This is an optimization exercise on Yosys and OpenROAD, whose aim is small area and a short achievable clock period, not a production implementation.
RTL that was checked went through simulation tests only; none was proved equivalent to the original.
Some runs may be left out. An edit can pass the tests and still lose a function that they never use.
Only the layout flow was run in runs 2 to 10 and 13 to 15; the RTL was not checked for function there.

===== flow/config.mk =====
export PLATFORM = sky130hd
export DESIGN_NAME = sync_fifo
export DESIGN_NICKNAME = sync_fifo
export VERILOG_FILES = /design/flow/design.v
export SDC_FILE = /design/flow/constraint.sdc
export NUM_CORES = 4
export LEC_CHECK = 0
export CAP_MARGIN = 20
export CORE_MARGIN = 2
export CORE_UTILIZATION = 40
export SLEW_MARGIN = 20

===== flow/constraint.sdc =====
create_clock -name core_clock -period 4.0 [get_ports {clk}]
set_input_delay 0.8000 -clock core_clock [delete_from_list [all_inputs] [get_ports {clk}]]
set_output_delay 0.8000 -clock core_clock [all_outputs]
set_load 0.01 [all_outputs]

===== flow/design.v =====
`default_nettype none
module sync_fifo
#(
    parameter DATA_WIDTH = 8,
    parameter DATA_DEPTH = 64,
    parameter ADDR_WIDTH = 6
)
(
	input   wire                      clk,
	input   wire                      rst_n,
	input   wire  [DATA_WIDTH-1:0]    wr_data,
	input   wire                      rq,   
	input   wire                      wq,   
	output  reg   [DATA_WIDTH-1:0]    rd_data,
	output  wire                      full,
	output  wire                      empty
);
reg [DATA_WIDTH-1:0] fifo_mem [DATA_DEPTH-1:0];
reg[ADDR_WIDTH:0]  counter;  
reg[ADDR_WIDTH-1:0] rd_ptr;
reg[ADDR_WIDTH-1:0] wr_ptr;
wire wr_en;
wire rd_en;
assign   full  = (counter==DATA_DEPTH) ? 1'b1 : 1'b0;
assign   empty = (counter==0) ? 1'b1 : 1'b0;
assign   wr_en = wq && !full;
assign   rd_en = rq && !empty;
always @(posedge clk or negedge rst_n)
begin
	if(!rst_n)
		counter<=0;
	else if(wr_en && !rd_en)
		counter <= counter + 1;
	else if(rd_en && !wr_en)
		counter <= counter - 1;
	else
		counter <= counter;    
end
always @(posedge clk or negedge rst_n )
begin
	if(!rst_n) begin
		rd_data <= 0;
	end
	else if(rd_en)
		rd_data <= fifo_mem[rd_ptr];
end
always @(posedge clk)
begin
	if(wr_en)
		fifo_mem[wr_ptr] <= wr_data;
end
always @(posedge clk or negedge rst_n)
begin
	if(!rst_n)
        begin
            wr_ptr <= 0;
            rd_ptr <= 0;
        end
	else
        begin
            if(wr_en)
                wr_ptr <= wr_ptr + 1;
            if(rd_en)
                rd_ptr <= rd_ptr + 1;
        end
end
endmodule
`default_nettype wire

===== flow/run.sh =====
#!/bin/bash
# synth_recipe.tcl (not shown) runs the flow's synth.tcl, then flattens the netlist and writes it again
# the make line also repeats each setting of config.mk as NAME=value (left out here)
make -C /OpenROAD-flow-scripts/flow DESIGN_CONFIG=/design/flow/config.mk WORK_HOME=/design/flow/orfs CLKGATE_MAP_FILE= SYNTH_SCRIPT=/design/flow/synth_recipe.tcl finish

Fig. 1: run 1, metal 3
(2 px per µm)
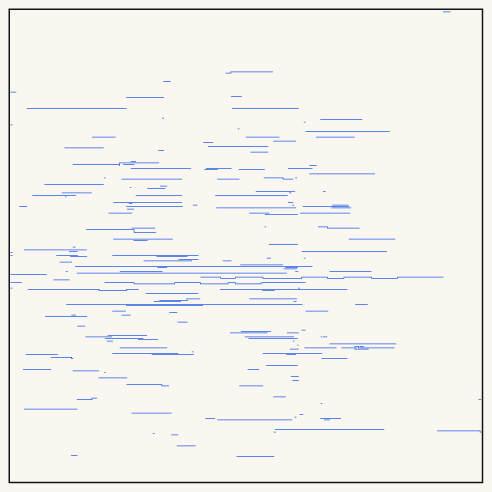
wire length on this layer = 3,000 µm
longest straight run = 119 µm
grt met3 use: 3.136%
via count: 11,150

Fig. 2: run 1, placed standard cells
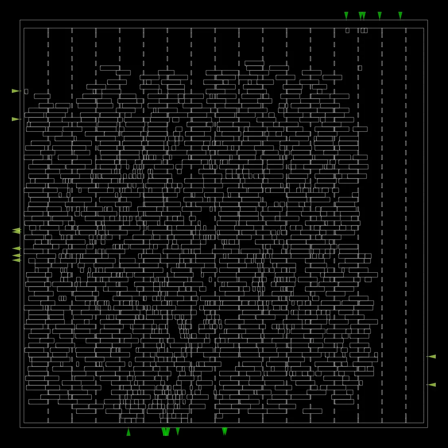
Rows: 84
# Taps: 688
fillcell total: 4,481
final core area utilization: 46.17%

Fig. 3: run 1, routed clock nets over the placement
(2 px per µm)
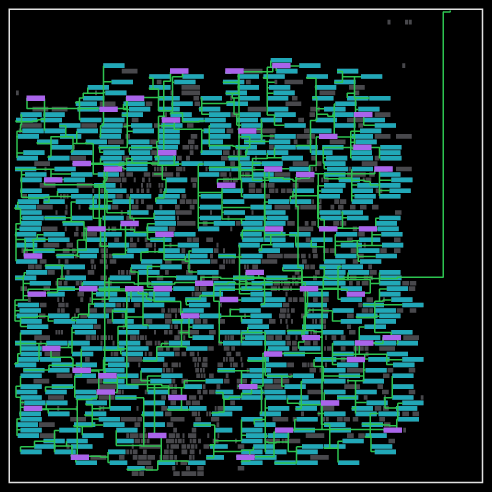
green -> clock wires  # length 6,090 µm
cyan -> flip-flops  # count 539
purple -> cells driving clock nets  # count 54
flops lie = spread over the die
routed clock nets = 55
Setup Skew: 0.01339 ns
Skew-Pair Late Insertion Delay: 0.59 ns

==> results.toml, run 1 <==
[setup_path]
worst-path-stages = 11
worst_setup_path_end_kind = "flop"
r2r-end = "counter[5]"
cp.buffers_inverters = 2
critPathKind = "reg -> reg"
cp-endpoint = "counter[5]"
critPathTopFamily = "simple AND/OR/NAND/NOR gates"
r2r_cells = 11
critical_path_arrival_ns = 3.91
critPathMaxFanout = 6
crit_required_ns = 4.47
r2r-start = "counter[1]"
crit_path_start = "counter[1]"
rrSetupSlack_ns = 0.56
slowest_delay_ns = 0.57

[routing]
met1_length_um = 22780
drtIter0Drc = 909
firstDrtPassIters = 5
routed-wl-met2_um = 23460
vias_per_cell = 5.593
wl_per_cell_um = 25.36
drc = 0
wl_met3_um = 2995
drt_wl_total_um = 50560
antenna_left = 0

[layout]
multi_input_gates = 561
buffer_area_share_pct = 3.199
reg_top3 = "fifo_mem x512, rd_data x8, counter x7"
stdcell_area_mm2 = 0.02441
n_antenna_cell = 0
final_cell_mix = "edfxtp_1, mux2i_1, nor2_1"
multi_input_area_share_pct = 20.36
clock_area_share_pct = 7.033
multi_input_area_mm2 = 0.004970
flops_and_latches = 539
largest_register_ffs = 512
layout.nets = 1282
inverters = 6
nClkBuffers = 71
area.growth.synth_to_final_pct = 13.47
register_area_mm2 = 0.01606
final_common_cell = "edfxtp_1"
n_all_buffers = 99
largestClassByArea = "registers"
final_cells = 1994
seq_share_pct = 65.79

[min_path]
hold_path.startpoint = "rd_data[4]"
whs_endpoint = "rd_data[4]"
hold_path_class = "reg -> reg"
min_path_cells = 2

[floorplan]
die_width_um = 235.9
start_util_pct = 40.69
core_mm2 = 0.05287
ios = 22
die_area_mm2 = 0.05565
die_height_um = 235.9

[clock_network]
cts_buffers = 54
clk_pin_slew_ns = 0.06
cts_root_buffer = "clkbuf_16"
cts_resized = 0
htree_levels = 2
cts_buffer_depth = 3
cts_tree = "yes"
cts_setup_buffers = 0

[synthesis]
synth_top_area_share_pct = 71.47
synthDistinctLibCells = 54
synth_common_cells = "edfxtp_1, mux2i_1, nor2_1"
synth.yosys.seq_area_share_pct = 74.61
synth-edff-count = 512
synth-async-reset-ratio_pct = 5.009
yosys.area.top_type = "edfxtp_1"
ys.flop_type = "edfxtp_1"
synthMuxAreaShare_pct = 13.02
yosys-top-cells-area = "edfxtp_1, mux4_2, mux2i_1"
yosys.area_share.simple_pct = 4.822
ys_ff_latch = 539
synthXorXnorAreaFrac_pct = 0.6107
ys_warn_count = 1
synth_top_family_by_area = "multiplexers"
synth_nets = 1192
synthAdderAreaFrac_pct = 0.5584
synth_area_mm2 = 0.02151
synth-compound-area-share_pct = 4.095
postSynthAreaPerCell_um2 = 18.37

[timing]
timing.max_slew.rel_slack_pct = 28.61
hold_viol = 0
setup_viol = 0
setup_ws_ns = 0.5551
post-route-period-util_pct = 86.12
holdWs_ns = 0.4893
rsz0062_at_grt = "no"
min_period_ns = 3.445
max_freq_mhz = 290.3
worst_pin_slew_ns = 1.071
drv_slew = 0

[placement]
dp_slack_ns = 0.5368
place_congestion = 0.8091
port_buffers = 21
dp_cells = 1893
placed_area_mm2 = 0.02269

[global_routing]
antenna_found_initial = 0
grt_start_max_net_pins = 45
grt_overflow = 0
grt_pass1_vias = 11420
grt-busiest-layer = "met2"
use_met2_pct = 28.64
grt_pass1_wl_um = 75400
use_met1_pct = 26.46

[outcome]
run_status = "complete, no violations"

[job]
cap_violations = 0
==> run 2, diff against run 1 <==
==> flow/design.v (replaced) <==
`default_nettype none
module sync_fifo
#(
    parameter DATA_WIDTH = 8,
    parameter DATA_DEPTH = 64,
    parameter ADDR_WIDTH = 6
)
(
	input   wire                      clk,
	input   wire                      rst_n,
	input   wire  [DATA_WIDTH-1:0]    wr_data,
	input   wire                      rq,   
	input   wire                      wq,   
	output  reg   [DATA_WIDTH-1:0]    rd_data,
	output  wire                      full,
	output  wire                      empty
);
reg [DATA_WIDTH-1:0] mem [DATA_DEPTH-1:0];
reg [ADDR_WIDTH-1:0] rd_ptr;
reg [ADDR_WIDTH-1:0] wr_ptr;
reg full_r;
reg empty_r;
assign full  = full_r;
assign empty = empty_r;
wire wr_en = wq & ~full_r;
wire rd_en = rq & ~empty_r;
wire [ADDR_WIDTH-1:0] rd_ptr_inc = rd_ptr + 1'b1;
wire [ADDR_WIDTH-1:0] wr_ptr_inc = wr_ptr + 1'b1;
wire one_left  = (rd_ptr_inc == wr_ptr);    
wire one_free  = (wr_ptr_inc == rd_ptr);    
always @(posedge clk or negedge rst_n)
begin
	if (!rst_n) begin
		rd_ptr  <= 0;
		wr_ptr  <= 0;
		full_r  <= 1'b0;
		empty_r <= 1'b1;
	end else begin
		if (wr_en)
			wr_ptr <= wr_ptr_inc;
		if (rd_en)
			rd_ptr <= rd_ptr_inc;
		empty_r <= ~wr_en & (empty_r | (rd_en & one_left));
		full_r  <= ~rd_en & (full_r | (wr_en & one_free));
	end
end
always @(posedge clk or negedge rst_n)
begin
	if (!rst_n)
		rd_data <= 0;
	else if (rd_en)
		rd_data <= mem[rd_ptr];
end
genvar i;
generate
	for (i = 0; i < DATA_DEPTH; i = i + 1) begin : row
		wire ld = (wr_ptr == i) & ~full_r;
		always @(posedge clk)
			mem[i] <= ({DATA_WIDTH{ld}} & wr_data) | ({DATA_WIDTH{~ld}} & mem[i]);
	end
endgenerate
endmodule
`default_nettype wire
--- a/flow/config.mk
+++ b/flow/config.mk
@@ -9,3 +9,4 @@
 export CORE_MARGIN = 2
-export CORE_UTILIZATION = 40
+export CORE_UTILIZATION = 65
+export PLACE_DENSITY = 0.75
 export SLEW_MARGIN = 20
Fig. 4: run 2, metal 3
(3 px per µm)
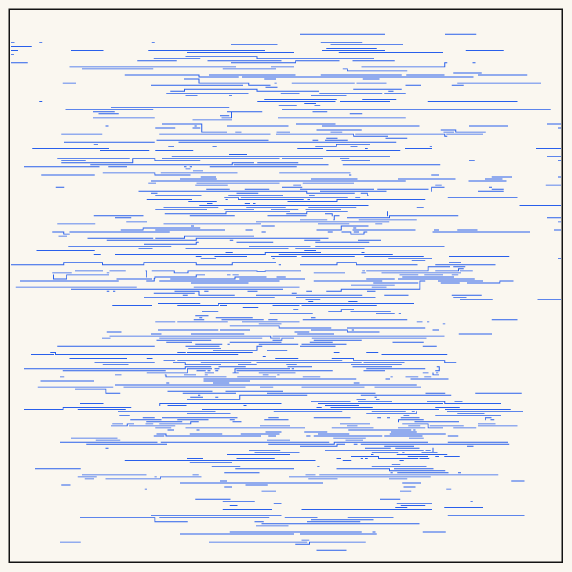
via count: 13,920
final WL: 68,160 µm
grt met3 use: 10.80%

Fig. 5: run 2, placed standard cells
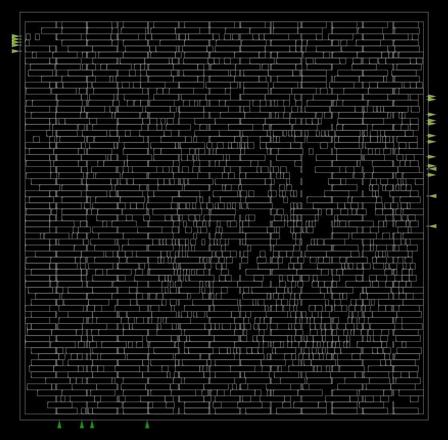
fillcell total: 1,919
CORE AREA: 0.03172 mm²
Rows: 65
final core area utilization: 74.87%

==> run 2 against run 1 <==
Compared with the run above: clock-buffer cell count fell by 14.
==> results.toml, run 2 <==
[synthesis]
synthAdderAreaFrac_pct = 0.4761
synth_area_mm2 = 0.02102
synth.yosys.seq_area_share_pct = 75.75
yosys.area_share.simple_pct = 8.879
synthDistinctLibCells = 71
synth_top_family_by_area = "compound AO/OA/AOI/OAI gates"
synthXorXnorAreaFrac_pct = 1.041
ys_ff_latch = 534
synth_top_area_share_pct = 73.13
synthMuxAreaShare_pct = 1.399
ys.flop_type = "edfxtp_1"
synth-async-reset-ratio_pct = 4.120
ys_warn_count = 2
synth_nets = 1347
postSynthAreaPerCell_um2 = 15.84

[timing]
setup_ws_ns = 0.1820
min_period_ns = 3.818
timing.max_slew.rel_slack_pct = 15.45
setup_viol = 0
holdWs_ns = 0.5022
max_freq_mhz = 261.9
clock-skew-final_ns = 0.02027
worst_pin_slew_ns = 1.264

[placement]
dp_cells = 1781
dp_slack_ns = 0.2751
placed_area_mm2 = 0.02210

[layout]
final_cell_mix = "edfxtp_1, nor2_1, a22oi_1"
multi_input_gates = 724
flops_and_latches = 534
multi_input_area_mm2 = 0.004782
n_all_buffers = 113
multi_input_area_share_pct = 20.14
final_cells = 1874
n_antenna_cell = 0
stdcell_area_mm2 = 0.02375
register_area_mm2 = 0.01593
largestClassByArea = "registers"
buffer_area_share_pct = 3.641
inverters = 9
area.growth.synth_to_final_pct = 12.96
clock_area_share_pct = 6.876

[clock_network]
cts_buffer_depth = 3
cts_resized = 0
cts_buffers = 51
clk_pin_slew_ns = 0.06
clock_latency_ns = 0.59
cts_root_buffer = "clkbuf_16"

[setup_path]
cp-endpoint = "rd_data[4]"
worst-path-stages = 10
slowest_delay_ns = 0.76
r2r_cells = 10
worst_setup_path_end_kind = "flop"
crit_required_ns = 4.42
cp.buffers_inverters = 2
critPathKind = "reg -> reg"
crit_path_start = "rd_ptr[0]"
critical_path_arrival_ns = 4.24
r2r-end = "rd_data[4]"

[global_routing]
grt_pass1_vias = 12970
grt_overflow = 0
antenna_found_initial = 0
use_met1_pct = 58.15
grt_start_max_net_pins = 49

[floorplan]
n_tap_cell = 402
die_area_mm2 = 0.03380
start_util_pct = 66.28
die_width_um = 183.8

[routing]
wl_per_cell_um = 36.37
wl_met3_um = 10170
drtIter0Drc = 2704
firstDrtPassIters = 6
met1_length_um = 23970
routed-wl-met2_um = 29950
antenna_left = 0

[outcome]
run_status = "complete, no violations"

[min_path]
whs_endpoint = "rd_data[1]"
hold_path_class = "reg -> reg"
Fig. 6: run 2, I/O pins on the die edge
(2 px per µm) Pins as bars across the die edge, other pins in grey.
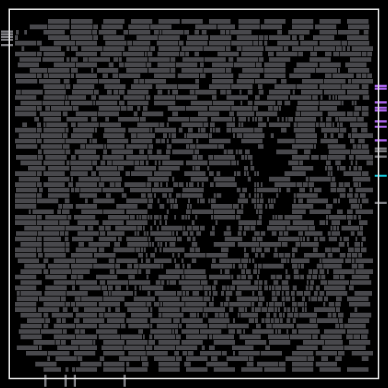
cyan -> `rq`  # pins 1, direction input, edge east
purple -> `rd_data`  # pins 8, direction output, edge east
all pins by edge = 13 east, 5 west, 4 south
input/output buffers: 21
chip height: 183.8 µm

==> run 3, diff against run 2 <==
--- a/flow/config.mk
+++ b/flow/config.mk
@@ -9,4 +9,3 @@
 export CORE_MARGIN = 2
-export CORE_UTILIZATION = 65
-export PLACE_DENSITY = 0.75
+export CORE_UTILIZATION = 40
 export SLEW_MARGIN = 20
Fig. 7: run 3, clock tree branches
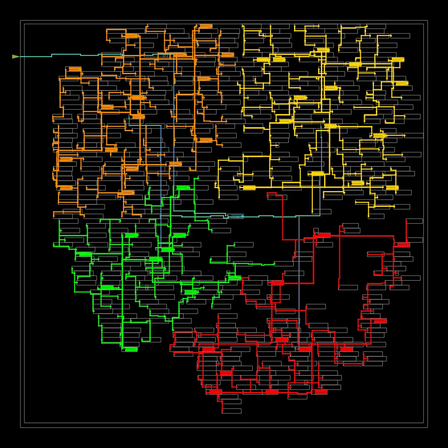
number of buffers created by CTS: 54
H-tree Lvls: 2
CTS root buf: clkbuf_16
clock sinks: 534

Fig. 8: run 3, wires at chosen ports, followed through buffers
(2 px per µm)
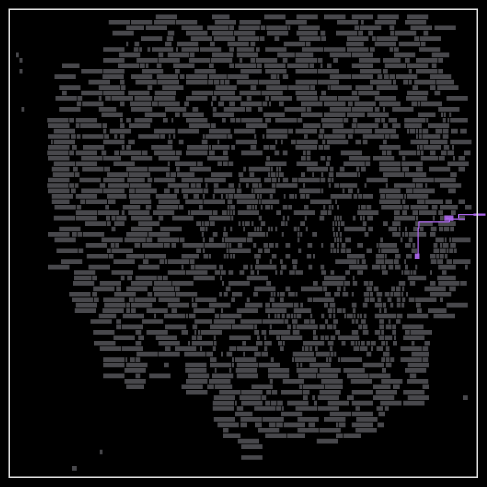
purple -> `rq`  # bits 1, direction input, end cells 3, buffers 1, wire 54.6 µm
# IOs: 22

==> run 3 against run 2 <==
Compared with the run above: sequential share of layout area is 1.2 points lower; die area is 61% higher; non-clock buffer count is 9 higher; highest routed layer unchanged; still clean; critical endpoint unchanged; largest cell class unchanged.
==> results.toml, run 3 <==
[outcome]
run_status = "complete, no violations"

[floorplan]
rows = 84
die_area_mm2 = 0.05441
core_mm2 = 0.05224
n_tap_cell = 688

[layout]
fin_util_pct = 46.28
final_cells = 2172
seq_share_pct = 65.90
area.growth.synth_to_final_pct = 14.99
flops_and_latches = 534
largestClassByArea = "registers"
layout.nets = 1465
multi_input_gates = 724
buffer_area_share_pct = 3.840
multi_input_area_share_pct = 19.82
clock_area_share_pct = 6.734
register_area_mm2 = 0.01593

[global_routing]
use_met2_pct = 40.03
grt-busiest-layer = "met2"

[routing]
drtIter0Drc = 2080
wl_per_cell_um = 33.90
met1_length_um = 28820
vias_per_cell = 6.281
firstDrtPassIters = 6
num_vias = 13640

[synthesis]
yosys.area.top_type = "edfxtp_1"
ys.flop_type = "edfxtp_1"
yosys.area_share.simple_pct = 8.879
synth_nets = 1347
synthDistinctLibCells = 71
synth.yosys.seq_area_share_pct = 75.75
synthXorXnorAreaFrac_pct = 1.041
synth_common_cells = "edfxtp_1, nor2_1, a22oi_1"

[clock_network]
cts_setup_buffers = 0
cts_buffer_depth = 3
cts_resized = 0

[timing]
max_freq_mhz = 267.8
drv_slew = 0
hold_viol = 0
timing.max_slew.rel_slack_pct = 9.597
clock-skew-final_ns = 0.03513
rsz0062_at_grt = "no"
holdWs_ns = 0.1571

[job]
cap_violations = 0

[setup_path]
critPathKind = "reg -> reg"
worst-path-stages = 8
slowest_delay_ns = 0.62
cp-endpoint = "rd_data[4]"
critPathTopFamily = "simple AND/OR/NAND/NOR gates"
r2r_cells = 8
critical_path_arrival_ns = 4.22
worst_setup_path_end_kind = "flop"

[placement]
place_congestion = 1.027
dp_cells = 2077

[min_path]
hold_path_class = "in -> async"
Fig. 9: run 3, I/O pins on the die edge
(1.5 px per µm) Pins as bars across the die edge, other pins in grey.
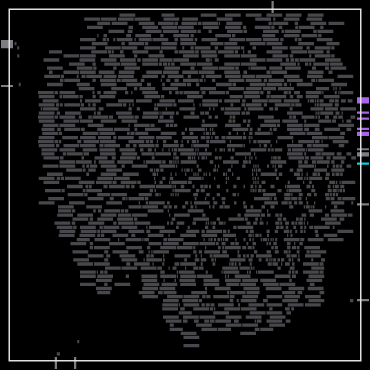
purple -> `rd_data`  # pins 8, direction output, edge east
cyan -> `rq`  # pins 1, direction input, edge east
all pins by edge = 14 east, 5 west, 2 south, 1 north
Die Wd: 233.3 µm
chip height: 233.3 µm

==> run 4, diff against run 3 <==
--- a/flow/config.mk
+++ b/flow/config.mk
@@ -9,3 +9,4 @@
 export CORE_MARGIN = 2
-export CORE_UTILIZATION = 40
+export CORE_UTILIZATION = 60
+export SETUP_SLACK_MARGIN = 2.0
 export SLEW_MARGIN = 20
Fig. 10: run 4, clock tree branches
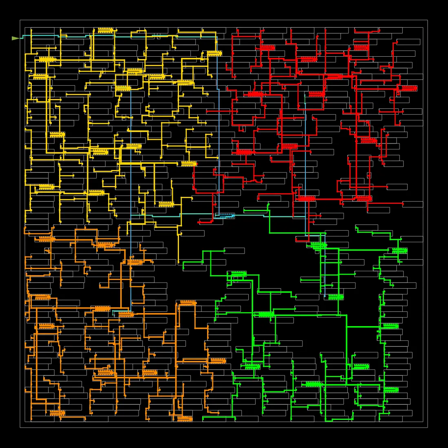
seq_cells: 534
number of buffers created by CTS: 51

Fig. 11: run 4, metal 3
(3 px per µm)
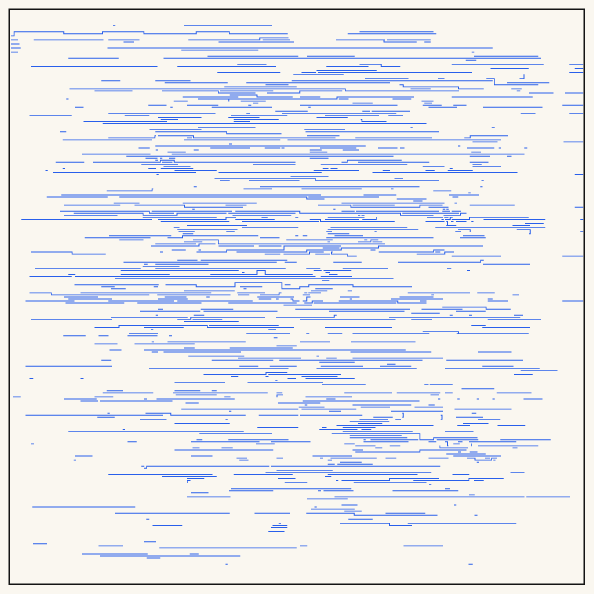
final WL: 76,240 µm
via count: 14,430

==> run 4 against run 3 <==
Compared with the run above: still clean on timing, DRC and antenna; global-route usage is 16 points higher; critical path depth is 1 higher; wire length is 3.5% higher; clock-buffer cell count is 9 lower; cell count is 7.7% lower; synthesized cell count stayed put; sequential share of layout area is 3.6 points lower; maximum frequency is 24% higher; largest cell class unchanged.
==> results.toml, run 4 <==
[layout]
inverters = 9
multi_input_area_share_pct = 21.96
area.growth.synth_to_final_pct = 21.78
final_cells = 2004
multi_input_gates = 724
seq_share_pct = 62.31
n_all_buffers = 189
largestClassByArea = "registers"
buffer_area_share_pct = 6.651
multi_input_area_mm2 = 0.005622
register_area_mm2 = 0.01595
fin_util_pct = 74.12
fill_cells = 2161

[routing]
wl_met3_um = 10430
drtIter0Drc = 2458
vias_per_cell = 7.202
drc = 0
met1_length_um = 26480
firstDrtPassIters = 6
routed-wl-met2_um = 34200
wl_per_cell_um = 38.04

[placement]
place_congestion = 1.097
dp_slack_ns = 0.3141
port_buffers = 21
placed_area_mm2 = 0.02225

[synthesis]
ys_ff_latch = 534
synth.yosys.seq_area_share_pct = 75.75
yosys-top-cells-area = "edfxtp_1, a22oi_1, dfrtp_1"
synthMuxAreaShare_pct = 1.399
synth_top_area_share_pct = 73.13
yosys.area_share.simple_pct = 8.879
synthDistinctLibCells = 71
synth-compound-area-share_pct = 10.88
synth_nets = 1347
ys.flop_type = "edfxtp_1"
synth-edff-count = 512
synth_area_mm2 = 0.02102

[timing]
post-route-period-util_pct = 75.00
max_freq_mhz = 333.3
timing.max_slew.rel_slack_pct = 25.72
worst_pin_slew_ns = 1.114
setup_viol = 0
rsz0062_at_grt = "yes"
hold_viol = 0
min_period_ns = 3.000

[setup_path]
r2r-start = "rd_ptr[0]"
cp-endpoint = "rd_data[4]"
r2r_cells = 9
rrSetupSlack_ns = 1.00
worst_setup_path_end_kind = "flop"
critical_path_arrival_ns = 3.48
critPathKind = "reg -> reg"
crit_required_ns = 4.48

[floorplan]
n_tap_cell = 455
ios = 22
start_util_pct = 60.86

[global_routing]
grt_pass1_wl_um = 105300
grt-busiest-layer = "met2"
grt_overflow = 0
use_met2_pct = 64.38
use_met3_pct = 10.43
grt_start_max_net_pins = 52
grt_pass1_vias = 13690

[outcome]
run_status = "complete, no violations"

[clock_network]
cts_resized = 208
clock_latency_ns = 0.62
cts_root_buffer = "clkbuf_16"
Fig. 12: run 4, wires at chosen ports, followed through buffers
(2 px per µm)
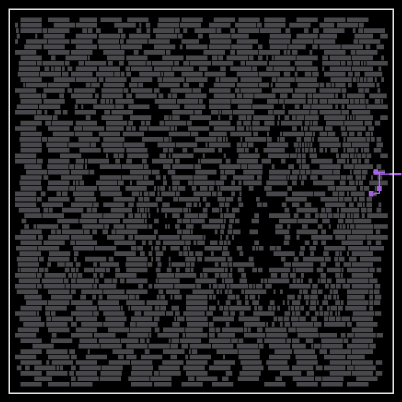

==> run 5, diff against run 4 <==
--- a/flow/design.v
+++ b/flow/design.v
@@ -18,4 +18,5 @@
 reg [DATA_WIDTH-1:0] mem [DATA_DEPTH-1:0];
-reg [ADDR_WIDTH-1:0] rd_ptr;
 reg [ADDR_WIDTH-1:0] wr_ptr;
+reg [7:0]            rd_lo;      
+reg [2:0]            rd_hi;      
 reg full_r;
@@ -26,6 +27,6 @@
 wire rd_en = rq & ~empty_r;
-wire [ADDR_WIDTH-1:0] rd_ptr_inc = rd_ptr + 1'b1;
 wire [ADDR_WIDTH-1:0] wr_ptr_inc = wr_ptr + 1'b1;
-wire one_left  = (rd_ptr_inc == wr_ptr);    
-wire one_free  = (wr_ptr_inc == rd_ptr);    
+wire [ADDR_WIDTH-1:0] wr_ptr_dec = wr_ptr - 1'b1;
+wire one_left = rd_lo[wr_ptr_dec[2:0]] & (rd_hi == wr_ptr_dec[5:3]);
+wire one_free = rd_lo[wr_ptr_inc[2:0]] & (rd_hi == wr_ptr_inc[5:3]);
 always @(posedge clk or negedge rst_n)
@@ -33,4 +34,5 @@
 	if (!rst_n) begin
-		rd_ptr  <= 0;
 		wr_ptr  <= 0;
+		rd_lo   <= 8'b0000_0001;
+		rd_hi   <= 0;
 		full_r  <= 1'b0;
@@ -40,4 +42,7 @@
 			wr_ptr <= wr_ptr_inc;
-		if (rd_en)
-			rd_ptr <= rd_ptr_inc;
+		if (rd_en) begin
+			rd_lo <= {rd_lo[6:0], rd_lo[7]};
+			if (rd_lo[7])
+				rd_hi <= rd_hi + 1'b1;
+		end
 		empty_r <= ~wr_en & (empty_r | (rd_en & one_left));
@@ -45,2 +50,15 @@
 	end
+end
+reg [DATA_WIDTH-1:0] grp [7:0];
+reg [DATA_WIDTH-1:0] rd_next;
+integer j, k;
+always @(*) begin
+	for (j = 0; j < 8; j = j + 1) begin
+		grp[j] = {DATA_WIDTH{1'b0}};
+		for (k = 0; k < 8; k = k + 1)
+			grp[j] = grp[j] | ({DATA_WIDTH{rd_lo[k]}} & mem[8*j+k]);
+	end
+	rd_next = {DATA_WIDTH{1'b0}};
+	for (j = 0; j < 8; j = j + 1)
+		rd_next = rd_next | ({DATA_WIDTH{rd_hi == j}} & grp[j]);
 end
@@ -51,3 +69,3 @@
 	else if (rd_en)
-		rd_data <= mem[rd_ptr];
+		rd_data <= rd_next;
 end
@@ -56,5 +74,5 @@
 	for (i = 0; i < DATA_DEPTH; i = i + 1) begin : row
-		wire ld = (wr_ptr == i) & ~full_r;
 		always @(posedge clk)
-			mem[i] <= ({DATA_WIDTH{ld}} & wr_data) | ({DATA_WIDTH{~ld}} & mem[i]);
+			if ((wr_ptr == i) && !full_r)
+				mem[i] <= wr_data;
 	end
Fig. 13: run 5, wires at chosen ports, followed through buffers
(2 px per µm)
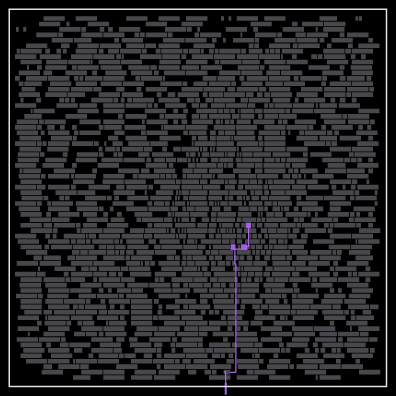
purple -> `rq`  # bits 1, direction input, end cells 3, buffers 1, wire 93.5 µm

Fig. 14: run 5, I/O pins on the die edge
(2 px per µm) Pins as bars across the die edge, other pins in grey.
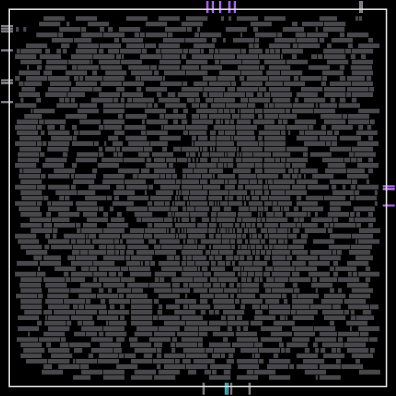
purple -> `rd_data`  # pins 8, direction output, edge 5 north, 3 east
cyan -> `rq`  # pins 1, direction input, edge south
all pins by edge = 7 west, 7 north, 5 south, 3 east
Die Wd: 187.9 µm
chip height: 187.9 µm

==> run 5 against run 4 <==
Compared with the run above: still clean; die area fell by 3.5%; first-iteration DRC count fell by 33%; cell count fell by 10%; critical endpoint is now rd_data[1]; largest cell class unchanged.
==> results.toml, run 5 <==
[outcome]
run_status = "complete, no violations"

[global_routing]
track_usage_pct = 32.46
use_met2_pct = 50.01
use_met1_pct = 47.37
antenna_found_initial = 0
grt_pass1_wl_um = 81790
grt_start_max_net_pins = 65
grt_pass1_vias = 11800
grt-busiest-layer = "met2"
grt_overflow = 0
use_met3_pct = 5.297

[placement]
port_buffers = 21
dp_cells = 1588
placed_area_mm2 = 0.02083
place_congestion = 0.9024
dp_slack_ns = 1.309

[timing]
setup_ws_ns = 1.838
timing.max_slew.rel_slack_pct = 32.13
drv_slew = 0
holdWs_ns = 0.5845
max_freq_mhz = 462.5
setup_viol = 0
rsz0062_at_grt = "yes"
min_period_ns = 2.162
clock-skew-final_ns = 0.02294
worst_pin_slew_ns = 1.018
finalSetupTns_ns = 0
post-route-period-util_pct = 54.06
hold_viol = 0

[synthesis]
synth_nets = 1199
ys_warn_count = 3
synthMuxAreaShare_pct = 0.6539
yosys.area_share.simple_pct = 4.232
synthAdderAreaFrac_pct = 0.6786
synth_common_cells = "edfxtp_1, a22oi_1, nor2_1"
synth.yosys.seq_area_share_pct = 79.15
syn_inst = 1176
synth_area_mm2 = 0.02028
yosys.area.top_type = "edfxtp_1"
synth_top_area_share_pct = 75.81
postSynthAreaPerCell_um2 = 17.25
synth_top_family_by_area = "compound AO/OA/AOI/OAI gates"
synth-compound-area-share_pct = 12.34
ys_ff_latch = 539
yosys-top-cells-area = "edfxtp_1, a22oi_1, dfrtp_1"
ys.flop_type = "edfxtp_1"
synth-edff-count = 512
synthDistinctLibCells = 46
synth-async-reset-ratio_pct = 5.009
synthXorXnorAreaFrac_pct = 0.6477

[layout]
largestClassByArea = "registers"
layout.nets = 1336
nClkBuffers = 65
multi_input_area_mm2 = 0.004771
fin_util_pct = 75.71
largest_register_ffs = 512
register_area_mm2 = 0.01609
n_antenna_cell = 0
flops_and_latches = 539
n_all_buffers = 167
final_cell_mix = "edfxtp_1, a22oi_1, nor2_4, buf_12"
stdcell_area_mm2 = 0.02532
area.growth.synth_to_final_pct = 24.85
seq_share_pct = 63.54
final_common_cell = "edfxtp_1"
clock_area_share_pct = 6.349
inverters = 5
multi_input_gates = 548
reg_top3 = "mem x512, rd_data x8, rd_lo x8"
multi_input_area_share_pct = 18.84
buffer_area_share_pct = 8.968

[clock_network]
cts_root_buffer = "clkbuf_16"
clock-sinks = 539
cts_resized = 239
clk_pin_slew_ns = 0.07
htree_levels = 2
cts_buffers = 52
clock_latency_ns = 0.61
cts_buffer_depth = 3
cts_tree = "yes"
cts_setup_buffers = 90

[setup_path]
crit_path_start = "rd_lo[1]"
cp-endpoint = "rd_data[1]"
critPathMaxFanout = 19
worst_setup_path_end_kind = "flop"
cp.buffers_inverters = 2
worst-path-stages = 7
r2r_cells = 7
critPathKind = "reg -> reg"
critical_path_arrival_ns = 2.64
r2r-start = "rd_lo[1]"
r2r-end = "rd_data[1]"
rrSetupSlack_ns = 1.84
critPathTopFamily = "compound AO/OA/AOI/OAI gates"
slowest_delay_ns = 0.57
start_kind = "flop"
crit_required_ns = 4.48

[routing]
num_vias = 12580
vias_per_cell = 6.983
firstDrtPassIters = 6
wl_per_cell_um = 32.99
drt_wl_total_um = 59460
drtIter0Drc = 1655
wl_met3_um = 6351
met1_length_um = 22840
drc = 0
routed-wl-met2_um = 27860
antenna_left = 0

[job]
cap_violations = 0

[floorplan]
start_util_pct = 60.64
die_area_mm2 = 0.03529
ios = 22

[min_path]
hold_path_class = "in -> async"
Fig. 15: run 5, placed standard cells
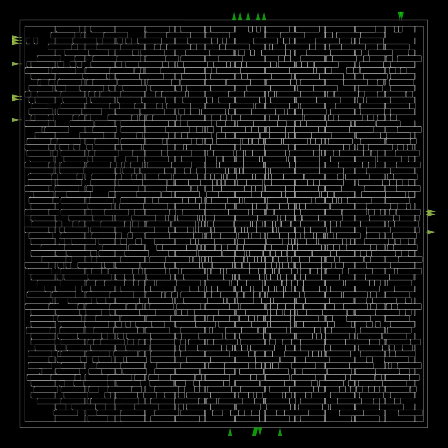
Rows: 67
CORE AREA: 0.03345 mm²
# Taps: 448
Post-Layout Cell Count: 1,802
fillcell total: 1,834

==> run 6, diff against run 5 <==
--- a/flow/design.v
+++ b/flow/design.v
@@ -19,4 +19,5 @@
 reg [ADDR_WIDTH-1:0] wr_ptr;
-reg [7:0]            rd_lo;      
-reg [2:0]            rd_hi;      
+reg [7:0]            rd_lo_a;
+reg [7:0]            rd_lo_b;
+reg [3:0]            rd_hi;
 reg full_r;
@@ -27,6 +28,8 @@
 wire rd_en = rq & ~empty_r;
+wire [7:0] rd_lo = rd_lo_a | rd_lo_b;    
+wire       rd_p5 = |rd_lo_b;             
 wire [ADDR_WIDTH-1:0] wr_ptr_inc = wr_ptr + 1'b1;
 wire [ADDR_WIDTH-1:0] wr_ptr_dec = wr_ptr - 1'b1;
-wire one_left = rd_lo[wr_ptr_dec[2:0]] & (rd_hi == wr_ptr_dec[5:3]);
-wire one_free = rd_lo[wr_ptr_inc[2:0]] & (rd_hi == wr_ptr_inc[5:3]);
+wire one_left = rd_lo[wr_ptr_dec[2:0]] & rd_hi[wr_ptr_dec[4:3]] & (rd_p5 == wr_ptr_dec[5]);
+wire one_free = rd_lo[wr_ptr_inc[2:0]] & rd_hi[wr_ptr_inc[4:3]] & (rd_p5 == wr_ptr_inc[5]);
 always @(posedge clk or negedge rst_n)
@@ -35,4 +38,2 @@
 		wr_ptr  <= 0;
-		rd_lo   <= 8'b0000_0001;
-		rd_hi   <= 0;
 		full_r  <= 1'b0;
@@ -42,9 +43,26 @@
 			wr_ptr <= wr_ptr_inc;
-		if (rd_en) begin
-			rd_lo <= {rd_lo[6:0], rd_lo[7]};
-			if (rd_lo[7])
-				rd_hi <= rd_hi + 1'b1;
-		end
 		empty_r <= ~wr_en & (empty_r | (rd_en & one_left));
-		full_r  <= ~rd_en & (full_r | (wr_en & one_free));
+		full_r  <= ~rd_en & (full_r | (wr_en & ~empty_r & one_free));
+	end
+end
+reg [7:0] lo_n;
+reg [3:0] hi_n;
+reg       p5_n;
+always @(*) begin
+	if (empty_r) begin
+		lo_n = 8'd1 << wr_ptr[2:0];
+		hi_n = 4'd1 << wr_ptr[4:3];
+		p5_n = wr_ptr[5];
+	end else begin
+		lo_n = {rd_lo[6:0], rd_lo[7]};
+		hi_n = rd_lo[7] ? {rd_hi[2:0], rd_hi[3]} : rd_hi;
+		p5_n = rd_p5 ^ (rd_lo[7] & rd_hi[3]);
+	end
+end
+always @(posedge clk)
+begin
+	if (empty_r || rq) begin
+		rd_lo_a <= lo_n & {8{~p5_n}};
+		rd_lo_b <= lo_n & {8{p5_n}};
+		rd_hi   <= hi_n;
 	end
@@ -58,7 +76,7 @@
 		for (k = 0; k < 8; k = k + 1)
-			grp[j] = grp[j] | ({DATA_WIDTH{rd_lo[k]}} & mem[8*j+k]);
+			grp[j] = grp[j] | ({DATA_WIDTH{(j < 4) ? rd_lo_a[k] : rd_lo_b[k]}} & mem[8*j+k]);
 	end
 	rd_next = {DATA_WIDTH{1'b0}};
-	for (j = 0; j < 8; j = j + 1)
-		rd_next = rd_next | ({DATA_WIDTH{rd_hi == j}} & grp[j]);
+	for (j = 0; j < 4; j = j + 1)
+		rd_next = rd_next | ({DATA_WIDTH{rd_hi[j]}} & (grp[j] | grp[j+4]));
 end
Fig. 16: run 6, metal 3
(3 px per µm)
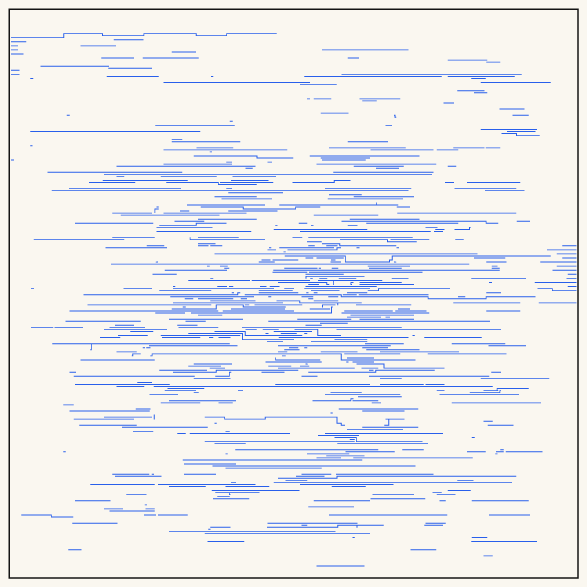
grt met3 use: 9.787%
final WL: 63,990 µm

Fig. 17: run 6, routed clock nets over the placement
(3 px per µm)
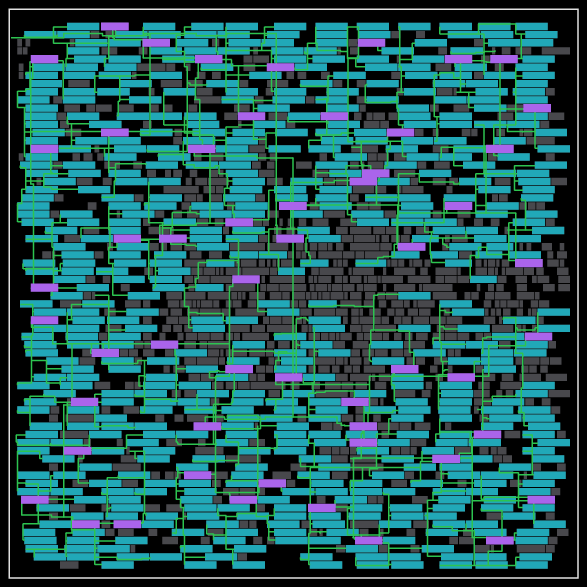
green -> clock wires  # length 5,740 µm
cyan -> flip-flops  # count 548
purple -> cells driving clock nets  # count 54
routed clock nets = 55

==> run 6 against run 5 <==
Compared with the run above: still clean; hold slack lost 0.017 ns; wire length grew 7.6%; cell count is the same; flip-flop and latch count grew 9; critical path depth is the same; critical path type unchanged.
==> results.toml, run 6 <==
[layout]
layout.nets = 1334
nClkBuffers = 70
n_all_buffers = 185
largest_register_ffs = 512
fin_util_pct = 77.50
multi_input_area_share_pct = 19.88
final_cell_mix = "edfxtp_1, a22o_1, buf_4"
register_area_mm2 = 0.01639
top_register = "mem"
inverters = 8
stdcell_area_mm2 = 0.02605
multi_input_area_mm2 = 0.005179
area.growth.synth_to_final_pct = 26.75
final_common_cell = "edfxtp_1"
clock_area_share_pct = 6.330
final_cells = 1802
seq_share_pct = 62.93
multi_input_gates = 517
n_antenna_cell = 0
fill_cells = 1806
buffer_area_share_pct = 8.597
largestClassByArea = "registers"

[setup_path]
critPathMaxFanout = 13
crit_required_ns = 4.40
r2r-end = "rd_data[4]"
rrSetupSlack_ns = 1.77
crit_chain = "buf_4 -> bufbuf_16 -> a22o_1 -> a221oi_2 -> nand4_1 -> a22oi_2 -> a31oi_1"
r2r_cells = 7
r2r-start = "rd_lo_b[6]"
start_kind = "flop"
worst_setup_path_end_kind = "flop"
critPathTopFamily = "compound AO/OA/AOI/OAI gates"
cp.buffers_inverters = 2
cp-endpoint = "rd_data[4]"
critical_path_arrival_ns = 2.63
critPathKind = "reg -> reg"
worst-path-stages = 7
slowest_delay_ns = 0.47
crit_path_start = "rd_lo_b[6]"

[synthesis]
synth_top_area_share_pct = 77.73
yosys.area.top_type = "edfxtp_1"
synth-async-reset-ratio_pct = 2.920
synth-compound-area-share_pct = 12.32
yosys.area_share.simple_pct = 4.249
yosys-top-cells-area = "edfxtp_1, a221oi_1, a22o_1"
synth-edff-count = 532
synthXorXnorAreaFrac_pct = 0.5053
synthDistinctLibCells = 42
synth_nets = 1179
ys_warn_count = 3
synthAdderAreaFrac_pct = 0.4870
ys_ff_latch = 548
syn_inst = 1159
ys.flop_type = "edfxtp_1"
synth.yosys.seq_area_share_pct = 79.68
yosysMostFrequentCell = "edfxtp_1"
postSynthAreaPerCell_um2 = 17.73
synth_common_cells = "edfxtp_1, a221oi_1, a22o_1"
synth_top_family_by_area = "compound AO/OA/AOI/OAI gates"
synth_area_mm2 = 0.02055
synthMuxAreaShare_pct = 0.8157

[floorplan]
ios = 22
die_area_mm2 = 0.03575
rows = 67
die_height_um = 189.1
start_util_pct = 61.14
n_tap_cell = 448
die_width_um = 189.1
core_mm2 = 0.03362

[clock_network]
cts_tree = "yes"
cts_buffer_depth = 3
cts_hold_buf = 0
cts_setup_buffers = 74
clock_latency_ns = 0.58
clk_pin_slew_ns = 0.06
cts_root_buffer = "clkbuf_16"
htree_levels = 2
cts_resized = 320

[global_routing]
grt_pass1_vias = 12000
grt_overflow = 0
grt_start_max_net_pins = 50
use_met1_pct = 51.88
grt-busiest-layer = "met2"
use_met2_pct = 52.93
antenna_found_initial = 1
grt_pass1_wl_um = 87730
track_usage_pct = 35.35

[placement]
place_congestion = 0.8873
port_buffers = 21
hpwlAfterDp_um = 34740
dp_slack_ns = 1.249
dp_cells = 1579
placed_area_mm2 = 0.02125

[min_path]
whs_endpoint = "rd_data[7]"
hold_path_class = "reg -> reg"
min_path_cells = 2
hold_path.startpoint = "rd_data[7]"

[routing]
dr.max_layer_used = "met4"
met1_length_um = 24290
routed-wl-met2_um = 29230
drc = 0
vias_per_cell = 7.094
wl_per_cell_um = 35.51
drtIter0Drc = 1720
firstDrtPassIters = 6
num_vias = 12780
antenna_left = 0
wl_met3_um = 8049

[timing]
rsz0062_at_grt = "yes"
max_freq_mhz = 449.4
finalSetupTns_ns = 0
clock-skew-final_ns = 0.01597
worst_pin_slew_ns = 1.004
drv_slew = 0
min_period_ns = 2.225
timing.max_slew.rel_slack_pct = 33.09
hold_viol = 0
post-route-period-util_pct = 55.63
setup_viol = 0
holdWs_ns = 0.5674
setup_ws_ns = 1.775

[job]
cap_violations = 0

[outcome]
run_status = "complete, no violations"
Fig. 18: run 6, clock tree branches
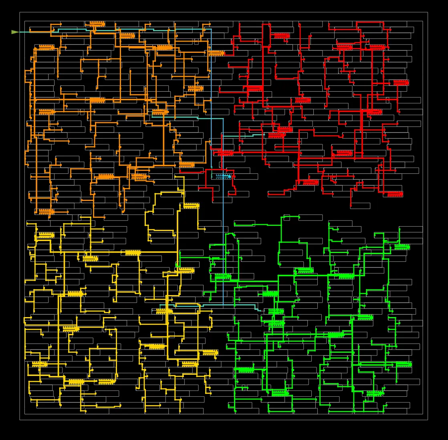
seq_cells: 548
number of buffers created by CTS: 54
clock sinks: 548

==> run 7, diff against run 6 <==
--- a/flow/design.v
+++ b/flow/design.v
@@ -23,3 +23,4 @@
 reg full_r;
-reg empty_r;
+reg nempty_r;                    
+wire empty_r = ~nempty_r;
 assign full  = full_r;
@@ -39,3 +40,3 @@
 		full_r  <= 1'b0;
-		empty_r <= 1'b1;
+		nempty_r <= 1'b0;
 	end else begin
@@ -43,3 +44,3 @@
 			wr_ptr <= wr_ptr_inc;
-		empty_r <= ~wr_en & (empty_r | (rd_en & one_left));
+		nempty_r <= wr_en | (nempty_r & ~(rd_en & one_left));
 		full_r  <= ~rd_en & (full_r | (wr_en & ~empty_r & one_free));
@@ -55,3 +56,3 @@
 		p5_n = wr_ptr[5];
-	end else begin
+	end else if (rq) begin
 		lo_n = {rd_lo[6:0], rd_lo[7]};
@@ -59,2 +60,6 @@
 		p5_n = rd_p5 ^ (rd_lo[7] & rd_hi[3]);
+	end else begin
+		lo_n = rd_lo;
+		hi_n = rd_hi;
+		p5_n = rd_p5;
 	end
@@ -63,7 +68,5 @@
 begin
-	if (empty_r || rq) begin
-		rd_lo_a <= lo_n & {8{~p5_n}};
-		rd_lo_b <= lo_n & {8{p5_n}};
-		rd_hi   <= hi_n;
-	end
+	rd_lo_a <= lo_n & {8{~p5_n}};
+	rd_lo_b <= lo_n & {8{p5_n}};
+	rd_hi   <= hi_n;
 end
--- a/flow/config.mk
+++ b/flow/config.mk
@@ -10,3 +10,3 @@
 export CORE_UTILIZATION = 60
-export SETUP_SLACK_MARGIN = 2.0
+export SETUP_SLACK_MARGIN = 2.2
 export SLEW_MARGIN = 20
Fig. 19: run 7, I/O pins on the die edge
(2 px per µm) Pins as bars across the die edge, other pins in grey.
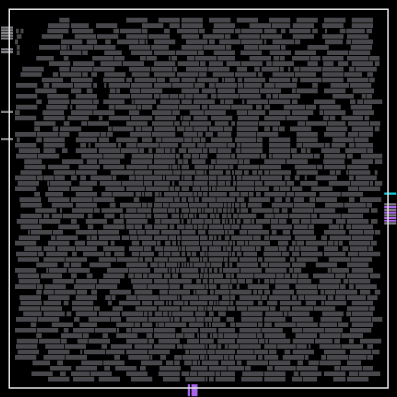
cyan -> `rq`  # pins 1, direction input, edge east
purple -> `rd_data`  # pins 8, direction output, edge 4 south, 4 east

Fig. 20: run 7, metal 3
(3 px per µm)
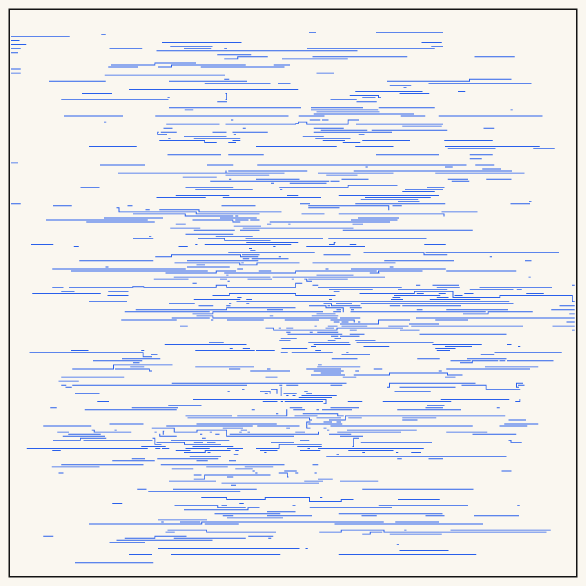
nets with wire on the layer = 300
wire length on this layer = 8,580 µm
share of all routed wire = 12%
longest straight run = 90.6 µm
via count: 13,590
final WL: 69,590 µm
grt met3 use: 8.121%

==> run 7 against run 6 <==
Compared with the run above: cell count is 3.2% higher; highest routed layer unchanged; still clean on timing, DRC and antenna; area after synthesis down 0.45%; synthesized cell count increased by 0.78%; non-clock buffer count rose by 50.
==> results.toml, run 7 <==
[layout]
final_common_cell = "edfxtp_1"
largest_register_ffs = 512
multi_input_area_mm2 = 0.005431
multi_input_gates = 530
stdcell_area_mm2 = 0.02699
register_area_mm2 = 0.01629
n_antenna_cell = 1
clock_area_share_pct = 5.646
inverters = 6
layout.nets = 1392
largestClassByArea = "registers"
n_all_buffers = 235
final_cell_mix = "edfxtp_1, a22o_1, buf_4"
buffer_area_share_pct = 11.69
area.growth.synth_to_final_pct = 31.92
seq_share_pct = 60.36
nClkBuffers = 72
final_cells = 1859
flops_and_latches = 548
top_register = "mem"
multi_input_area_share_pct = 20.12
fin_util_pct = 80.50
fill_cells = 1599

[global_routing]
grt_pass1_wl_um = 94160
use_met1_pct = 52.06
antenna_found_initial = 1
grt_pass1_vias = 12810
track_usage_pct = 38.10
grt-busiest-layer = "met2"
grt_start_max_net_pins = 65
use_met2_pct = 59.01
grt_overflow = 0

[clock_network]
cts_buffer_depth = 3
cts_root_buffer = "clkbuf_16"
clock_latency_ns = 0.59
cts_resized = 365
cts_hold_buf = 0
clock-sinks = 548
cts_tree = "yes"
cts_setup_buffers = 133
htree_levels = 2

[synthesis]
synth_top_family_by_area = "compound AO/OA/AOI/OAI gates"
synthXorXnorAreaFrac_pct = 0.5137
ys_ff_latch = 548
ys_warn_count = 3
synth.yosys.seq_area_share_pct = 79.25
yosys-top-cells-area = "edfxtp_1, a221oi_1, a22o_1"
syn_inst = 1168
synthAdderAreaFrac_pct = 0.4281
synthMuxAreaShare_pct = 0.7644
synth_common_cells = "edfxtp_1, a221oi_1, a22o_1"
ys.flop_type = "edfxtp_1"
synth_nets = 1187
yosys.area.top_type = "edfxtp_1"
synthDistinctLibCells = 39
synth_area_mm2 = 0.02046
synth-async-reset-ratio_pct = 2.920
synth-edff-count = 516
synth_top_area_share_pct = 75.73
synth-compound-area-share_pct = 12.69
postSynthAreaPerCell_um2 = 17.52
yosys.area_share.simple_pct = 4.274
yosysMostFrequentCell = "edfxtp_1"

[timing]
timing.max_slew.rel_slack_pct = 26.43
hold_viol = 0
holdWs_ns = 0.6367
setup_ws_ns = 1.851
worst_pin_slew_ns = 1.104
finalSetupTns_ns = 0
post-route-period-util_pct = 53.73
drv_slew = 0
rsz0062_at_grt = "yes"
min_period_ns = 2.149
setup_viol = 0

[setup_path]
critPathKind = "in -> reg"
critPathTopFamily = "simple AND/OR/NAND/NOR gates"
rrSetupSlack_ns = 1.91
cp-endpoint = "full_r"
r2r-end = "rd_data[6]"
worst_setup_path_end_kind = "flop"
slowest_delay_ns = 0.60
critical_path_arrival_ns = 2.60
r2r_cells = 6
cp.buffers_inverters = 1
start_kind = "primary input"
r2r-start = "rd_lo_b[7]"
worst-path-stages = 4
crit_chain = "clkdlybuf4s50_1 -> nand2_1 -> or3_1 -> o32ai_1"
critPathMaxFanout = 9
crit_required_ns = 4.45

[min_path]
whs_endpoint = "wr_ptr[4]"
hold_path_class = "reg -> reg"
hold_path.startpoint = "wr_ptr[4]"
min_path_cells = 2

[floorplan]
die_height_um = 188.7
ios = 22
die_width_um = 188.7
start_util_pct = 61.02
rows = 67
n_tap_cell = 448
die_area_mm2 = 0.03559
core_mm2 = 0.03353

[routing]
dr.max_layer_used = "met4"
drtIter0Drc = 2184
drc = 0
met1_length_um = 24610
firstDrtPassIters = 7
antenna_left = 0
wl_per_cell_um = 37.43
vias_per_cell = 7.309
routed-wl-met2_um = 31670
wl_met3_um = 8575

[placement]
place_congestion = 0.9699
placed_area_mm2 = 0.02119
port_buffers = 21
dp_cells = 1587
hpwlAfterDp_um = 35030
dp_slack_ns = 1.484

[job]
cap_violations = 0

[outcome]
run_status = "complete, no violations"
Fig. 21: run 7, clock tree branches
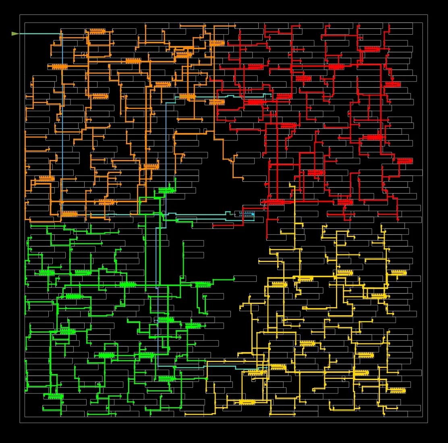
number of buffers created by CTS: 52

==> run 8, diff against run 7 <==
--- a/flow/config.mk
+++ b/flow/config.mk
@@ -9,3 +9,5 @@
 export CORE_MARGIN = 2
-export CORE_UTILIZATION = 60
+export CORE_UTILIZATION = 70
+export CTS_CLUSTER_DIAMETER = 60
+export CTS_CLUSTER_SIZE = 30
 export SETUP_SLACK_MARGIN = 2.2
Fig. 22: run 8, metal 3
(3 px per µm)
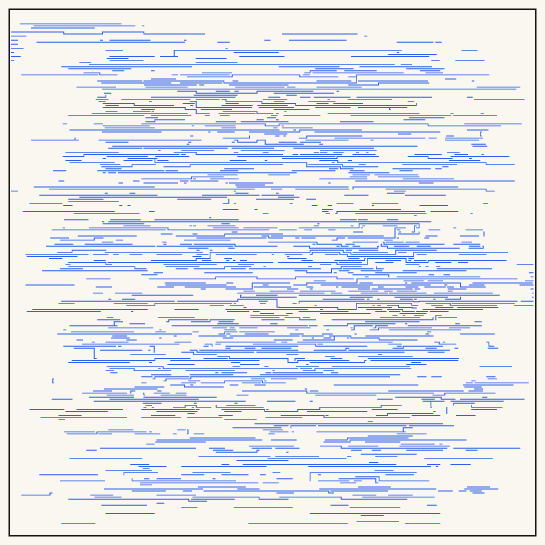
main direction = horizontal
share of all routed wire = 17%
final WL: 73,240 µm
via count: 14,340

Fig. 23: run 8, placed standard cells
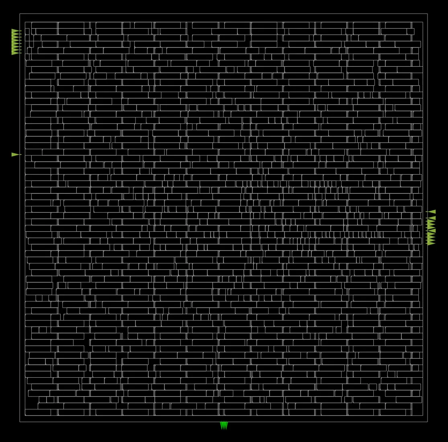
Rows: 62
# Taps: 384

==> run 8 against run 7 <==
Compared with the run above: wire length is 5.2% higher; area after synthesis stayed put; clock skew is 0.012 ns higher; cell count is 6.8% lower; die area is 14% lower; via count is 5.5% higher; maximum frequency is 6.4% lower; critical path depth is 3 higher; critical path type is now reg -> reg; critical endpoint is now rd_data[1].
==> results.toml, run 8 <==
[timing]
rsz0062_at_grt = "yes"
setup_ws_ns = 1.703
setup_viol = 0
finalSetupTns_ns = 0
drv_slew = 0
holdWs_ns = 0.6583
post-route-period-util_pct = 57.42
worst_pin_slew_ns = 1.064
min_period_ns = 2.297
max_freq_mhz = 435.4
hold_viol = 0
clock-skew-final_ns = 0.02902
timing.max_slew.rel_slack_pct = 29.07

[synthesis]
synth-async-reset-ratio_pct = 2.920
yosys.area.top_type = "edfxtp_1"
synth-compound-area-share_pct = 12.69
synthAdderAreaFrac_pct = 0.4281
ys.flop_type = "edfxtp_1"
syn_inst = 1168
synth_area_mm2 = 0.02046
synth_top_area_share_pct = 75.73
synth_nets = 1187
ys_warn_count = 3
yosys-top-cells-area = "edfxtp_1, a221oi_1, a22o_1"
synth.yosys.seq_area_share_pct = 79.25
postSynthAreaPerCell_um2 = 17.52
synthXorXnorAreaFrac_pct = 0.5137
synth_top_family_by_area = "compound AO/OA/AOI/OAI gates"
synthDistinctLibCells = 39
ys_ff_latch = 548
synthMuxAreaShare_pct = 0.7644
yosys.area_share.simple_pct = 4.274
yosysMostFrequentCell = "edfxtp_1"
synth-edff-count = 516
synth_common_cells = "edfxtp_1, a221oi_1, a22o_1"

[layout]
top_register = "mem"
seq_share_pct = 62.68
multi_input_gates = 530
final_cell_mix = "edfxtp_1, a22o_1, buf_4"
multi_input_area_share_pct = 20.68
largest_register_ffs = 512
layout.nets = 1342
final_common_cell = "edfxtp_1"
area.growth.synth_to_final_pct = 26.92
fin_util_pct = 90.24
clock_area_share_pct = 4.818
inverters = 6
largestClassByArea = "registers"
n_all_buffers = 201
nClkBuffers = 38
register_area_mm2 = 0.01628
layout-drive-gt1-share_pct = 36.94
multi_input_area_mm2 = 0.005371
final_cells = 1732
n_antenna_cell = 0
buffer_area_share_pct = 9.843
flops_and_latches = 548
fill_cells = 866
stdcell_area_mm2 = 0.02597

[setup_path]
crit_required_ns = 4.40
critPathKind = "reg -> reg"
crit_chain = "buf_12 -> buf_8 -> a22o_1 -> a221oi_2 -> nand4_1 -> a22oi_2 -> a31oi_1"
cp-endpoint = "rd_data[1]"
critPathTopFamily = "compound AO/OA/AOI/OAI gates"
critPathMaxFanout = 6
critPathSlowestCell = "nand4_1"
r2r_cells = 7
critical_path_arrival_ns = 2.69
cp.buffers_inverters = 2
slowest_delay_ns = 0.41
r2r-start = "rd_lo_a[0]"
worst-path-stages = 7
r2r-end = "rd_data[1]"
start_kind = "flop"
crit_path_start = "rd_lo_a[0]"
rrSetupSlack_ns = 1.70
worst_setup_path_end_kind = "flop"

[clock_network]
cts_buffers = 36
clock_latency_ns = 0.56
clock-sinks = 548
cts_hold_buf = 0
cts_setup_buffers = 114
cts_tree = "yes"
cts_resized = 321
clk_pin_slew_ns = 0.10
cts_root_buffer = "clkbuf_16"
cts_buffer_depth = 3
htree_levels = 2

[floorplan]
ios = 22
core_mm2 = 0.02878
die_area_mm2 = 0.03061
die_height_um = 175.0
die_width_um = 175.0
start_util_pct = 71.09

[placement]
placed_area_mm2 = 0.02111
hpwlAfterDp_um = 32390
place_congestion = 0.9497
port_buffers = 21
dp_cells = 1521
dp_slack_ns = 1.290

[min_path]
whs_endpoint = "rd_data[7]"
hold_path_class = "reg -> reg"
min_path_cells = 2
hold_path.startpoint = "rd_data[7]"

[routing]
wl_per_cell_um = 42.29
firstDrtPassIters = 7
dr.max_layer_used = "met5"
routed-wl-met2_um = 32440
vias_per_cell = 8.277
drc = 0
drtIter0Drc = 3036
wl_met3_um = 12570
antenna_left = 0
met1_length_um = 22100

[outcome]
run_status = "complete, no violations"

[global_routing]
grt_overflow = 0
antenna_found_initial = 0
use_met2_pct = 64.92
grt_pass1_vias = 13080
grt_start_max_net_pins = 65
use_met1_pct = 58.55
grt-busiest-layer = "met2"
use_met3_pct = 13.19
track_usage_pct = 42.55
grt_pass1_wl_um = 91430

[job]
cap_violations = 0
Fig. 24: run 8, I/O pins on the die edge
(2 px per µm) Pins as bars across the die edge, other pins in grey.
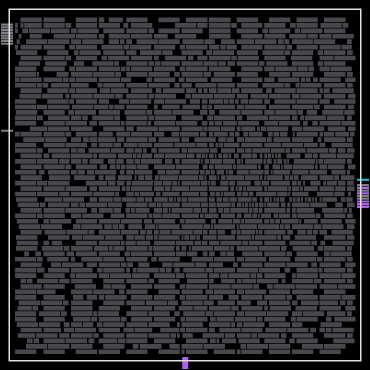
cyan -> `rq`  # pins 1, direction input, edge east
purple -> `rd_data`  # pins 8, direction output, edge 5 east, 3 south

==> run 9, diff against run 8 <==
==> flow/design.v (replaced) <==
`default_nettype none
module sync_fifo
#(
    parameter DATA_WIDTH = 8,
    parameter DATA_DEPTH = 64,
    parameter ADDR_WIDTH = 6
)
(
	input   wire                      clk,
	input   wire                      rst_n,
	input   wire  [DATA_WIDTH-1:0]    wr_data,
	input   wire                      rq,   
	input   wire                      wq,   
	output  reg   [DATA_WIDTH-1:0]    rd_data,
	output  wire                      full,
	output  wire                      empty
);
reg [DATA_WIDTH-1:0] mem [DATA_DEPTH-1:0];
reg [ADDR_WIDTH-1:0] wr_ptr;
reg [7:0]            rd_lo;      
reg [7:0]            rd_hi;      
reg full_r;
reg nempty_r;
assign full  = full_r;
assign empty = ~nempty_r;
wire wr_en = wq & ~full_r;
wire rd_en = rq & nempty_r;
wire [ADDR_WIDTH-1:0] wr_ptr_inc = wr_ptr + 1'b1;
wire [ADDR_WIDTH-1:0] wr_ptr_dec = wr_ptr - 1'b1;
wire one_left = rd_lo[wr_ptr_dec[2:0]] & rd_hi[wr_ptr_dec[5:3]];
wire one_free = rd_lo[wr_ptr_inc[2:0]] & rd_hi[wr_ptr_inc[5:3]] & nempty_r;
always @(posedge clk or negedge rst_n)
begin
	if (!rst_n) begin
		wr_ptr   <= 0;
		full_r   <= 1'b0;
		nempty_r <= 1'b0;
	end else begin
		if (wr_en)
			wr_ptr <= wr_ptr_inc;
		full_r   <= ~rq & (full_r | (wq & one_free));
		nempty_r <= nempty_r ? ~(rq & ~wq & one_left) : wq;
	end
end
always @(posedge clk)
begin
	if (!nempty_r) begin
		rd_lo <= 8'd1 << wr_ptr[2:0];
		rd_hi <= 8'd1 << wr_ptr[5:3];
	end else if (rq) begin
		rd_lo <= {rd_lo[6:0], rd_lo[7]};
		if (rd_lo[7])
			rd_hi <= {rd_hi[6:0], rd_hi[7]};
	end
end
reg [DATA_WIDTH-1:0] rd_next;
integer r;
always @(*) begin
	rd_next = {DATA_WIDTH{1'b0}};
	for (r = 0; r < DATA_DEPTH; r = r + 1)
		rd_next = rd_next | ({DATA_WIDTH{rd_lo[r % 8] & rd_hi[r / 8]}} & mem[r]);
end
always @(posedge clk or negedge rst_n)
begin
	if (!rst_n)
		rd_data <= 0;
	else if (rd_en)
		rd_data <= rd_next;
end
genvar i;
generate
	for (i = 0; i < DATA_DEPTH; i = i + 1) begin : row
		always @(posedge clk)
			if ((wr_ptr == i) && !full_r)
				mem[i] <= wr_data;
	end
endgenerate
endmodule
`default_nettype wire
--- a/flow/config.mk
+++ b/flow/config.mk
@@ -9,5 +9,3 @@
 export CORE_MARGIN = 2
-export CORE_UTILIZATION = 70
-export CTS_CLUSTER_DIAMETER = 60
-export CTS_CLUSTER_SIZE = 30
+export CORE_UTILIZATION = 60
 export SETUP_SLACK_MARGIN = 2.2
Fig. 25: run 9, placed standard cells
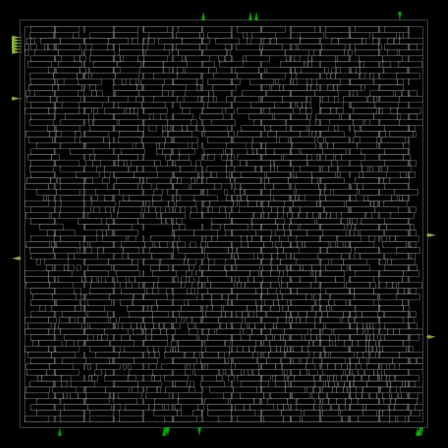
Rows: 68
# Taps: 455
Post-Layout Cell Count: 2,049

Fig. 26: run 9, routed clock nets over the placement
(3 px per µm)
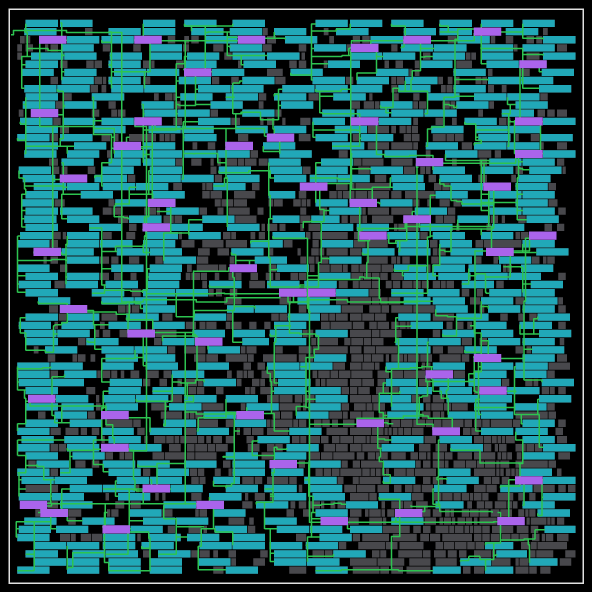
green -> clock wires  # length 5,960 µm
cyan -> flip-flops  # count 544
purple -> cells driving clock nets  # count 53
routed clock nets = 54
flops lie = spread over the die

==> run 9 against run 8 <==
Compared with the run above: critical path depth down 2; cell count up 18%; flip-flop and latch count down 4; worst setup slack worse by 0.25 ns; synthesized cell count up 12%; wire length up 9.6%.
==> results.toml, run 9 <==
[min_path]
hold_path_class = "in -> async"

[synthesis]
synth_area_mm2 = 0.02094
synth_nets = 1328
synthMuxAreaShare_pct = 0.9323
yosys-top-cells-area = "edfxtp_1, a22oi_1, dfrtp_1"
synthXorXnorAreaFrac_pct = 0.4184
synthAdderAreaFrac_pct = 0.4184
ys_ff_latch = 544
syn_inst = 1309
synth-async-reset-ratio_pct = 2.941
synth.yosys.seq_area_share_pct = 77.65
synth-compound-area-share_pct = 12.07
synth-edff-count = 528
postSynthAreaPerCell_um2 = 15.99
synthDistinctLibCells = 55
yosys.area.top_type = "edfxtp_1"

[layout]
multi_input_area_share_pct = 19.39
layout-drive-gt1-share_pct = 32.12
seq_share_pct = 60.32
fin_util_pct = 78.30
largestClassByArea = "registers"
multi_input_gates = 655
buffer_area_share_pct = 11.73
final_common_cell = "edfxtp_1"
n_all_buffers = 281
nClkBuffers = 65
area.growth.synth_to_final_pct = 28.88
flops_and_latches = 544
multi_input_area_mm2 = 0.005233
n_antenna_cell = 0
largest_register_ffs = 512
layout.nets = 1572
fill_cells = 1886

[timing]
min_period_ns = 2.546
rsz0062_at_grt = "yes"
clock-skew-final_ns = 0.03430
setup_ws_ns = 1.454
hold_viol = 0
post-route-period-util_pct = 63.66
worst_pin_slew_ns = 1.058
drv_slew = 0
setup_viol = 0
timing.max_slew.rel_slack_pct = 29.49

[global_routing]
grt_overflow = 0
grt-busiest-layer = "met2"
grt_start_max_net_pins = 65
antenna_found_initial = 3
track_usage_pct = 44.56
grt_pass1_vias = 14120
use_met1_pct = 61.62

[setup_path]
critical_path_arrival_ns = 3.06
critPathTopFamily = "compound AO/OA/AOI/OAI gates"
crit_required_ns = 4.51
r2r_cells = 5
r2r-end = "rd_data[3]"
critPathMaxFanout = 21
crit_path_start = "rd_lo[6]"
worst_setup_path_end_kind = "flop"
r2r-start = "rd_lo[6]"
cp-endpoint = "rd_data[3]"
rrSetupSlack_ns = 1.45

[clock_network]
cts_hold_buf = 0
cts_buffers = 53
clock-sinks = 544
cts_setup_buffers = 172
cts_tree = "yes"
cts_resized = 201

[routing]
wl_met3_um = 12830
routed-wl-met2_um = 34610
met1_length_um = 26980
antenna_left = 0
vias_per_cell = 7.424

[placement]
place_congestion = 0.9890
hpwlAfterDp_um = 45650
placed_area_mm2 = 0.02212
dp_slack_ns = 1.011

[floorplan]
core_mm2 = 0.03446
die_area_mm2 = 0.03640
ios = 22

[outcome]
run_status = "complete, no violations"
Fig. 27: run 9, I/O pins on the die edge
(2 px per µm) Pins as bars across the die edge, other pins in grey.
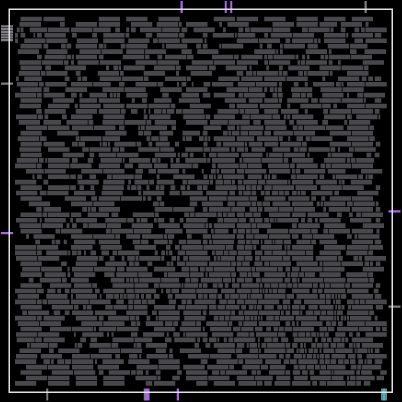
Die Wd: 190.8 µm
chip height: 190.8 µm

==> run 10, diff against run 9 <==
--- a/flow/config.mk
+++ b/flow/config.mk
@@ -10,3 +10,3 @@
 export CORE_UTILIZATION = 60
-export SETUP_SLACK_MARGIN = 2.2
+export SETUP_SLACK_MARGIN = 1.9
 export SLEW_MARGIN = 20
Fig. 28: run 10, clock tree branches
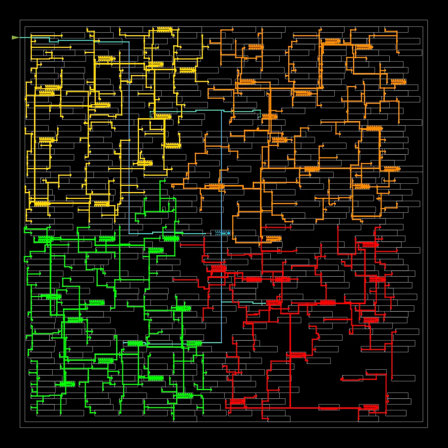
seq_cells: 544
number of buffers created by CTS: 53
clock sinks: 544

Fig. 29: run 10, placed standard cells
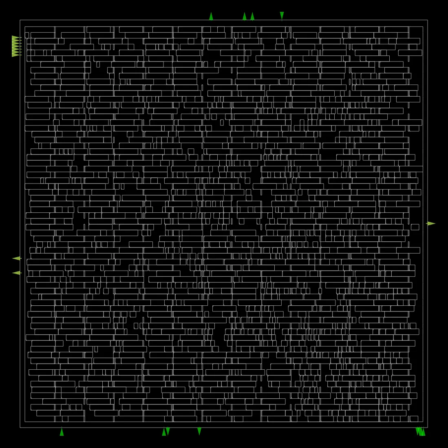
Seq/total area: 64.84%
fillcell total: 2,190
final core area utilization: 72.83%

==> run 10 against run 9 <==
Compared with the run above: sequential share of layout area is 4.5 points higher; area after synthesis stayed put; flip-flop and latch count stayed put; utilization is 5.5 points lower; hold slack better by 0.040 ns.
==> results.toml, run 10 <==
[timing]
setup_ws_ns = 1.585
setup_viol = 0
holdWs_ns = 0.6094
max_freq_mhz = 414.1
timing.max_slew.rel_slack_pct = 21.47
clock-skew-final_ns = 0.03011
post-route-period-util_pct = 60.38

[synthesis]
synth_area_mm2 = 0.02094
synth-compound-area-share_pct = 12.07
synthDistinctLibCells = 55
synthXorXnorAreaFrac_pct = 0.4184
syn_inst = 1309
yosysMostFrequentCell = "edfxtp_1"
synth.yosys.seq_area_share_pct = 77.65
synth-async-reset-ratio_pct = 2.941

[layout]
n_all_buffers = 204
inverters = 18
layout.nets = 1494
area.growth.synth_to_final_pct = 19.88
stdcell_area_mm2 = 0.02510
nClkBuffers = 75
buffer_area_share_pct = 7.000
top_register = "mem"
register_area_mm2 = 0.01627
multi_input_gates = 654
final_common_cell = "edfxtp_1"
largest_register_ffs = 512

[setup_path]
cp.buffers_inverters = 1
rrSetupSlack_ns = 1.58
critPathMaxFanout = 12
critPathSlowestCell = "a222oi_1"
crit_path_start = "rd_lo[7]"
worst-path-stages = 5
r2r_cells = 5
critPathTopFamily = "compound AO/OA/AOI/OAI gates"
critical_path_arrival_ns = 2.91
critPathKind = "reg -> reg"
worst_setup_path_end_kind = "flop"
r2r-start = "rd_lo[7]"
crit_chain = "buf_6 -> a222oi_1 -> o221ai_1 -> or4_1 -> o22a_1"

[job]
cap_violations = 0

[routing]
routed-wl-met2_um = 32800
antenna_left = 0
wl_per_cell_um = 37.50
num_vias = 14480
dr.max_layer_used = "met4"
wl_met3_um = 11570
vias_per_cell = 7.350

[floorplan]
die_width_um = 190.8
die_area_mm2 = 0.03640
start_util_pct = 60.76
core_mm2 = 0.03446
n_tap_cell = 455

[global_routing]
grt_overflow = 0
track_usage_pct = 41.68
antenna_found_initial = 2
use_met2_pct = 62.49
use_met3_pct = 11.96
grt-busiest-layer = "met2"

[clock_network]
cts_buffer_depth = 3
cts_tree = "yes"
cts_root_buffer = "clkbuf_16"
cts_resized = 156
cts_hold_buf = 0

[outcome]
run_status = "complete, no violations"

[placement]
placed_area_mm2 = 0.02217
hpwlAfterDp_um = 46730
dp_cells = 1801

[min_path]
hold_path_class = "reg -> reg"
whs_endpoint = "rd_data[3]"
Fig. 30: run 10, wires at chosen ports, followed through buffers
(2 px per µm)
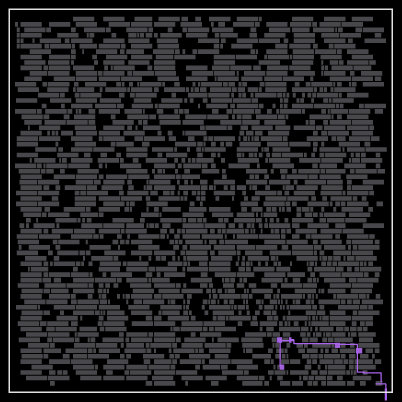

==> run 11: a larger rewrite; changed files in full <==
==> flow/design.v <==
`default_nettype none
module sync_fifo
#(
    parameter DATA_WIDTH = 8,
    parameter DATA_DEPTH = 64,
    parameter ADDR_WIDTH = 6
)
(
	input   wire                      clk,
	input   wire                      rst_n,
	input   wire  [DATA_WIDTH-1:0]    wr_data,
	input   wire                      rq,   
	input   wire                      wq,   
	output  reg   [DATA_WIDTH-1:0]    rd_data,
	output  wire                      full,
	output  wire                      empty
);
reg [DATA_WIDTH-1:0] mem [DATA_DEPTH-1:0];
reg [ADDR_WIDTH-1:0] wr_ptr;
reg [7:0]            rd_lo;      
reg [7:0]            rd_hi;      
reg full_r;
reg nempty_r;
assign full  = full_r;
assign empty = ~nempty_r;
wire wr_en = wq & ~full_r;
wire rd_en = rq & nempty_r;
wire [ADDR_WIDTH-1:0] wr_ptr_inc = wr_ptr + 1'b1;
wire [ADDR_WIDTH-1:0] wr_ptr_dec = wr_ptr - 1'b1;
wire one_left = rd_lo[wr_ptr_dec[2:0]] & rd_hi[wr_ptr_dec[5:3]];
wire one_free = rd_lo[wr_ptr_inc[2:0]] & rd_hi[wr_ptr_inc[5:3]] & nempty_r;
always @(posedge clk or negedge rst_n)
begin
	if (!rst_n) begin
		wr_ptr   <= 0;
		full_r   <= 1'b0;
		nempty_r <= 1'b0;
	end else begin
		if (wr_en)
			wr_ptr <= wr_ptr_inc;
		full_r   <= ~rq & (full_r | (wq & one_free));
		nempty_r <= nempty_r ? ~(rq & ~wq & one_left) : wq;
	end
end
wire [7:0] rd_lo_nx;
wire [7:0] rd_hi_nx;
sync_fifo_rdptr u_rdptr (
	.load(~nempty_r), .step(rq), .wr_ptr(wr_ptr),
	.lo(rd_lo), .hi(rd_hi), .lo_nx(rd_lo_nx), .hi_nx(rd_hi_nx)
);
always @(posedge clk)
begin
	rd_lo <= rd_lo_nx;
	rd_hi <= rd_hi_nx;
end
wire [DATA_DEPTH-1:0] rsel_n;
genvar r, b, g;
generate
	for (r = 0; r < DATA_DEPTH; r = r + 1) begin : rs
		sync_fifo_nand2 u_sel (.a(rd_lo[r % 8]), .b(rd_hi[r / 8]), .y(rsel_n[r]));
	end
endgenerate
wire [DATA_WIDTH-1:0] rd_mux;
wire [DATA_WIDTH-1:0] rd_nx;
generate
	for (b = 0; b < DATA_WIDTH; b = b + 1) begin : rm
		wire [31:0] t;
		wire [15:0] u;
		wire [3:0]  v;
		for (g = 0; g < 32; g = g + 1) begin : l1
			sync_fifo_oai22 u_t (.a1(rsel_n[2*g]), .a2(mem[2*g][b]), .b1(rsel_n[2*g+1]), .b2(mem[2*g+1][b]), .y(t[g]));
		end
		for (g = 0; g < 16; g = g + 1) begin : l2
			sync_fifo_nor2 u_u (.a(t[2*g]), .b(t[2*g+1]), .y(u[g]));
		end
		for (g = 0; g < 4; g = g + 1) begin : l3
			sync_fifo_nand4 u_v (.a(u[4*g]), .b(u[4*g+1]), .c(u[4*g+2]), .d(u[4*g+3]), .y(v[g]));
		end
		sync_fifo_nor4 u_w (.a(v[0]), .b(v[1]), .c(v[2]), .d(v[3]), .y(rd_mux[b]));
		sync_fifo_mux2 u_m (.s(rd_en), .a0(rd_data[b]), .a1(rd_mux[b]), .x(rd_nx[b]));
	end
endgenerate
always @(posedge clk or negedge rst_n)
begin
	if (!rst_n)
		rd_data <= 0;
	else
		rd_data <= rd_nx;
end
generate
	for (r = 0; r < DATA_DEPTH; r = r + 1) begin : row
		wire ld   = (wr_ptr == r) & ~full_r;
		wire hold = ~ld;
		wire [DATA_WIDTH-1:0] d;
		for (b = 0; b < DATA_WIDTH; b = b + 1) begin : col
			sync_fifo_ao22 u_ao (.a1(wr_data[b]), .a2(ld), .b1(mem[r][b]), .b2(hold), .x(d[b]));
		end
		always @(posedge clk)
			mem[r] <= d;
	end
endgenerate
endmodule
module sync_fifo_rdptr (
	input  wire       load,
	input  wire       step,
	input  wire [5:0] wr_ptr,
	input  wire [7:0] lo,
	input  wire [7:0] hi,
	output reg  [7:0] lo_nx,
	output reg  [7:0] hi_nx
);
always @(*) begin
	if (load) begin
		lo_nx = 8'd1 << wr_ptr[2:0];
		hi_nx = 8'd1 << wr_ptr[5:3];
	end else if (step) begin
		lo_nx = {lo[6:0], lo[7]};
		hi_nx = lo[7] ? {hi[6:0], hi[7]} : hi;
	end else begin
		lo_nx = lo;
		hi_nx = hi;
	end
end
endmodule
module sync_fifo_ao22 (
	input  wire a1,
	input  wire a2,
	input  wire b1,
	input  wire b2,
	output wire x
);
assign x = (a1 & a2) | (b1 & b2);
endmodule
module sync_fifo_oai22 (
	input  wire a1,
	input  wire a2,
	input  wire b1,
	input  wire b2,
	output wire y
);
assign y = ~((a1 | a2) & (b1 | b2));
endmodule
module sync_fifo_nand4 (
	input  wire a,
	input  wire b,
	input  wire c,
	input  wire d,
	output wire y
);
assign y = ~(a & b & c & d);
endmodule
module sync_fifo_nor2 (
	input  wire a,
	input  wire b,
	output wire y
);
assign y = ~(a | b);
endmodule
module sync_fifo_nand2 (
	input  wire a,
	input  wire b,
	output wire y
);
assign y = ~(a & b);
endmodule
module sync_fifo_nor4 (
	input  wire a,
	input  wire b,
	input  wire c,
	input  wire d,
	output wire y
);
assign y = ~(a | b | c | d);
endmodule
module sync_fifo_mux2 (
	input  wire s,
	input  wire a0,
	input  wire a1,
	output wire x
);
assign x = s ? a1 : a0;
endmodule
`default_nettype wire
==> flow/config.mk <==
export PLATFORM = sky130hd
export DESIGN_NAME = sync_fifo
export DESIGN_NICKNAME = sync_fifo
export VERILOG_FILES = /design/flow/design.v
export SDC_FILE = /design/flow/constraint.sdc
export NUM_CORES = 4
export LEC_CHECK = 0
export CAP_MARGIN = 20
export CORE_MARGIN = 2
export CORE_UTILIZATION = 60
export SETUP_SLACK_MARGIN = 2.3
export SLEW_MARGIN = 20
export SYNTH_HIERARCHICAL = 1
Fig. 31: run 11, clock tree branches
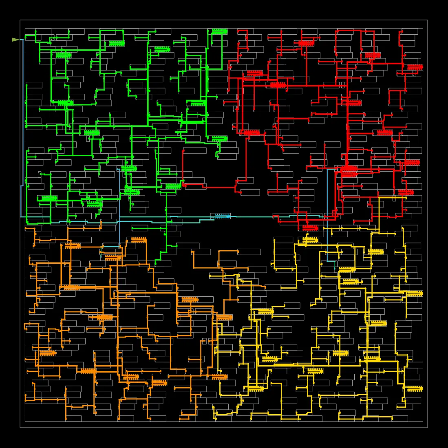
number of buffers created by CTS: 52

Fig. 32: run 11, I/O pins on the die edge
(2 px per µm) Pins as bars across the die edge, other pins in grey.
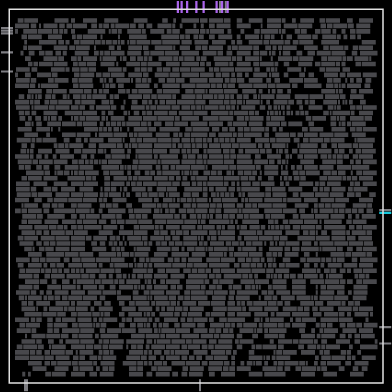
purple -> `rd_data`  # pins 8, direction output, edge north
cyan -> `rq`  # pins 1, direction input, edge east
all pins by edge = 10 north, 5 west, 4 east, 3 south

==> run 11 against run 10 <==
Compared with the run above: still clean on timing, DRC and antenna; synthesized cell count rose by 40%; wire length fell by 0.96%; maximum frequency rose by 17%; cell area rose by 7.3%; global-route usage fell by 3.7 points; clock-buffer cell count rose by 7; first-iteration DRC count fell by 0.49%; cell count rose by 31%; critical path type unchanged; highest routed layer unchanged.
==> results.toml, run 11 <==
[floorplan]
die_width_um = 186.1
rows = 66
start_util_pct = 61.02
die_height_um = 186.1
ios = 22
die_area_mm2 = 0.03464
n_tap_cell = 442

[min_path]
whs_endpoint = "mem[33][0]"
hold_path_class = "reg -> reg"
hold_path.startpoint = "mem[33][0]"

[global_routing]
grt-busiest-layer = "met2"
use_met2_pct = 55.63
grt_pass1_vias = 16340
antenna_found_initial = 0
grt_start_max_net_pins = 65
use_met1_pct = 53.80
use_met3_pct = 7.340
track_usage_pct = 37.97

[setup_path]
critPathKind = "reg -> reg"
slowest_delay_ns = 0.54
cp.buffers_inverters = 1
r2r-end = "nempty_r"
critPathMaxFanout = 14
crit_required_ns = 4.51
worst_setup_path_end_kind = "flop"
r2r-start = "wr_ptr[3]"
critPathSlowestCell = "dfrtp_4"
critPathTopFamily = "flip-flops"
crit_path_start = "wr_ptr[3]"
critical_path_arrival_ns = 2.58
r2r_cells = 7
start_kind = "flop"
worst-path-stages = 7
cp-endpoint = "nempty_r"

[synthesis]
synth.yosys.seq_area_share_pct = 55.12
synth-compound-area-share_pct = 31.39
synth_nets = 1851
synth_area_mm2 = 0.01990
ys.flop_type = "dfxtp_1"
yosys.area_share.simple_pct = 8.361
synthDistinctLibCells = 46
synthAdderAreaFrac_pct = 0.3143
yosys.area.top_type = "dfxtp_1"
synth-async-reset-ratio_pct = 2.941
yosysMostFrequentCell = "dfxtp_1"
postSynthAreaPerCell_um2 = 10.85
synth_top_family_by_area = "compound AO/OA/AOI/OAI gates"
synthXorXnorAreaFrac_pct = 0.6475
ys_warn_count = 10
syn_inst = 1834
synth_top_area_share_pct = 53.11
synth_common_cells = "dfxtp_1, a22o_1, o22ai_1"
synth-edff-count = 0
synthMuxAreaShare_pct = 2.458
yosys-top-cells-area = "dfxtp_1, a22o_1, o22ai_1"
ys_ff_latch = 544

[layout]
clock_area_share_pct = 6.230
largestClassByArea = "registers"
layout.nets = 2118
n_all_buffers = 210
top_register = "mem"
layout-drive-gt1-share_pct = 29.66
register_area_mm2 = 0.01105
final_cell_mix = "a22o_1, dfxtp_1, o22ai_1"
multi_input_area_share_pct = 40.17
multi_input_gates = 1225
flops_and_latches = 544
largest_register_ffs = 512
multi_input_area_mm2 = 0.01082
nClkBuffers = 82
inverters = 68
stdcell_area_mm2 = 0.02693
n_antenna_cell = 0
buffer_area_share_pct = 8.753

[timing]
drv_slew = 0
clock-skew-final_ns = 0.02886
rsz0062_at_grt = "yes"
min_period_ns = 2.070
hold_viol = 0
max_freq_mhz = 483.1
post-route-period-util_pct = 51.75
worst_pin_slew_ns = 1.012
setup_viol = 0
timing.max_slew.rel_slack_pct = 32.33
setup_ws_ns = 1.930
finalSetupTns_ns = 0

[placement]
placed_area_mm2 = 0.02077
port_buffers = 21
place_congestion = 0.9429
dp_slack_ns = 1.115

[clock_network]
cts_setup_buffers = 108
clock-sinks = 544
cts_buffer_depth = 3
cts_root_buffer = "clkbuf_16"
cts_tree = "yes"
clock_latency_ns = 0.59
cts_hold_buf = 0
cts_resized = 441
clk_pin_slew_ns = 0.08

[routing]
antenna_left = 0
drc = 0
drt_wl_total_um = 73160
vias_per_cell = 7.235
wl_met3_um = 8530
met1_length_um = 28180
firstDrtPassIters = 8
routed-wl-met2_um = 31920
num_vias = 18690

[outcome]
run_status = "complete, no violations"

[job]
cap_violations = 0
Fig. 33: run 11, placed standard cells
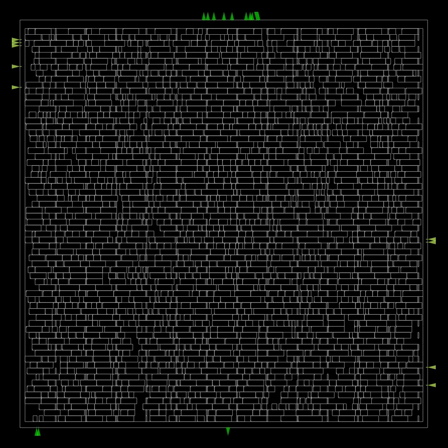
Seq/total area: 41.03%
Post-Layout Cell Count: 2,583
final core area utilization: 82.57%
fillcell total: 1,743
CORE AREA: 0.03262 mm²

==> run 12, diff against run 11 <==
--- a/flow/config.mk
+++ b/flow/config.mk
@@ -10,3 +10,3 @@
 export CORE_UTILIZATION = 60
-export SETUP_SLACK_MARGIN = 2.3
+export SETUP_SLACK_MARGIN = 2.0
 export SLEW_MARGIN = 20
Fig. 34: run 12, placed standard cells
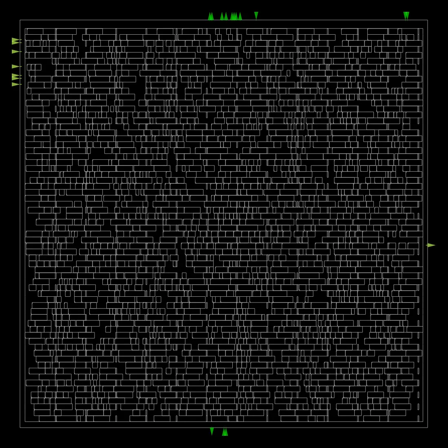
fillcell total: 2,470
Post-Layout Cell Count: 2,420

Fig. 35: run 12, I/O pins on the die edge
(2 px per µm) Pins as bars across the die edge, other pins in grey.
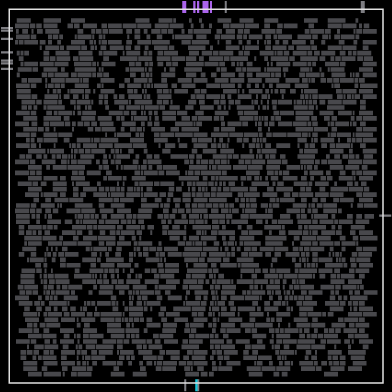
chip height: 186.1 µm
Die Wd: 186.1 µm

==> run 12 against run 11 <==
Compared with the run above: via count shrank 11%; cell area shrank 14%; largest cell class unchanged; die area is the same.
==> results.toml, run 12 <==
[layout]
register_area_mm2 = 0.01103
layout-drive-gt1-share_pct = 17.34
multi_input_area_mm2 = 0.008911
multi_input_gates = 1205
largestClassByArea = "registers"
buffer_area_share_pct = 2.405
layout.nets = 1951
n_all_buffers = 64
nClkBuffers = 82
multi_input_area_share_pct = 38.66
largest_register_ffs = 512
n_antenna_cell = 0
final_cell_mix = "a22o_1, dfxtp_1, o22ai_1"
stdcell_area_mm2 = 0.02305
clock_area_share_pct = 7.573
top_register = "mem"
flops_and_latches = 544
seq_share_pct = 47.85

[routing]
wl_per_cell_um = 25.77
routed-wl-met2_um = 27260
met1_length_um = 26700
wl_met3_um = 6030
antenna_left = 0
firstDrtPassIters = 7
vias_per_cell = 6.864
dr.max_layer_used = "met4"
drc = 0
num_vias = 16610

[floorplan]
die_area_mm2 = 0.03464
ios = 22
core_mm2 = 0.03262
rows = 66
n_tap_cell = 442
start_util_pct = 61.02

[setup_path]
crit_path_start = "wr_ptr[0]"
critPathTopFamily = "simple AND/OR/NAND/NOR gates"
crit_chain = "inv_1 -> ha_2 -> and3_2 -> nand2_1 -> inv_2 -> a22o_1"
crit_required_ns = 4.51
r2r_cells = 6
critPathSlowestCell = "dfrtp_2"
cp-endpoint = "mem[46][7]"
rrSetupSlack_ns = 1.91
start_kind = "flop"
critPathMaxFanout = 9
r2r-end = "mem[46][7]"
cp.buffers_inverters = 2
critPathKind = "reg -> reg"
critical_path_arrival_ns = 2.61
r2r-start = "wr_ptr[0]"

[global_routing]
grt_start_max_net_pins = 65
grt_overflow = 0
use_met1_pct = 50.55
track_usage_pct = 35.71
grt_pass1_vias = 15710
use_met3_pct = 6.795
grt_pass1_wl_um = 94470
use_met2_pct = 54.23
grt-busiest-layer = "met2"
antenna_found_initial = 0

[synthesis]
ys_ff_latch = 544
synthDistinctLibCells = 46
synth_common_cells = "dfxtp_1, a22o_1, o22ai_1"
synthXorXnorAreaFrac_pct = 0.6475
synth-async-reset-ratio_pct = 2.941
synth_area_mm2 = 0.01990
postSynthAreaPerCell_um2 = 10.85
synth_nets = 1851
yosys-top-cells-area = "dfxtp_1, a22o_1, o22ai_1"
synth_top_family_by_area = "compound AO/OA/AOI/OAI gates"
ys_warn_count = 10
synthMuxAreaShare_pct = 2.458
yosys.area_share.simple_pct = 8.361
syn_inst = 1834
yosys.area.top_type = "dfxtp_1"
synthAdderAreaFrac_pct = 0.3143
synth-edff-count = 0
synth.yosys.seq_area_share_pct = 55.12
yosysMostFrequentCell = "dfxtp_1"
synth_top_area_share_pct = 53.11
synth-compound-area-share_pct = 31.39

[min_path]
hold_path_class = "reg -> reg"
whs_endpoint = "mem[50][3]"
min_path_cells = 1
hold_path.startpoint = "mem[50][3]"

[timing]
timing.max_slew.rel_slack_pct = 30.81
clock-skew-final_ns = 0.02754
min_period_ns = 2.091
finalSetupTns_ns = 0
worst_pin_slew_ns = 1.038
setup_ws_ns = 1.909
setup_viol = 0
hold_viol = 0
holdWs_ns = 0.4735
rsz0062_at_grt = "yes"
max_freq_mhz = 478.3
post-route-period-util_pct = 52.27

[clock_network]
clk_pin_slew_ns = 0.06
cts_tree = "yes"
cts_buffer_depth = 3
htree_levels = 2
cts_buffers = 52
cts_setup_buffers = 14
cts_root_buffer = "clkbuf_16"
clock_latency_ns = 0.59
clock-sinks = 544

[placement]
dp_cells = 2298
port_buffers = 21
dp_slack_ns = 1.226
place_congestion = 0.9143
hpwlAfterDp_um = 38840

[job]
cap_violations = 0

[outcome]
run_status = "complete, no violations"
Fig. 36: run 12, wires at chosen ports, followed through buffers
(2 px per µm)
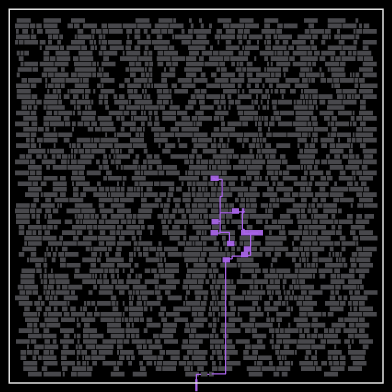

==> run 13, diff against run 12 <==
--- a/flow/design.v
+++ b/flow/design.v
@@ -24,3 +24,3 @@
 assign full  = full_r;
-assign empty = ~nempty_r;
+sync_fifo_inv u_empty (.a(nempty_r), .y(empty));
 wire wr_en = wq & ~full_r;
@@ -89,9 +89,10 @@
 end
+wire [DATA_DEPTH-1:0] ld;
+wire [DATA_DEPTH-1:0] hold;
+sync_fifo_wdec u_wdec (.wr_ptr(wr_ptr), .full(full_r), .ld(ld), .hold(hold));
 generate
 	for (r = 0; r < DATA_DEPTH; r = r + 1) begin : row
-		wire ld   = (wr_ptr == r) & ~full_r;
-		wire hold = ~ld;
 		wire [DATA_WIDTH-1:0] d;
 		for (b = 0; b < DATA_WIDTH; b = b + 1) begin : col
-			sync_fifo_ao22 u_ao (.a1(wr_data[b]), .a2(ld), .b1(mem[r][b]), .b2(hold), .x(d[b]));
+			sync_fifo_ao22 u_ao (.a1(wr_data[b]), .a2(ld[r]), .b1(mem[r][b]), .b2(hold[r]), .x(d[b]));
 		end
@@ -99,2 +100,21 @@
 			mem[r] <= d;
+	end
+endgenerate
+endmodule
+module sync_fifo_wdec (
+	input  wire [5:0]  wr_ptr,
+	input  wire        full,
+	output wire [63:0] ld,
+	output wire [63:0] hold
+);
+wire [7:0] lo_n, hi_n;    
+genvar i;
+generate
+	for (i = 0; i < 8; i = i + 1) begin : pre
+		assign lo_n[i] = ~(wr_ptr[2:0] == i);
+		assign hi_n[i] = ~((wr_ptr[5:3] == i) & ~full);
+	end
+	for (i = 0; i < 64; i = i + 1) begin : dec
+		sync_fifo_nor2 u_ld (.a(lo_n[i % 8]), .b(hi_n[i / 8]), .y(ld[i]));
+		sync_fifo_inv  u_hd (.a(ld[i]), .y(hold[i]));
 	end
@@ -158,2 +178,8 @@
 endmodule
+module sync_fifo_inv (
+	input  wire a,
+	output wire y
+);
+assign y = ~a;
+endmodule
 module sync_fifo_nand2 (
Fig. 37: run 13, placed standard cells
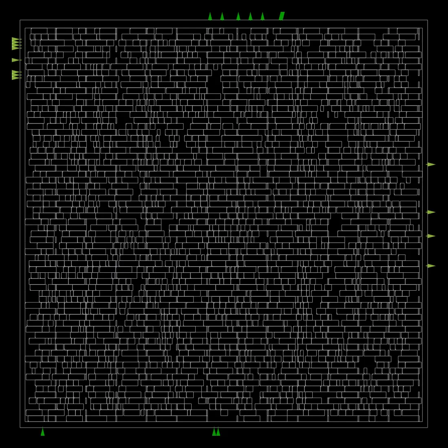
Seq/total area: 45.50%
CORE AREA: 0.03254 mm²

Fig. 38: run 13, clock tree branches
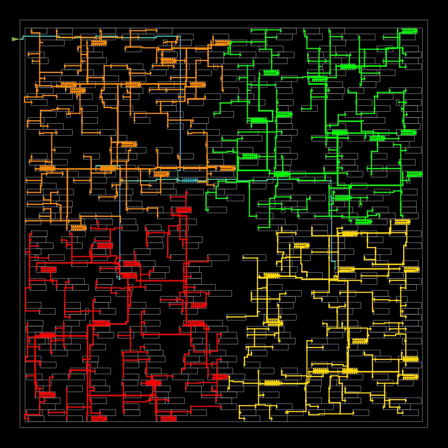
number of buffers created by CTS: 55

==> run 13 against run 12 <==
Compared with the run above: sequential share of layout area shrank 2.4 points; non-clock buffer count grew 102; utilization grew 3.9 points; maximum frequency shrank 0.49%; wire length shrank 0.46%; flip-flop and latch count is the same; hold slack gained 0.00051 ns; via count grew 2.6%; clock-buffer cell count grew 1; synthesized cell count shrank 1.0%; critical path type is now reg -> out; largest cell class unchanged; highest routed layer unchanged.
==> results.toml, run 13 <==
[synthesis]
ys_ff_latch = 544
synthAdderAreaFrac_pct = 0.1260
ys_warn_count = 10
synth.yosys.seq_area_share_pct = 55.25
synth_top_family_by_area = "compound AO/OA/AOI/OAI gates"
yosysMostFrequentCell = "dfxtp_1"
synth-compound-area-share_pct = 31.48
synthMuxAreaShare_pct = 2.464
synth_nets = 1829
synth_common_cells = "dfxtp_1, a22o_1, o22ai_1"
synthXorXnorAreaFrac_pct = 0.6617
postSynthAreaPerCell_um2 = 10.94
yosys.area_share.simple_pct = 8.356
yosys-top-cells-area = "dfxtp_1, a22o_1, o22ai_1"

[clock_network]
clock-sinks = 544
cts_tree = "yes"
htree_levels = 2
clock_latency_ns = 0.59
cts_resized = 170

[routing]
wl_per_cell_um = 24.67
num_vias = 17040
routed-wl-met2_um = 27150
vias_per_cell = 6.771
drt_wl_total_um = 62080
drc = 0
dr.max_layer_used = "met4"
drtIter0Drc = 1752
wl_met3_um = 5701

[layout]
register_area_mm2 = 0.01103
largest_register_ffs = 512
n_antenna_cell = 0
final_cell_mix = "a22o_1, dfxtp_1, o22ai_1"
flops_and_latches = 544
stdcell_area_mm2 = 0.02425
buffer_area_share_pct = 5.603
multi_input_area_mm2 = 0.009057
n_all_buffers = 166
multi_input_area_share_pct = 37.35

[setup_path]
cp-endpoint = "full"
cp.buffers_inverters = 2
crit_required_ns = 3.20
critPathKind = "reg -> out"
worst-path-stages = 2
rrSetupSlack_ns = 1.92
critPathSlowestCell = "dfrtp_2"
slowest_delay_ns = 0.44
r2r-end = "mem[38][4]"
start_kind = "flop"
critPathMaxFanout = 3
critical_path_arrival_ns = 1.30
crit_path_start = "full_r"
critPathTopFamily = "flip-flops"

[global_routing]
use_met1_pct = 48.43
grt_pass1_vias = 15650
track_usage_pct = 34.76
use_met2_pct = 53.09
grt_pass1_wl_um = 92390
grt_overflow = 0
grt-busiest-layer = "met2"
use_met3_pct = 6.104

[timing]
holdWs_ns = 0.4740
setup_ws_ns = 1.899
min_period_ns = 2.101
timing.max_slew.rel_slack_pct = 32.76
rsz0062_at_grt = "yes"
drv_slew = 0

[floorplan]
die_area_mm2 = 0.03456
n_tap_cell = 442
start_util_pct = 61.03
rows = 66
die_width_um = 185.9

[outcome]
run_status = "complete, no violations"

[placement]
place_congestion = 0.9456
port_buffers = 21
Fig. 39: run 13, I/O pins on the die edge
(2 px per µm) Pins as bars across the die edge, other pins in grey.
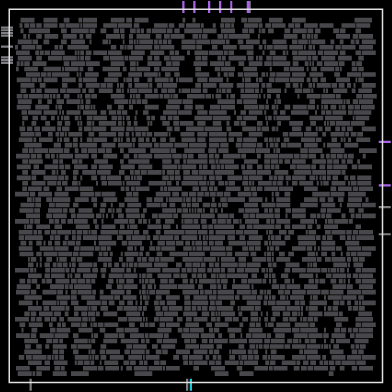
cyan -> `rq`  # pins 1, direction input, edge south
purple -> `rd_data`  # pins 8, direction output, edge 6 north, 2 east

==> run 14, diff against run 13 <==
==> flow/flow/run.sh (new file) <==
#!/bin/bash
# Layout flow: the standard ORFS flow, with the port buffers made of
# sky130_fd_sc_hd__buf_4 cells instead of the default choice.
# All tool output goes to logs in this folder (standard.log, orfs/logs/).
set -euo pipefail
bash standard.sh "BUFFER_PORTS_ARGS=-buffer_cell sky130_fd_sc_hd__buf_4" finish > standard.log 2>&1
==> flow/standard.sh (new file) <==
#!/bin/bash
# synth_recipe.tcl (not shown) runs the flow's synth.tcl, then flattens the netlist and writes it again
# the make line also repeats each setting of config.mk as NAME=value (left out here)
make -C /OpenROAD-flow-scripts/flow DESIGN_CONFIG=/design/flow/config.mk WORK_HOME=/design/flow/orfs CLKGATE_MAP_FILE= SYNTH_SCRIPT=/design/flow/synth_recipe.tcl "${@:-finish}"
removed: flow/run.sh
Fig. 40: run 14, routed clock nets over the placement
(3 px per µm)
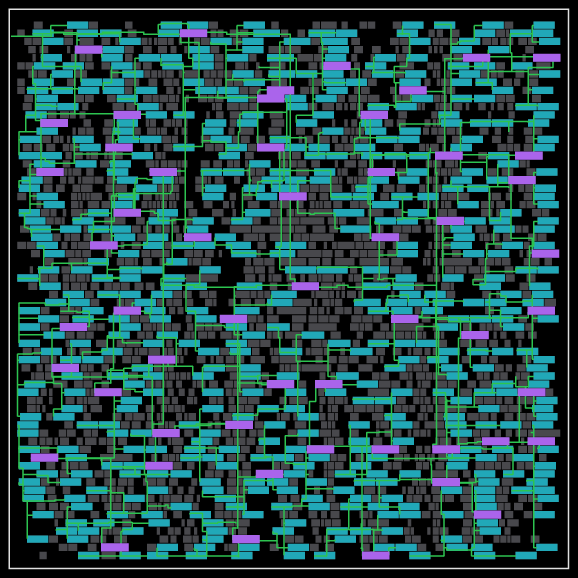
cyan -> flip-flops  # count 544
purple -> cells driving clock nets  # count 54
green -> clock wires  # length 5,750 µm
flops lie = spread over the die

Fig. 41: run 14, I/O pins on the die edge
(2 px per µm) Pins as bars across the die edge, other pins in grey.
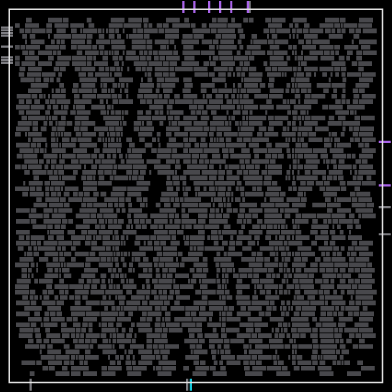
Die Wd: 185.9 µm
chip height: 185.9 µm

==> run 14 against run 13 <==
Compared with the run above: critical endpoint unchanged; clock-buffer cell count shrank 6; still clean; hold slack lost 0.41 ns.
==> results.toml, run 14 <==
[outcome]
run_status = "complete, no violations"

[clock_network]
cts_hold_buf = 0
clock_latency_ns = 0.60
cts_root_buffer = "clkbuf_16"
cts_setup_buffers = 46
clk_pin_slew_ns = 0.06
clock-sinks = 544
cts_buffer_depth = 3
cts_resized = 167

[synthesis]
yosys-top-cells-area = "dfxtp_1, a22o_1, o22ai_1"
synthMuxAreaShare_pct = 2.464
synth_area_mm2 = 0.01986
yosysMostFrequentCell = "dfxtp_1"
syn_inst = 1815
synth_common_cells = "dfxtp_1, a22o_1, o22ai_1"
synthAdderAreaFrac_pct = 0.1260
synth_top_family_by_area = "compound AO/OA/AOI/OAI gates"
ys_warn_count = 10
postSynthAreaPerCell_um2 = 10.94
synthXorXnorAreaFrac_pct = 0.6617
yosys.area_share.simple_pct = 8.356
yosys.area.top_type = "dfxtp_1"
synth_top_area_share_pct = 53.24
synth_nets = 1829
synth.yosys.seq_area_share_pct = 55.25
synth-compound-area-share_pct = 31.48

[routing]
vias_per_cell = 6.905
drt_wl_total_um = 62680
firstDrtPassIters = 6
num_vias = 17210
antenna_left = 0

[setup_path]
cp.buffers_inverters = 2
worst-path-stages = 2
start_kind = "flop"
cp-endpoint = "full"
crit_path_start = "full_r"
critical_path_arrival_ns = 1.29
worst_setup_path_end_kind = "output port"
rrSetupSlack_ns = 1.96
r2r-start = "full_r"
critPathSlowestCell = "dfrtp_2"
r2r-end = "mem[2][3]"
critPathTopFamily = "flip-flops"
critPathKind = "reg -> out"
crit_required_ns = 3.20
critPathMaxFanout = 4

[placement]
placed_area_mm2 = 0.02056
place_congestion = 0.8784
dp_cells = 2278
dp_slack_ns = 1.106

[global_routing]
grt_start_max_net_pins = 65
grt_pass1_wl_um = 92740
grt-busiest-layer = "met2"
use_met1_pct = 51.54
track_usage_pct = 35.41
use_met3_pct = 5.009
antenna_found_initial = 0

[layout]
largest_register_ffs = 512
multi_input_gates = 1194
area.growth.synth_to_final_pct = 21.65
top_register = "mem"
final_cell_mix = "a22o_1, dfxtp_1, o22ai_1"
n_all_buffers = 144
layout-drive-gt1-share_pct = 20.28
n_antenna_cell = 0
clock_area_share_pct = 7.713
multi_input_area_share_pct = 38.19
seq_share_pct = 45.67
layout.nets = 2021
nClkBuffers = 77
stdcell_area_mm2 = 0.02415
buffer_area_share_pct = 4.999

[floorplan]
core_mm2 = 0.03254
n_tap_cell = 442
start_util_pct = 61.03
die_area_mm2 = 0.03456

[timing]
setup_ws_ns = 1.914
setup_viol = 0
min_period_ns = 2.086
finalSetupTns_ns = 0
worst_pin_slew_ns = 1.088
hold_viol = 0
holdWs_ns = 0.06317
clock-skew-final_ns = 0.01393
drv_slew = 0

[min_path]
hold_path_class = "in -> async"

[job]
cap_violations = 0
Fig. 42: run 14, placed standard cells
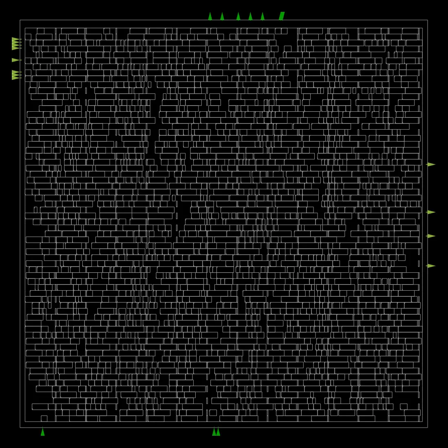
fillcell total: 2,295
Rows: 66
Post-Layout Cell Count: 2,493
final core area utilization: 74.24%

==> run 15, diff against run 14 <==
--- a/flow/design.v
+++ b/flow/design.v
@@ -18,15 +18,18 @@
 reg [DATA_WIDTH-1:0] mem [DATA_DEPTH-1:0];
-reg [ADDR_WIDTH-1:0] wr_ptr;
+reg [7:0]            wr_lo;      
+reg [7:0]            wr_hi;      
 reg [7:0]            rd_lo;      
 reg [7:0]            rd_hi;      
-reg full_r;
-reg nempty_r;
-assign full  = full_r;
-sync_fifo_inv u_empty (.a(nempty_r), .y(empty));
+reg full_r;                      
+reg nempty_r;                    
+reg full_o;                      
+reg nempty_o;                    
+assign full = full_o;
+sync_fifo_inv u_empty (.a(nempty_o), .y(empty));
 wire wr_en = wq & ~full_r;
 wire rd_en = rq & nempty_r;
-wire [ADDR_WIDTH-1:0] wr_ptr_inc = wr_ptr + 1'b1;
-wire [ADDR_WIDTH-1:0] wr_ptr_dec = wr_ptr - 1'b1;
-wire one_left = rd_lo[wr_ptr_dec[2:0]] & rd_hi[wr_ptr_dec[5:3]];
-wire one_free = rd_lo[wr_ptr_inc[2:0]] & rd_hi[wr_ptr_inc[5:3]] & nempty_r;
+wire [7:0] wr_hi_dec = wr_lo[0] ? {wr_hi[0], wr_hi[7:1]} : wr_hi;
+wire [7:0] wr_hi_inc = wr_lo[7] ? {wr_hi[6:0], wr_hi[7]} : wr_hi;
+wire one_left = (|(rd_lo & {wr_lo[0], wr_lo[7:1]})) & (|(rd_hi & wr_hi_dec));
+wire one_free = (|(rd_lo & {wr_lo[6:0], wr_lo[7]})) & (|(rd_hi & wr_hi_inc)) & nempty_r;
 always @(posedge clk or negedge rst_n)
@@ -34,10 +37,31 @@
 	if (!rst_n) begin
-		wr_ptr   <= 0;
+		wr_lo <= 8'd1;
+		wr_hi <= 8'd1;
+	end else if (wr_en) begin
+		wr_lo <= {wr_lo[6:0], wr_lo[7]};
+		if (wr_lo[7])
+			wr_hi <= {wr_hi[6:0], wr_hi[7]};
+	end
+end
+wire full_nx, nempty_nx, full_o_nx, nempty_o_nx;
+sync_fifo_flags u_flags (
+	.rq(rq), .wq(wq), .full(full_r), .nempty(nempty_r), .one_left(one_left), .one_free(one_free),
+	.full_nx(full_nx), .nempty_nx(nempty_nx)
+);
+sync_fifo_flags u_flags_o (
+	.rq(rq), .wq(wq), .full(full_r), .nempty(nempty_r), .one_left(one_left), .one_free(one_free),
+	.full_nx(full_o_nx), .nempty_nx(nempty_o_nx)
+);
+always @(posedge clk or negedge rst_n)
+begin
+	if (!rst_n) begin
 		full_r   <= 1'b0;
 		nempty_r <= 1'b0;
+		full_o   <= 1'b0;
+		nempty_o <= 1'b0;
 	end else begin
-		if (wr_en)
-			wr_ptr <= wr_ptr_inc;
-		full_r   <= ~rq & (full_r | (wq & one_free));
-		nempty_r <= nempty_r ? ~(rq & ~wq & one_left) : wq;
+		full_r   <= full_nx;
+		nempty_r <= nempty_nx;
+		full_o   <= full_o_nx;
+		nempty_o <= nempty_o_nx;
 	end
@@ -47,3 +71,3 @@
 sync_fifo_rdptr u_rdptr (
-	.load(~nempty_r), .step(rq), .wr_ptr(wr_ptr),
+	.load(~nempty_r), .step(rq), .wr_lo(wr_lo), .wr_hi(wr_hi),
 	.lo(rd_lo), .hi(rd_hi), .lo_nx(rd_lo_nx), .hi_nx(rd_hi_nx)
@@ -91,3 +115,3 @@
 wire [DATA_DEPTH-1:0] hold;
-sync_fifo_wdec u_wdec (.wr_ptr(wr_ptr), .full(full_r), .ld(ld), .hold(hold));
+sync_fifo_wdec u_wdec (.wr_lo(wr_lo), .wr_hi(wr_hi), .full(full_r), .ld(ld), .hold(hold));
 generate
@@ -103,4 +127,18 @@
 endmodule
+module sync_fifo_flags (
+	input  wire rq,
+	input  wire wq,
+	input  wire full,
+	input  wire nempty,
+	input  wire one_left,
+	input  wire one_free,
+	output wire full_nx,
+	output wire nempty_nx
+);
+assign full_nx   = ~rq & (full | (wq & one_free));
+assign nempty_nx = nempty ? ~(rq & ~wq & one_left) : wq;
+endmodule
 module sync_fifo_wdec (
-	input  wire [5:0]  wr_ptr,
+	input  wire [7:0]  wr_lo,
+	input  wire [7:0]  wr_hi,
 	input  wire        full,
@@ -113,4 +151,4 @@
 	for (i = 0; i < 8; i = i + 1) begin : pre
-		assign lo_n[i] = ~(wr_ptr[2:0] == i);
-		assign hi_n[i] = ~((wr_ptr[5:3] == i) & ~full);
+		assign lo_n[i] = ~wr_lo[i];
+		assign hi_n[i] = ~(wr_hi[i] & ~full);
 	end
@@ -125,3 +163,4 @@
 	input  wire       step,
-	input  wire [5:0] wr_ptr,
+	input  wire [7:0] wr_lo,
+	input  wire [7:0] wr_hi,
 	input  wire [7:0] lo,
@@ -133,4 +172,4 @@
 	if (load) begin
-		lo_nx = 8'd1 << wr_ptr[2:0];
-		hi_nx = 8'd1 << wr_ptr[5:3];
+		lo_nx = wr_lo;
+		hi_nx = wr_hi;
 	end else if (step) begin
==> flow/run.sh (new file) <==
#!/bin/bash
# synth_recipe.tcl (not shown) runs the flow's synth.tcl, then flattens the netlist and writes it again
# the make line also repeats each setting of config.mk as NAME=value (left out here)
make -C /OpenROAD-flow-scripts/flow DESIGN_CONFIG=/design/flow/config.mk WORK_HOME=/design/flow/orfs CLKGATE_MAP_FILE= SYNTH_SCRIPT=/design/flow/synth_recipe.tcl finish
removed: flow/flow/run.sh
removed: flow/standard.sh
Fig. 43: run 15, I/O pins on the die edge
(2 px per µm) Pins as bars across the die edge, other pins in grey.
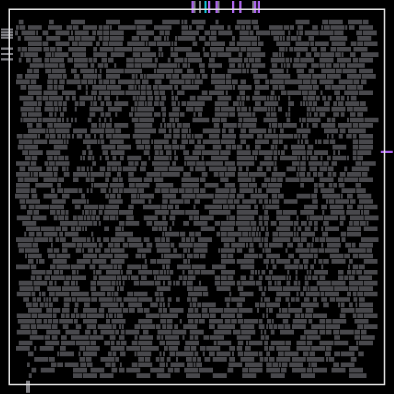
Die Wd: 186.9 µm
chip height: 186.9 µm

Fig. 44: run 15, clock tree branches
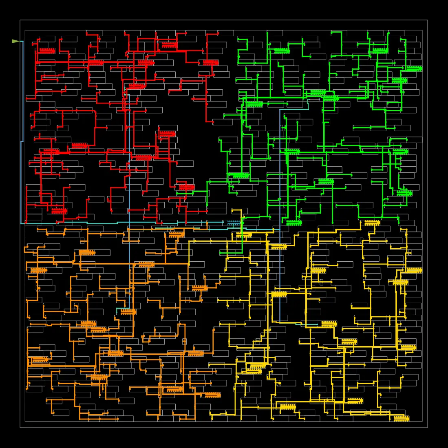
seq_cells: 556
clock sinks: 556

==> run 15 against run 14 <==
Compared with the run above: still clean on timing, DRC and antenna; non-clock buffer count fell by 96; utilization down 3.2 points; critical endpoint is now mem[27][2]; highest routed layer unchanged.
==> results.toml, run 15 <==
[synthesis]
synthDistinctLibCells = 37
synth_top_area_share_pct = 52.67
synth.yosys.seq_area_share_pct = 56.17
yosys-top-cells-area = "dfxtp_1, a22o_1, o22ai_1"
synth_nets = 1854
synthXorXnorAreaFrac_pct = 0
postSynthAreaPerCell_um2 = 10.90
syn_inst = 1842
ys_ff_latch = 556
synth_area_mm2 = 0.02007
ys_warn_count = 10
ys.flop_type = "dfxtp_1"
synth-compound-area-share_pct = 32.03
synth_common_cells = "dfxtp_1, a22o_1, o22ai_1"
yosys.area_share.simple_pct = 7.936

[timing]
rsz0062_at_grt = "yes"
setup_viol = 0
finalSetupTns_ns = 0
worst_pin_slew_ns = 1.098
drv_slew = 0
post-route-period-util_pct = 51.60
timing.max_slew.rel_slack_pct = 26.72
setup_ws_ns = 1.936
min_period_ns = 2.064
holdWs_ns = 0.4713

[layout]
register_area_mm2 = 0.01130
multi_input_gates = 1201
final_cells = 2422
inverters = 74
multi_input_area_mm2 = 0.008833
seq_share_pct = 48.63
n_all_buffers = 48
stdcell_area_mm2 = 0.02324
layout.nets = 1948
top_register = "mem"
final_common_cell = "dfxtp_1"
multi_input_area_share_pct = 38.01
clock_area_share_pct = 8.022
nClkBuffers = 85

[clock_network]
cts_buffer_depth = 3
cts_root_buffer = "clkbuf_16"
cts_hold_buf = 0
clock_latency_ns = 0.62
clk_pin_slew_ns = 0.06
cts_buffers = 55

[placement]
dp_slack_ns = 1.482
placed_area_mm2 = 0.02086
place_congestion = 0.9416

[setup_path]
worst_setup_path_end_kind = "flop"
critical_path_arrival_ns = 2.55
slowest_delay_ns = 0.52
r2r-end = "mem[27][2]"
r2r-start = "wr_lo[3]"
critPathMaxFanout = 9
r2r_cells = 4
critPathSlowestCell = "inv_1"
crit_path_start = "wr_lo[3]"
crit_required_ns = 4.48
crit_chain = "inv_1 -> nor2_2 -> inv_1 -> a22o_1"
cp-endpoint = "mem[27][2]"
start_kind = "flop"

[routing]
routed-wl-met2_um = 27850
wl_met3_um = 6009
firstDrtPassIters = 6
wl_per_cell_um = 26.27
drtIter0Drc = 2029
antenna_left = 0

[outcome]
run_status = "complete, no violations"

[global_routing]
grt_pass1_vias = 15780
use_met2_pct = 54.10
use_met1_pct = 49.63
grt_pass1_wl_um = 96570

[min_path]
hold_path_class = "reg -> reg"
hold_path.startpoint = "mem[46][7]"
min_path_cells = 1

[job]
cap_violations = 0

[floorplan]
rows = 66
Fig. 45: run 15, metal 3
(3 px per µm)
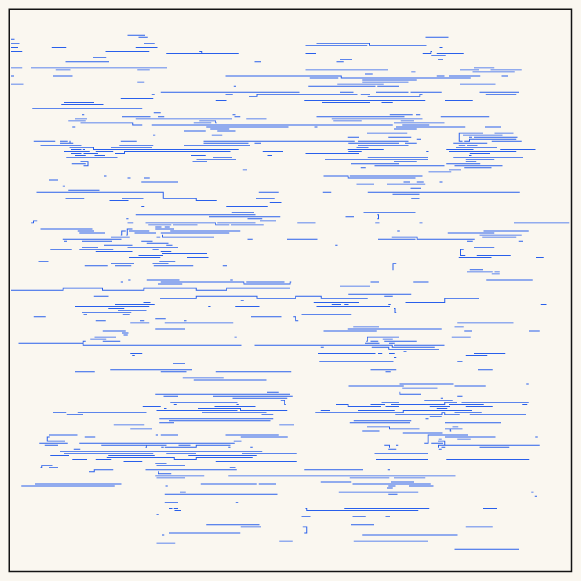
final WL: 63,630 µm
via count: 16,890
grt met3 use: 5.760%


==> layout pictures side by side <==
I/O pins on the die edge.
shot_01.png
(1.5 px per µm) Pins as bars across the die edge, other pins in grey.
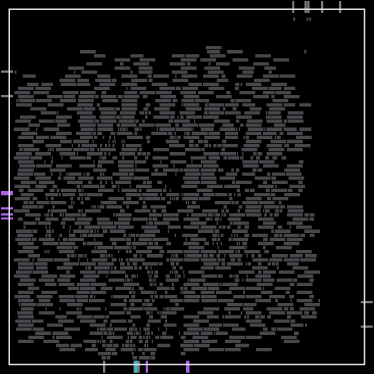
shot_02.png
(2 px per µm) Pins as bars across the die edge, other pins in grey.
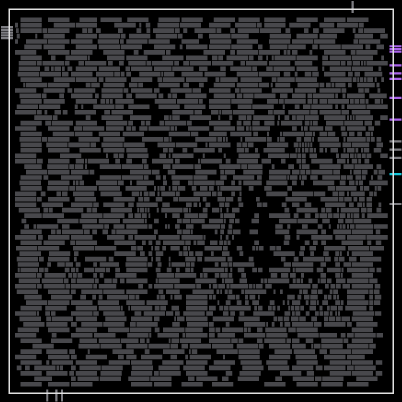
shot_03.png
(2 px per µm) Pins as bars across the die edge, other pins in grey.
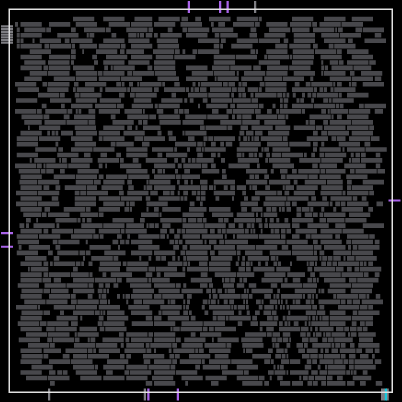
shot_04.png
(2 px per µm) Pins as bars across the die edge, other pins in grey.
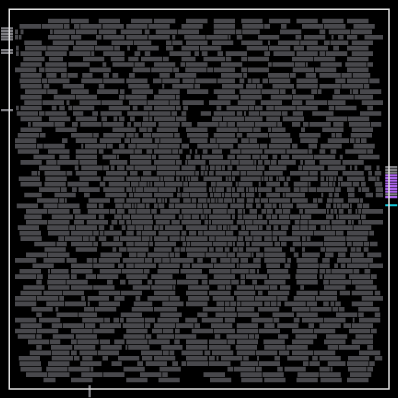
- run 4 = shot_02.png
- run 10 = shot_03.png
- run 6 = shot_04.png
- run 1 = shot_01.png

Key to shot_02.png:
purple -> `rd_data`  # pins 8, direction output, edge east
cyan -> `rq`  # pins 1, direction input, edge east
all pins by edge = 13 east, 5 west, 3 south, 1 north


==> notes/layouts.md <==
Pictures saved along the way, in no particular order.

Placed standard cells.
panel A
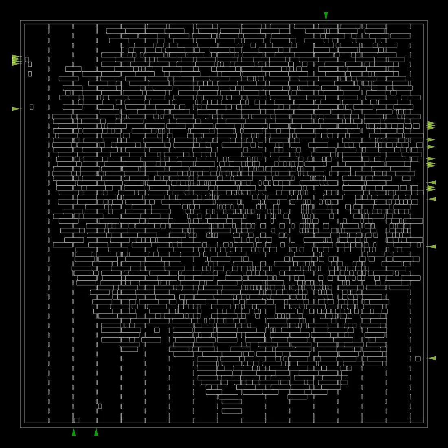
panel B
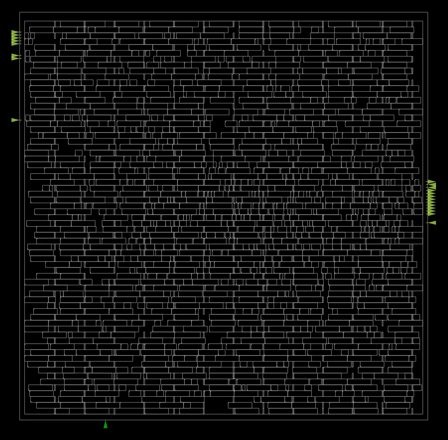
panel C
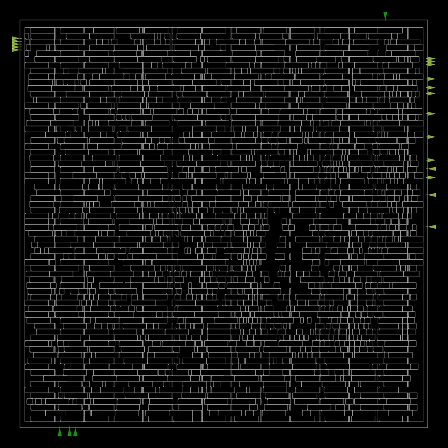
panel D
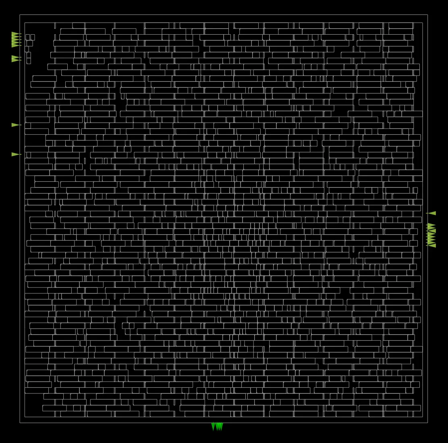
panel E
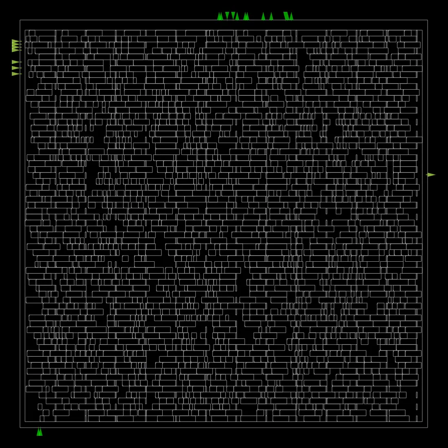
The one with the lowest utilization is panel A.
run 15: panel E
run 6: panel B
run 7: panel D
run 3: panel A
run 4: panel C

[re-timing with driven ports]
No port has a modelled driver above. Below, the same layouts with a new extraction and two added sets of constraints. Step 1 sets driving cells, clkbuf_16 on the clock port and buf_2 on the other inputs (assumed; they add their load-dependent delay and slew). Step 2 times the ports against the registers' clock, not the clock port: input delays grow and output delays shrink by t, the midpoint of the rising clock arrivals with the driver on. a / b / c = ideal / step 1 / step 2; a / b = the first two.
| run | t (ns) | setup WS [ns] | worst hold slack (ns) |
|---|---|---|---|
| run 1 | 0.649 | 0.555 / 0.555 / 0.490 | 0.489 / 0.489 / 0.489 |
| run 2 | 0.627 | 0.182 / 0.182 / 0.182 | 0.502 / 0.502 / 0.502 |
| run 3 | 0.672 | 0.266 / 0.266 / 0.266 | 0.157 / 0.119 / 0.498 |
| run 4 | 0.665 | 1.000 / 1.000 / 1.000 | 0.232 / 0.200 / 0.503 |
| run 5 | 0.652 | 1.838 / 1.838 / 1.403 | 0.584 / 0.554 / 0.605 |
| run 6 | 0.624 | 1.775 / 1.775 / 1.419 | 0.567 / 0.567 / 0.567 |
| run 7 | 0.637 | 1.851 / 1.873 / 1.248 | 0.637 / 0.637 / 0.637 |
| run 8 | 0.597 | 1.703 / 1.703 / 1.435 | 0.658 / 0.658 / 0.658 |
| run 9 | 0.663 | 1.454 / 1.454 / 1.200 | 0.570 / 0.535 / 0.598 |
| run 10 | 0.643 | 1.585 / 1.585 / 1.214 | 0.609 / 0.609 / 0.609 |
| run 11 | 0.625 | 1.930 / 1.929 / 1.658 | 0.474 / 0.450 / 0.474 |
| run 12 | 0.634 | 1.909 / 1.886 / 1.418 | 0.474 / 0.474 / 0.474 |
| run 13 | 0.631 | 1.899 / 1.849 / 1.430 | 0.474 / 0.474 / 0.474 |
| run 14 | 0.649 | 1.914 / 1.857 / 1.823 | 0.063 / 0.030 / 0.475 |
| run 15 | 0.653 | 1.936 / 1.936 / 1.434 | 0.471 / 0.471 / 0.471 |
After both steps setup and hold are still met in every run listed. The setup slack of run 7, which loses most, moves by +0.022 ns with the drivers and by -0.603 ns with both steps.
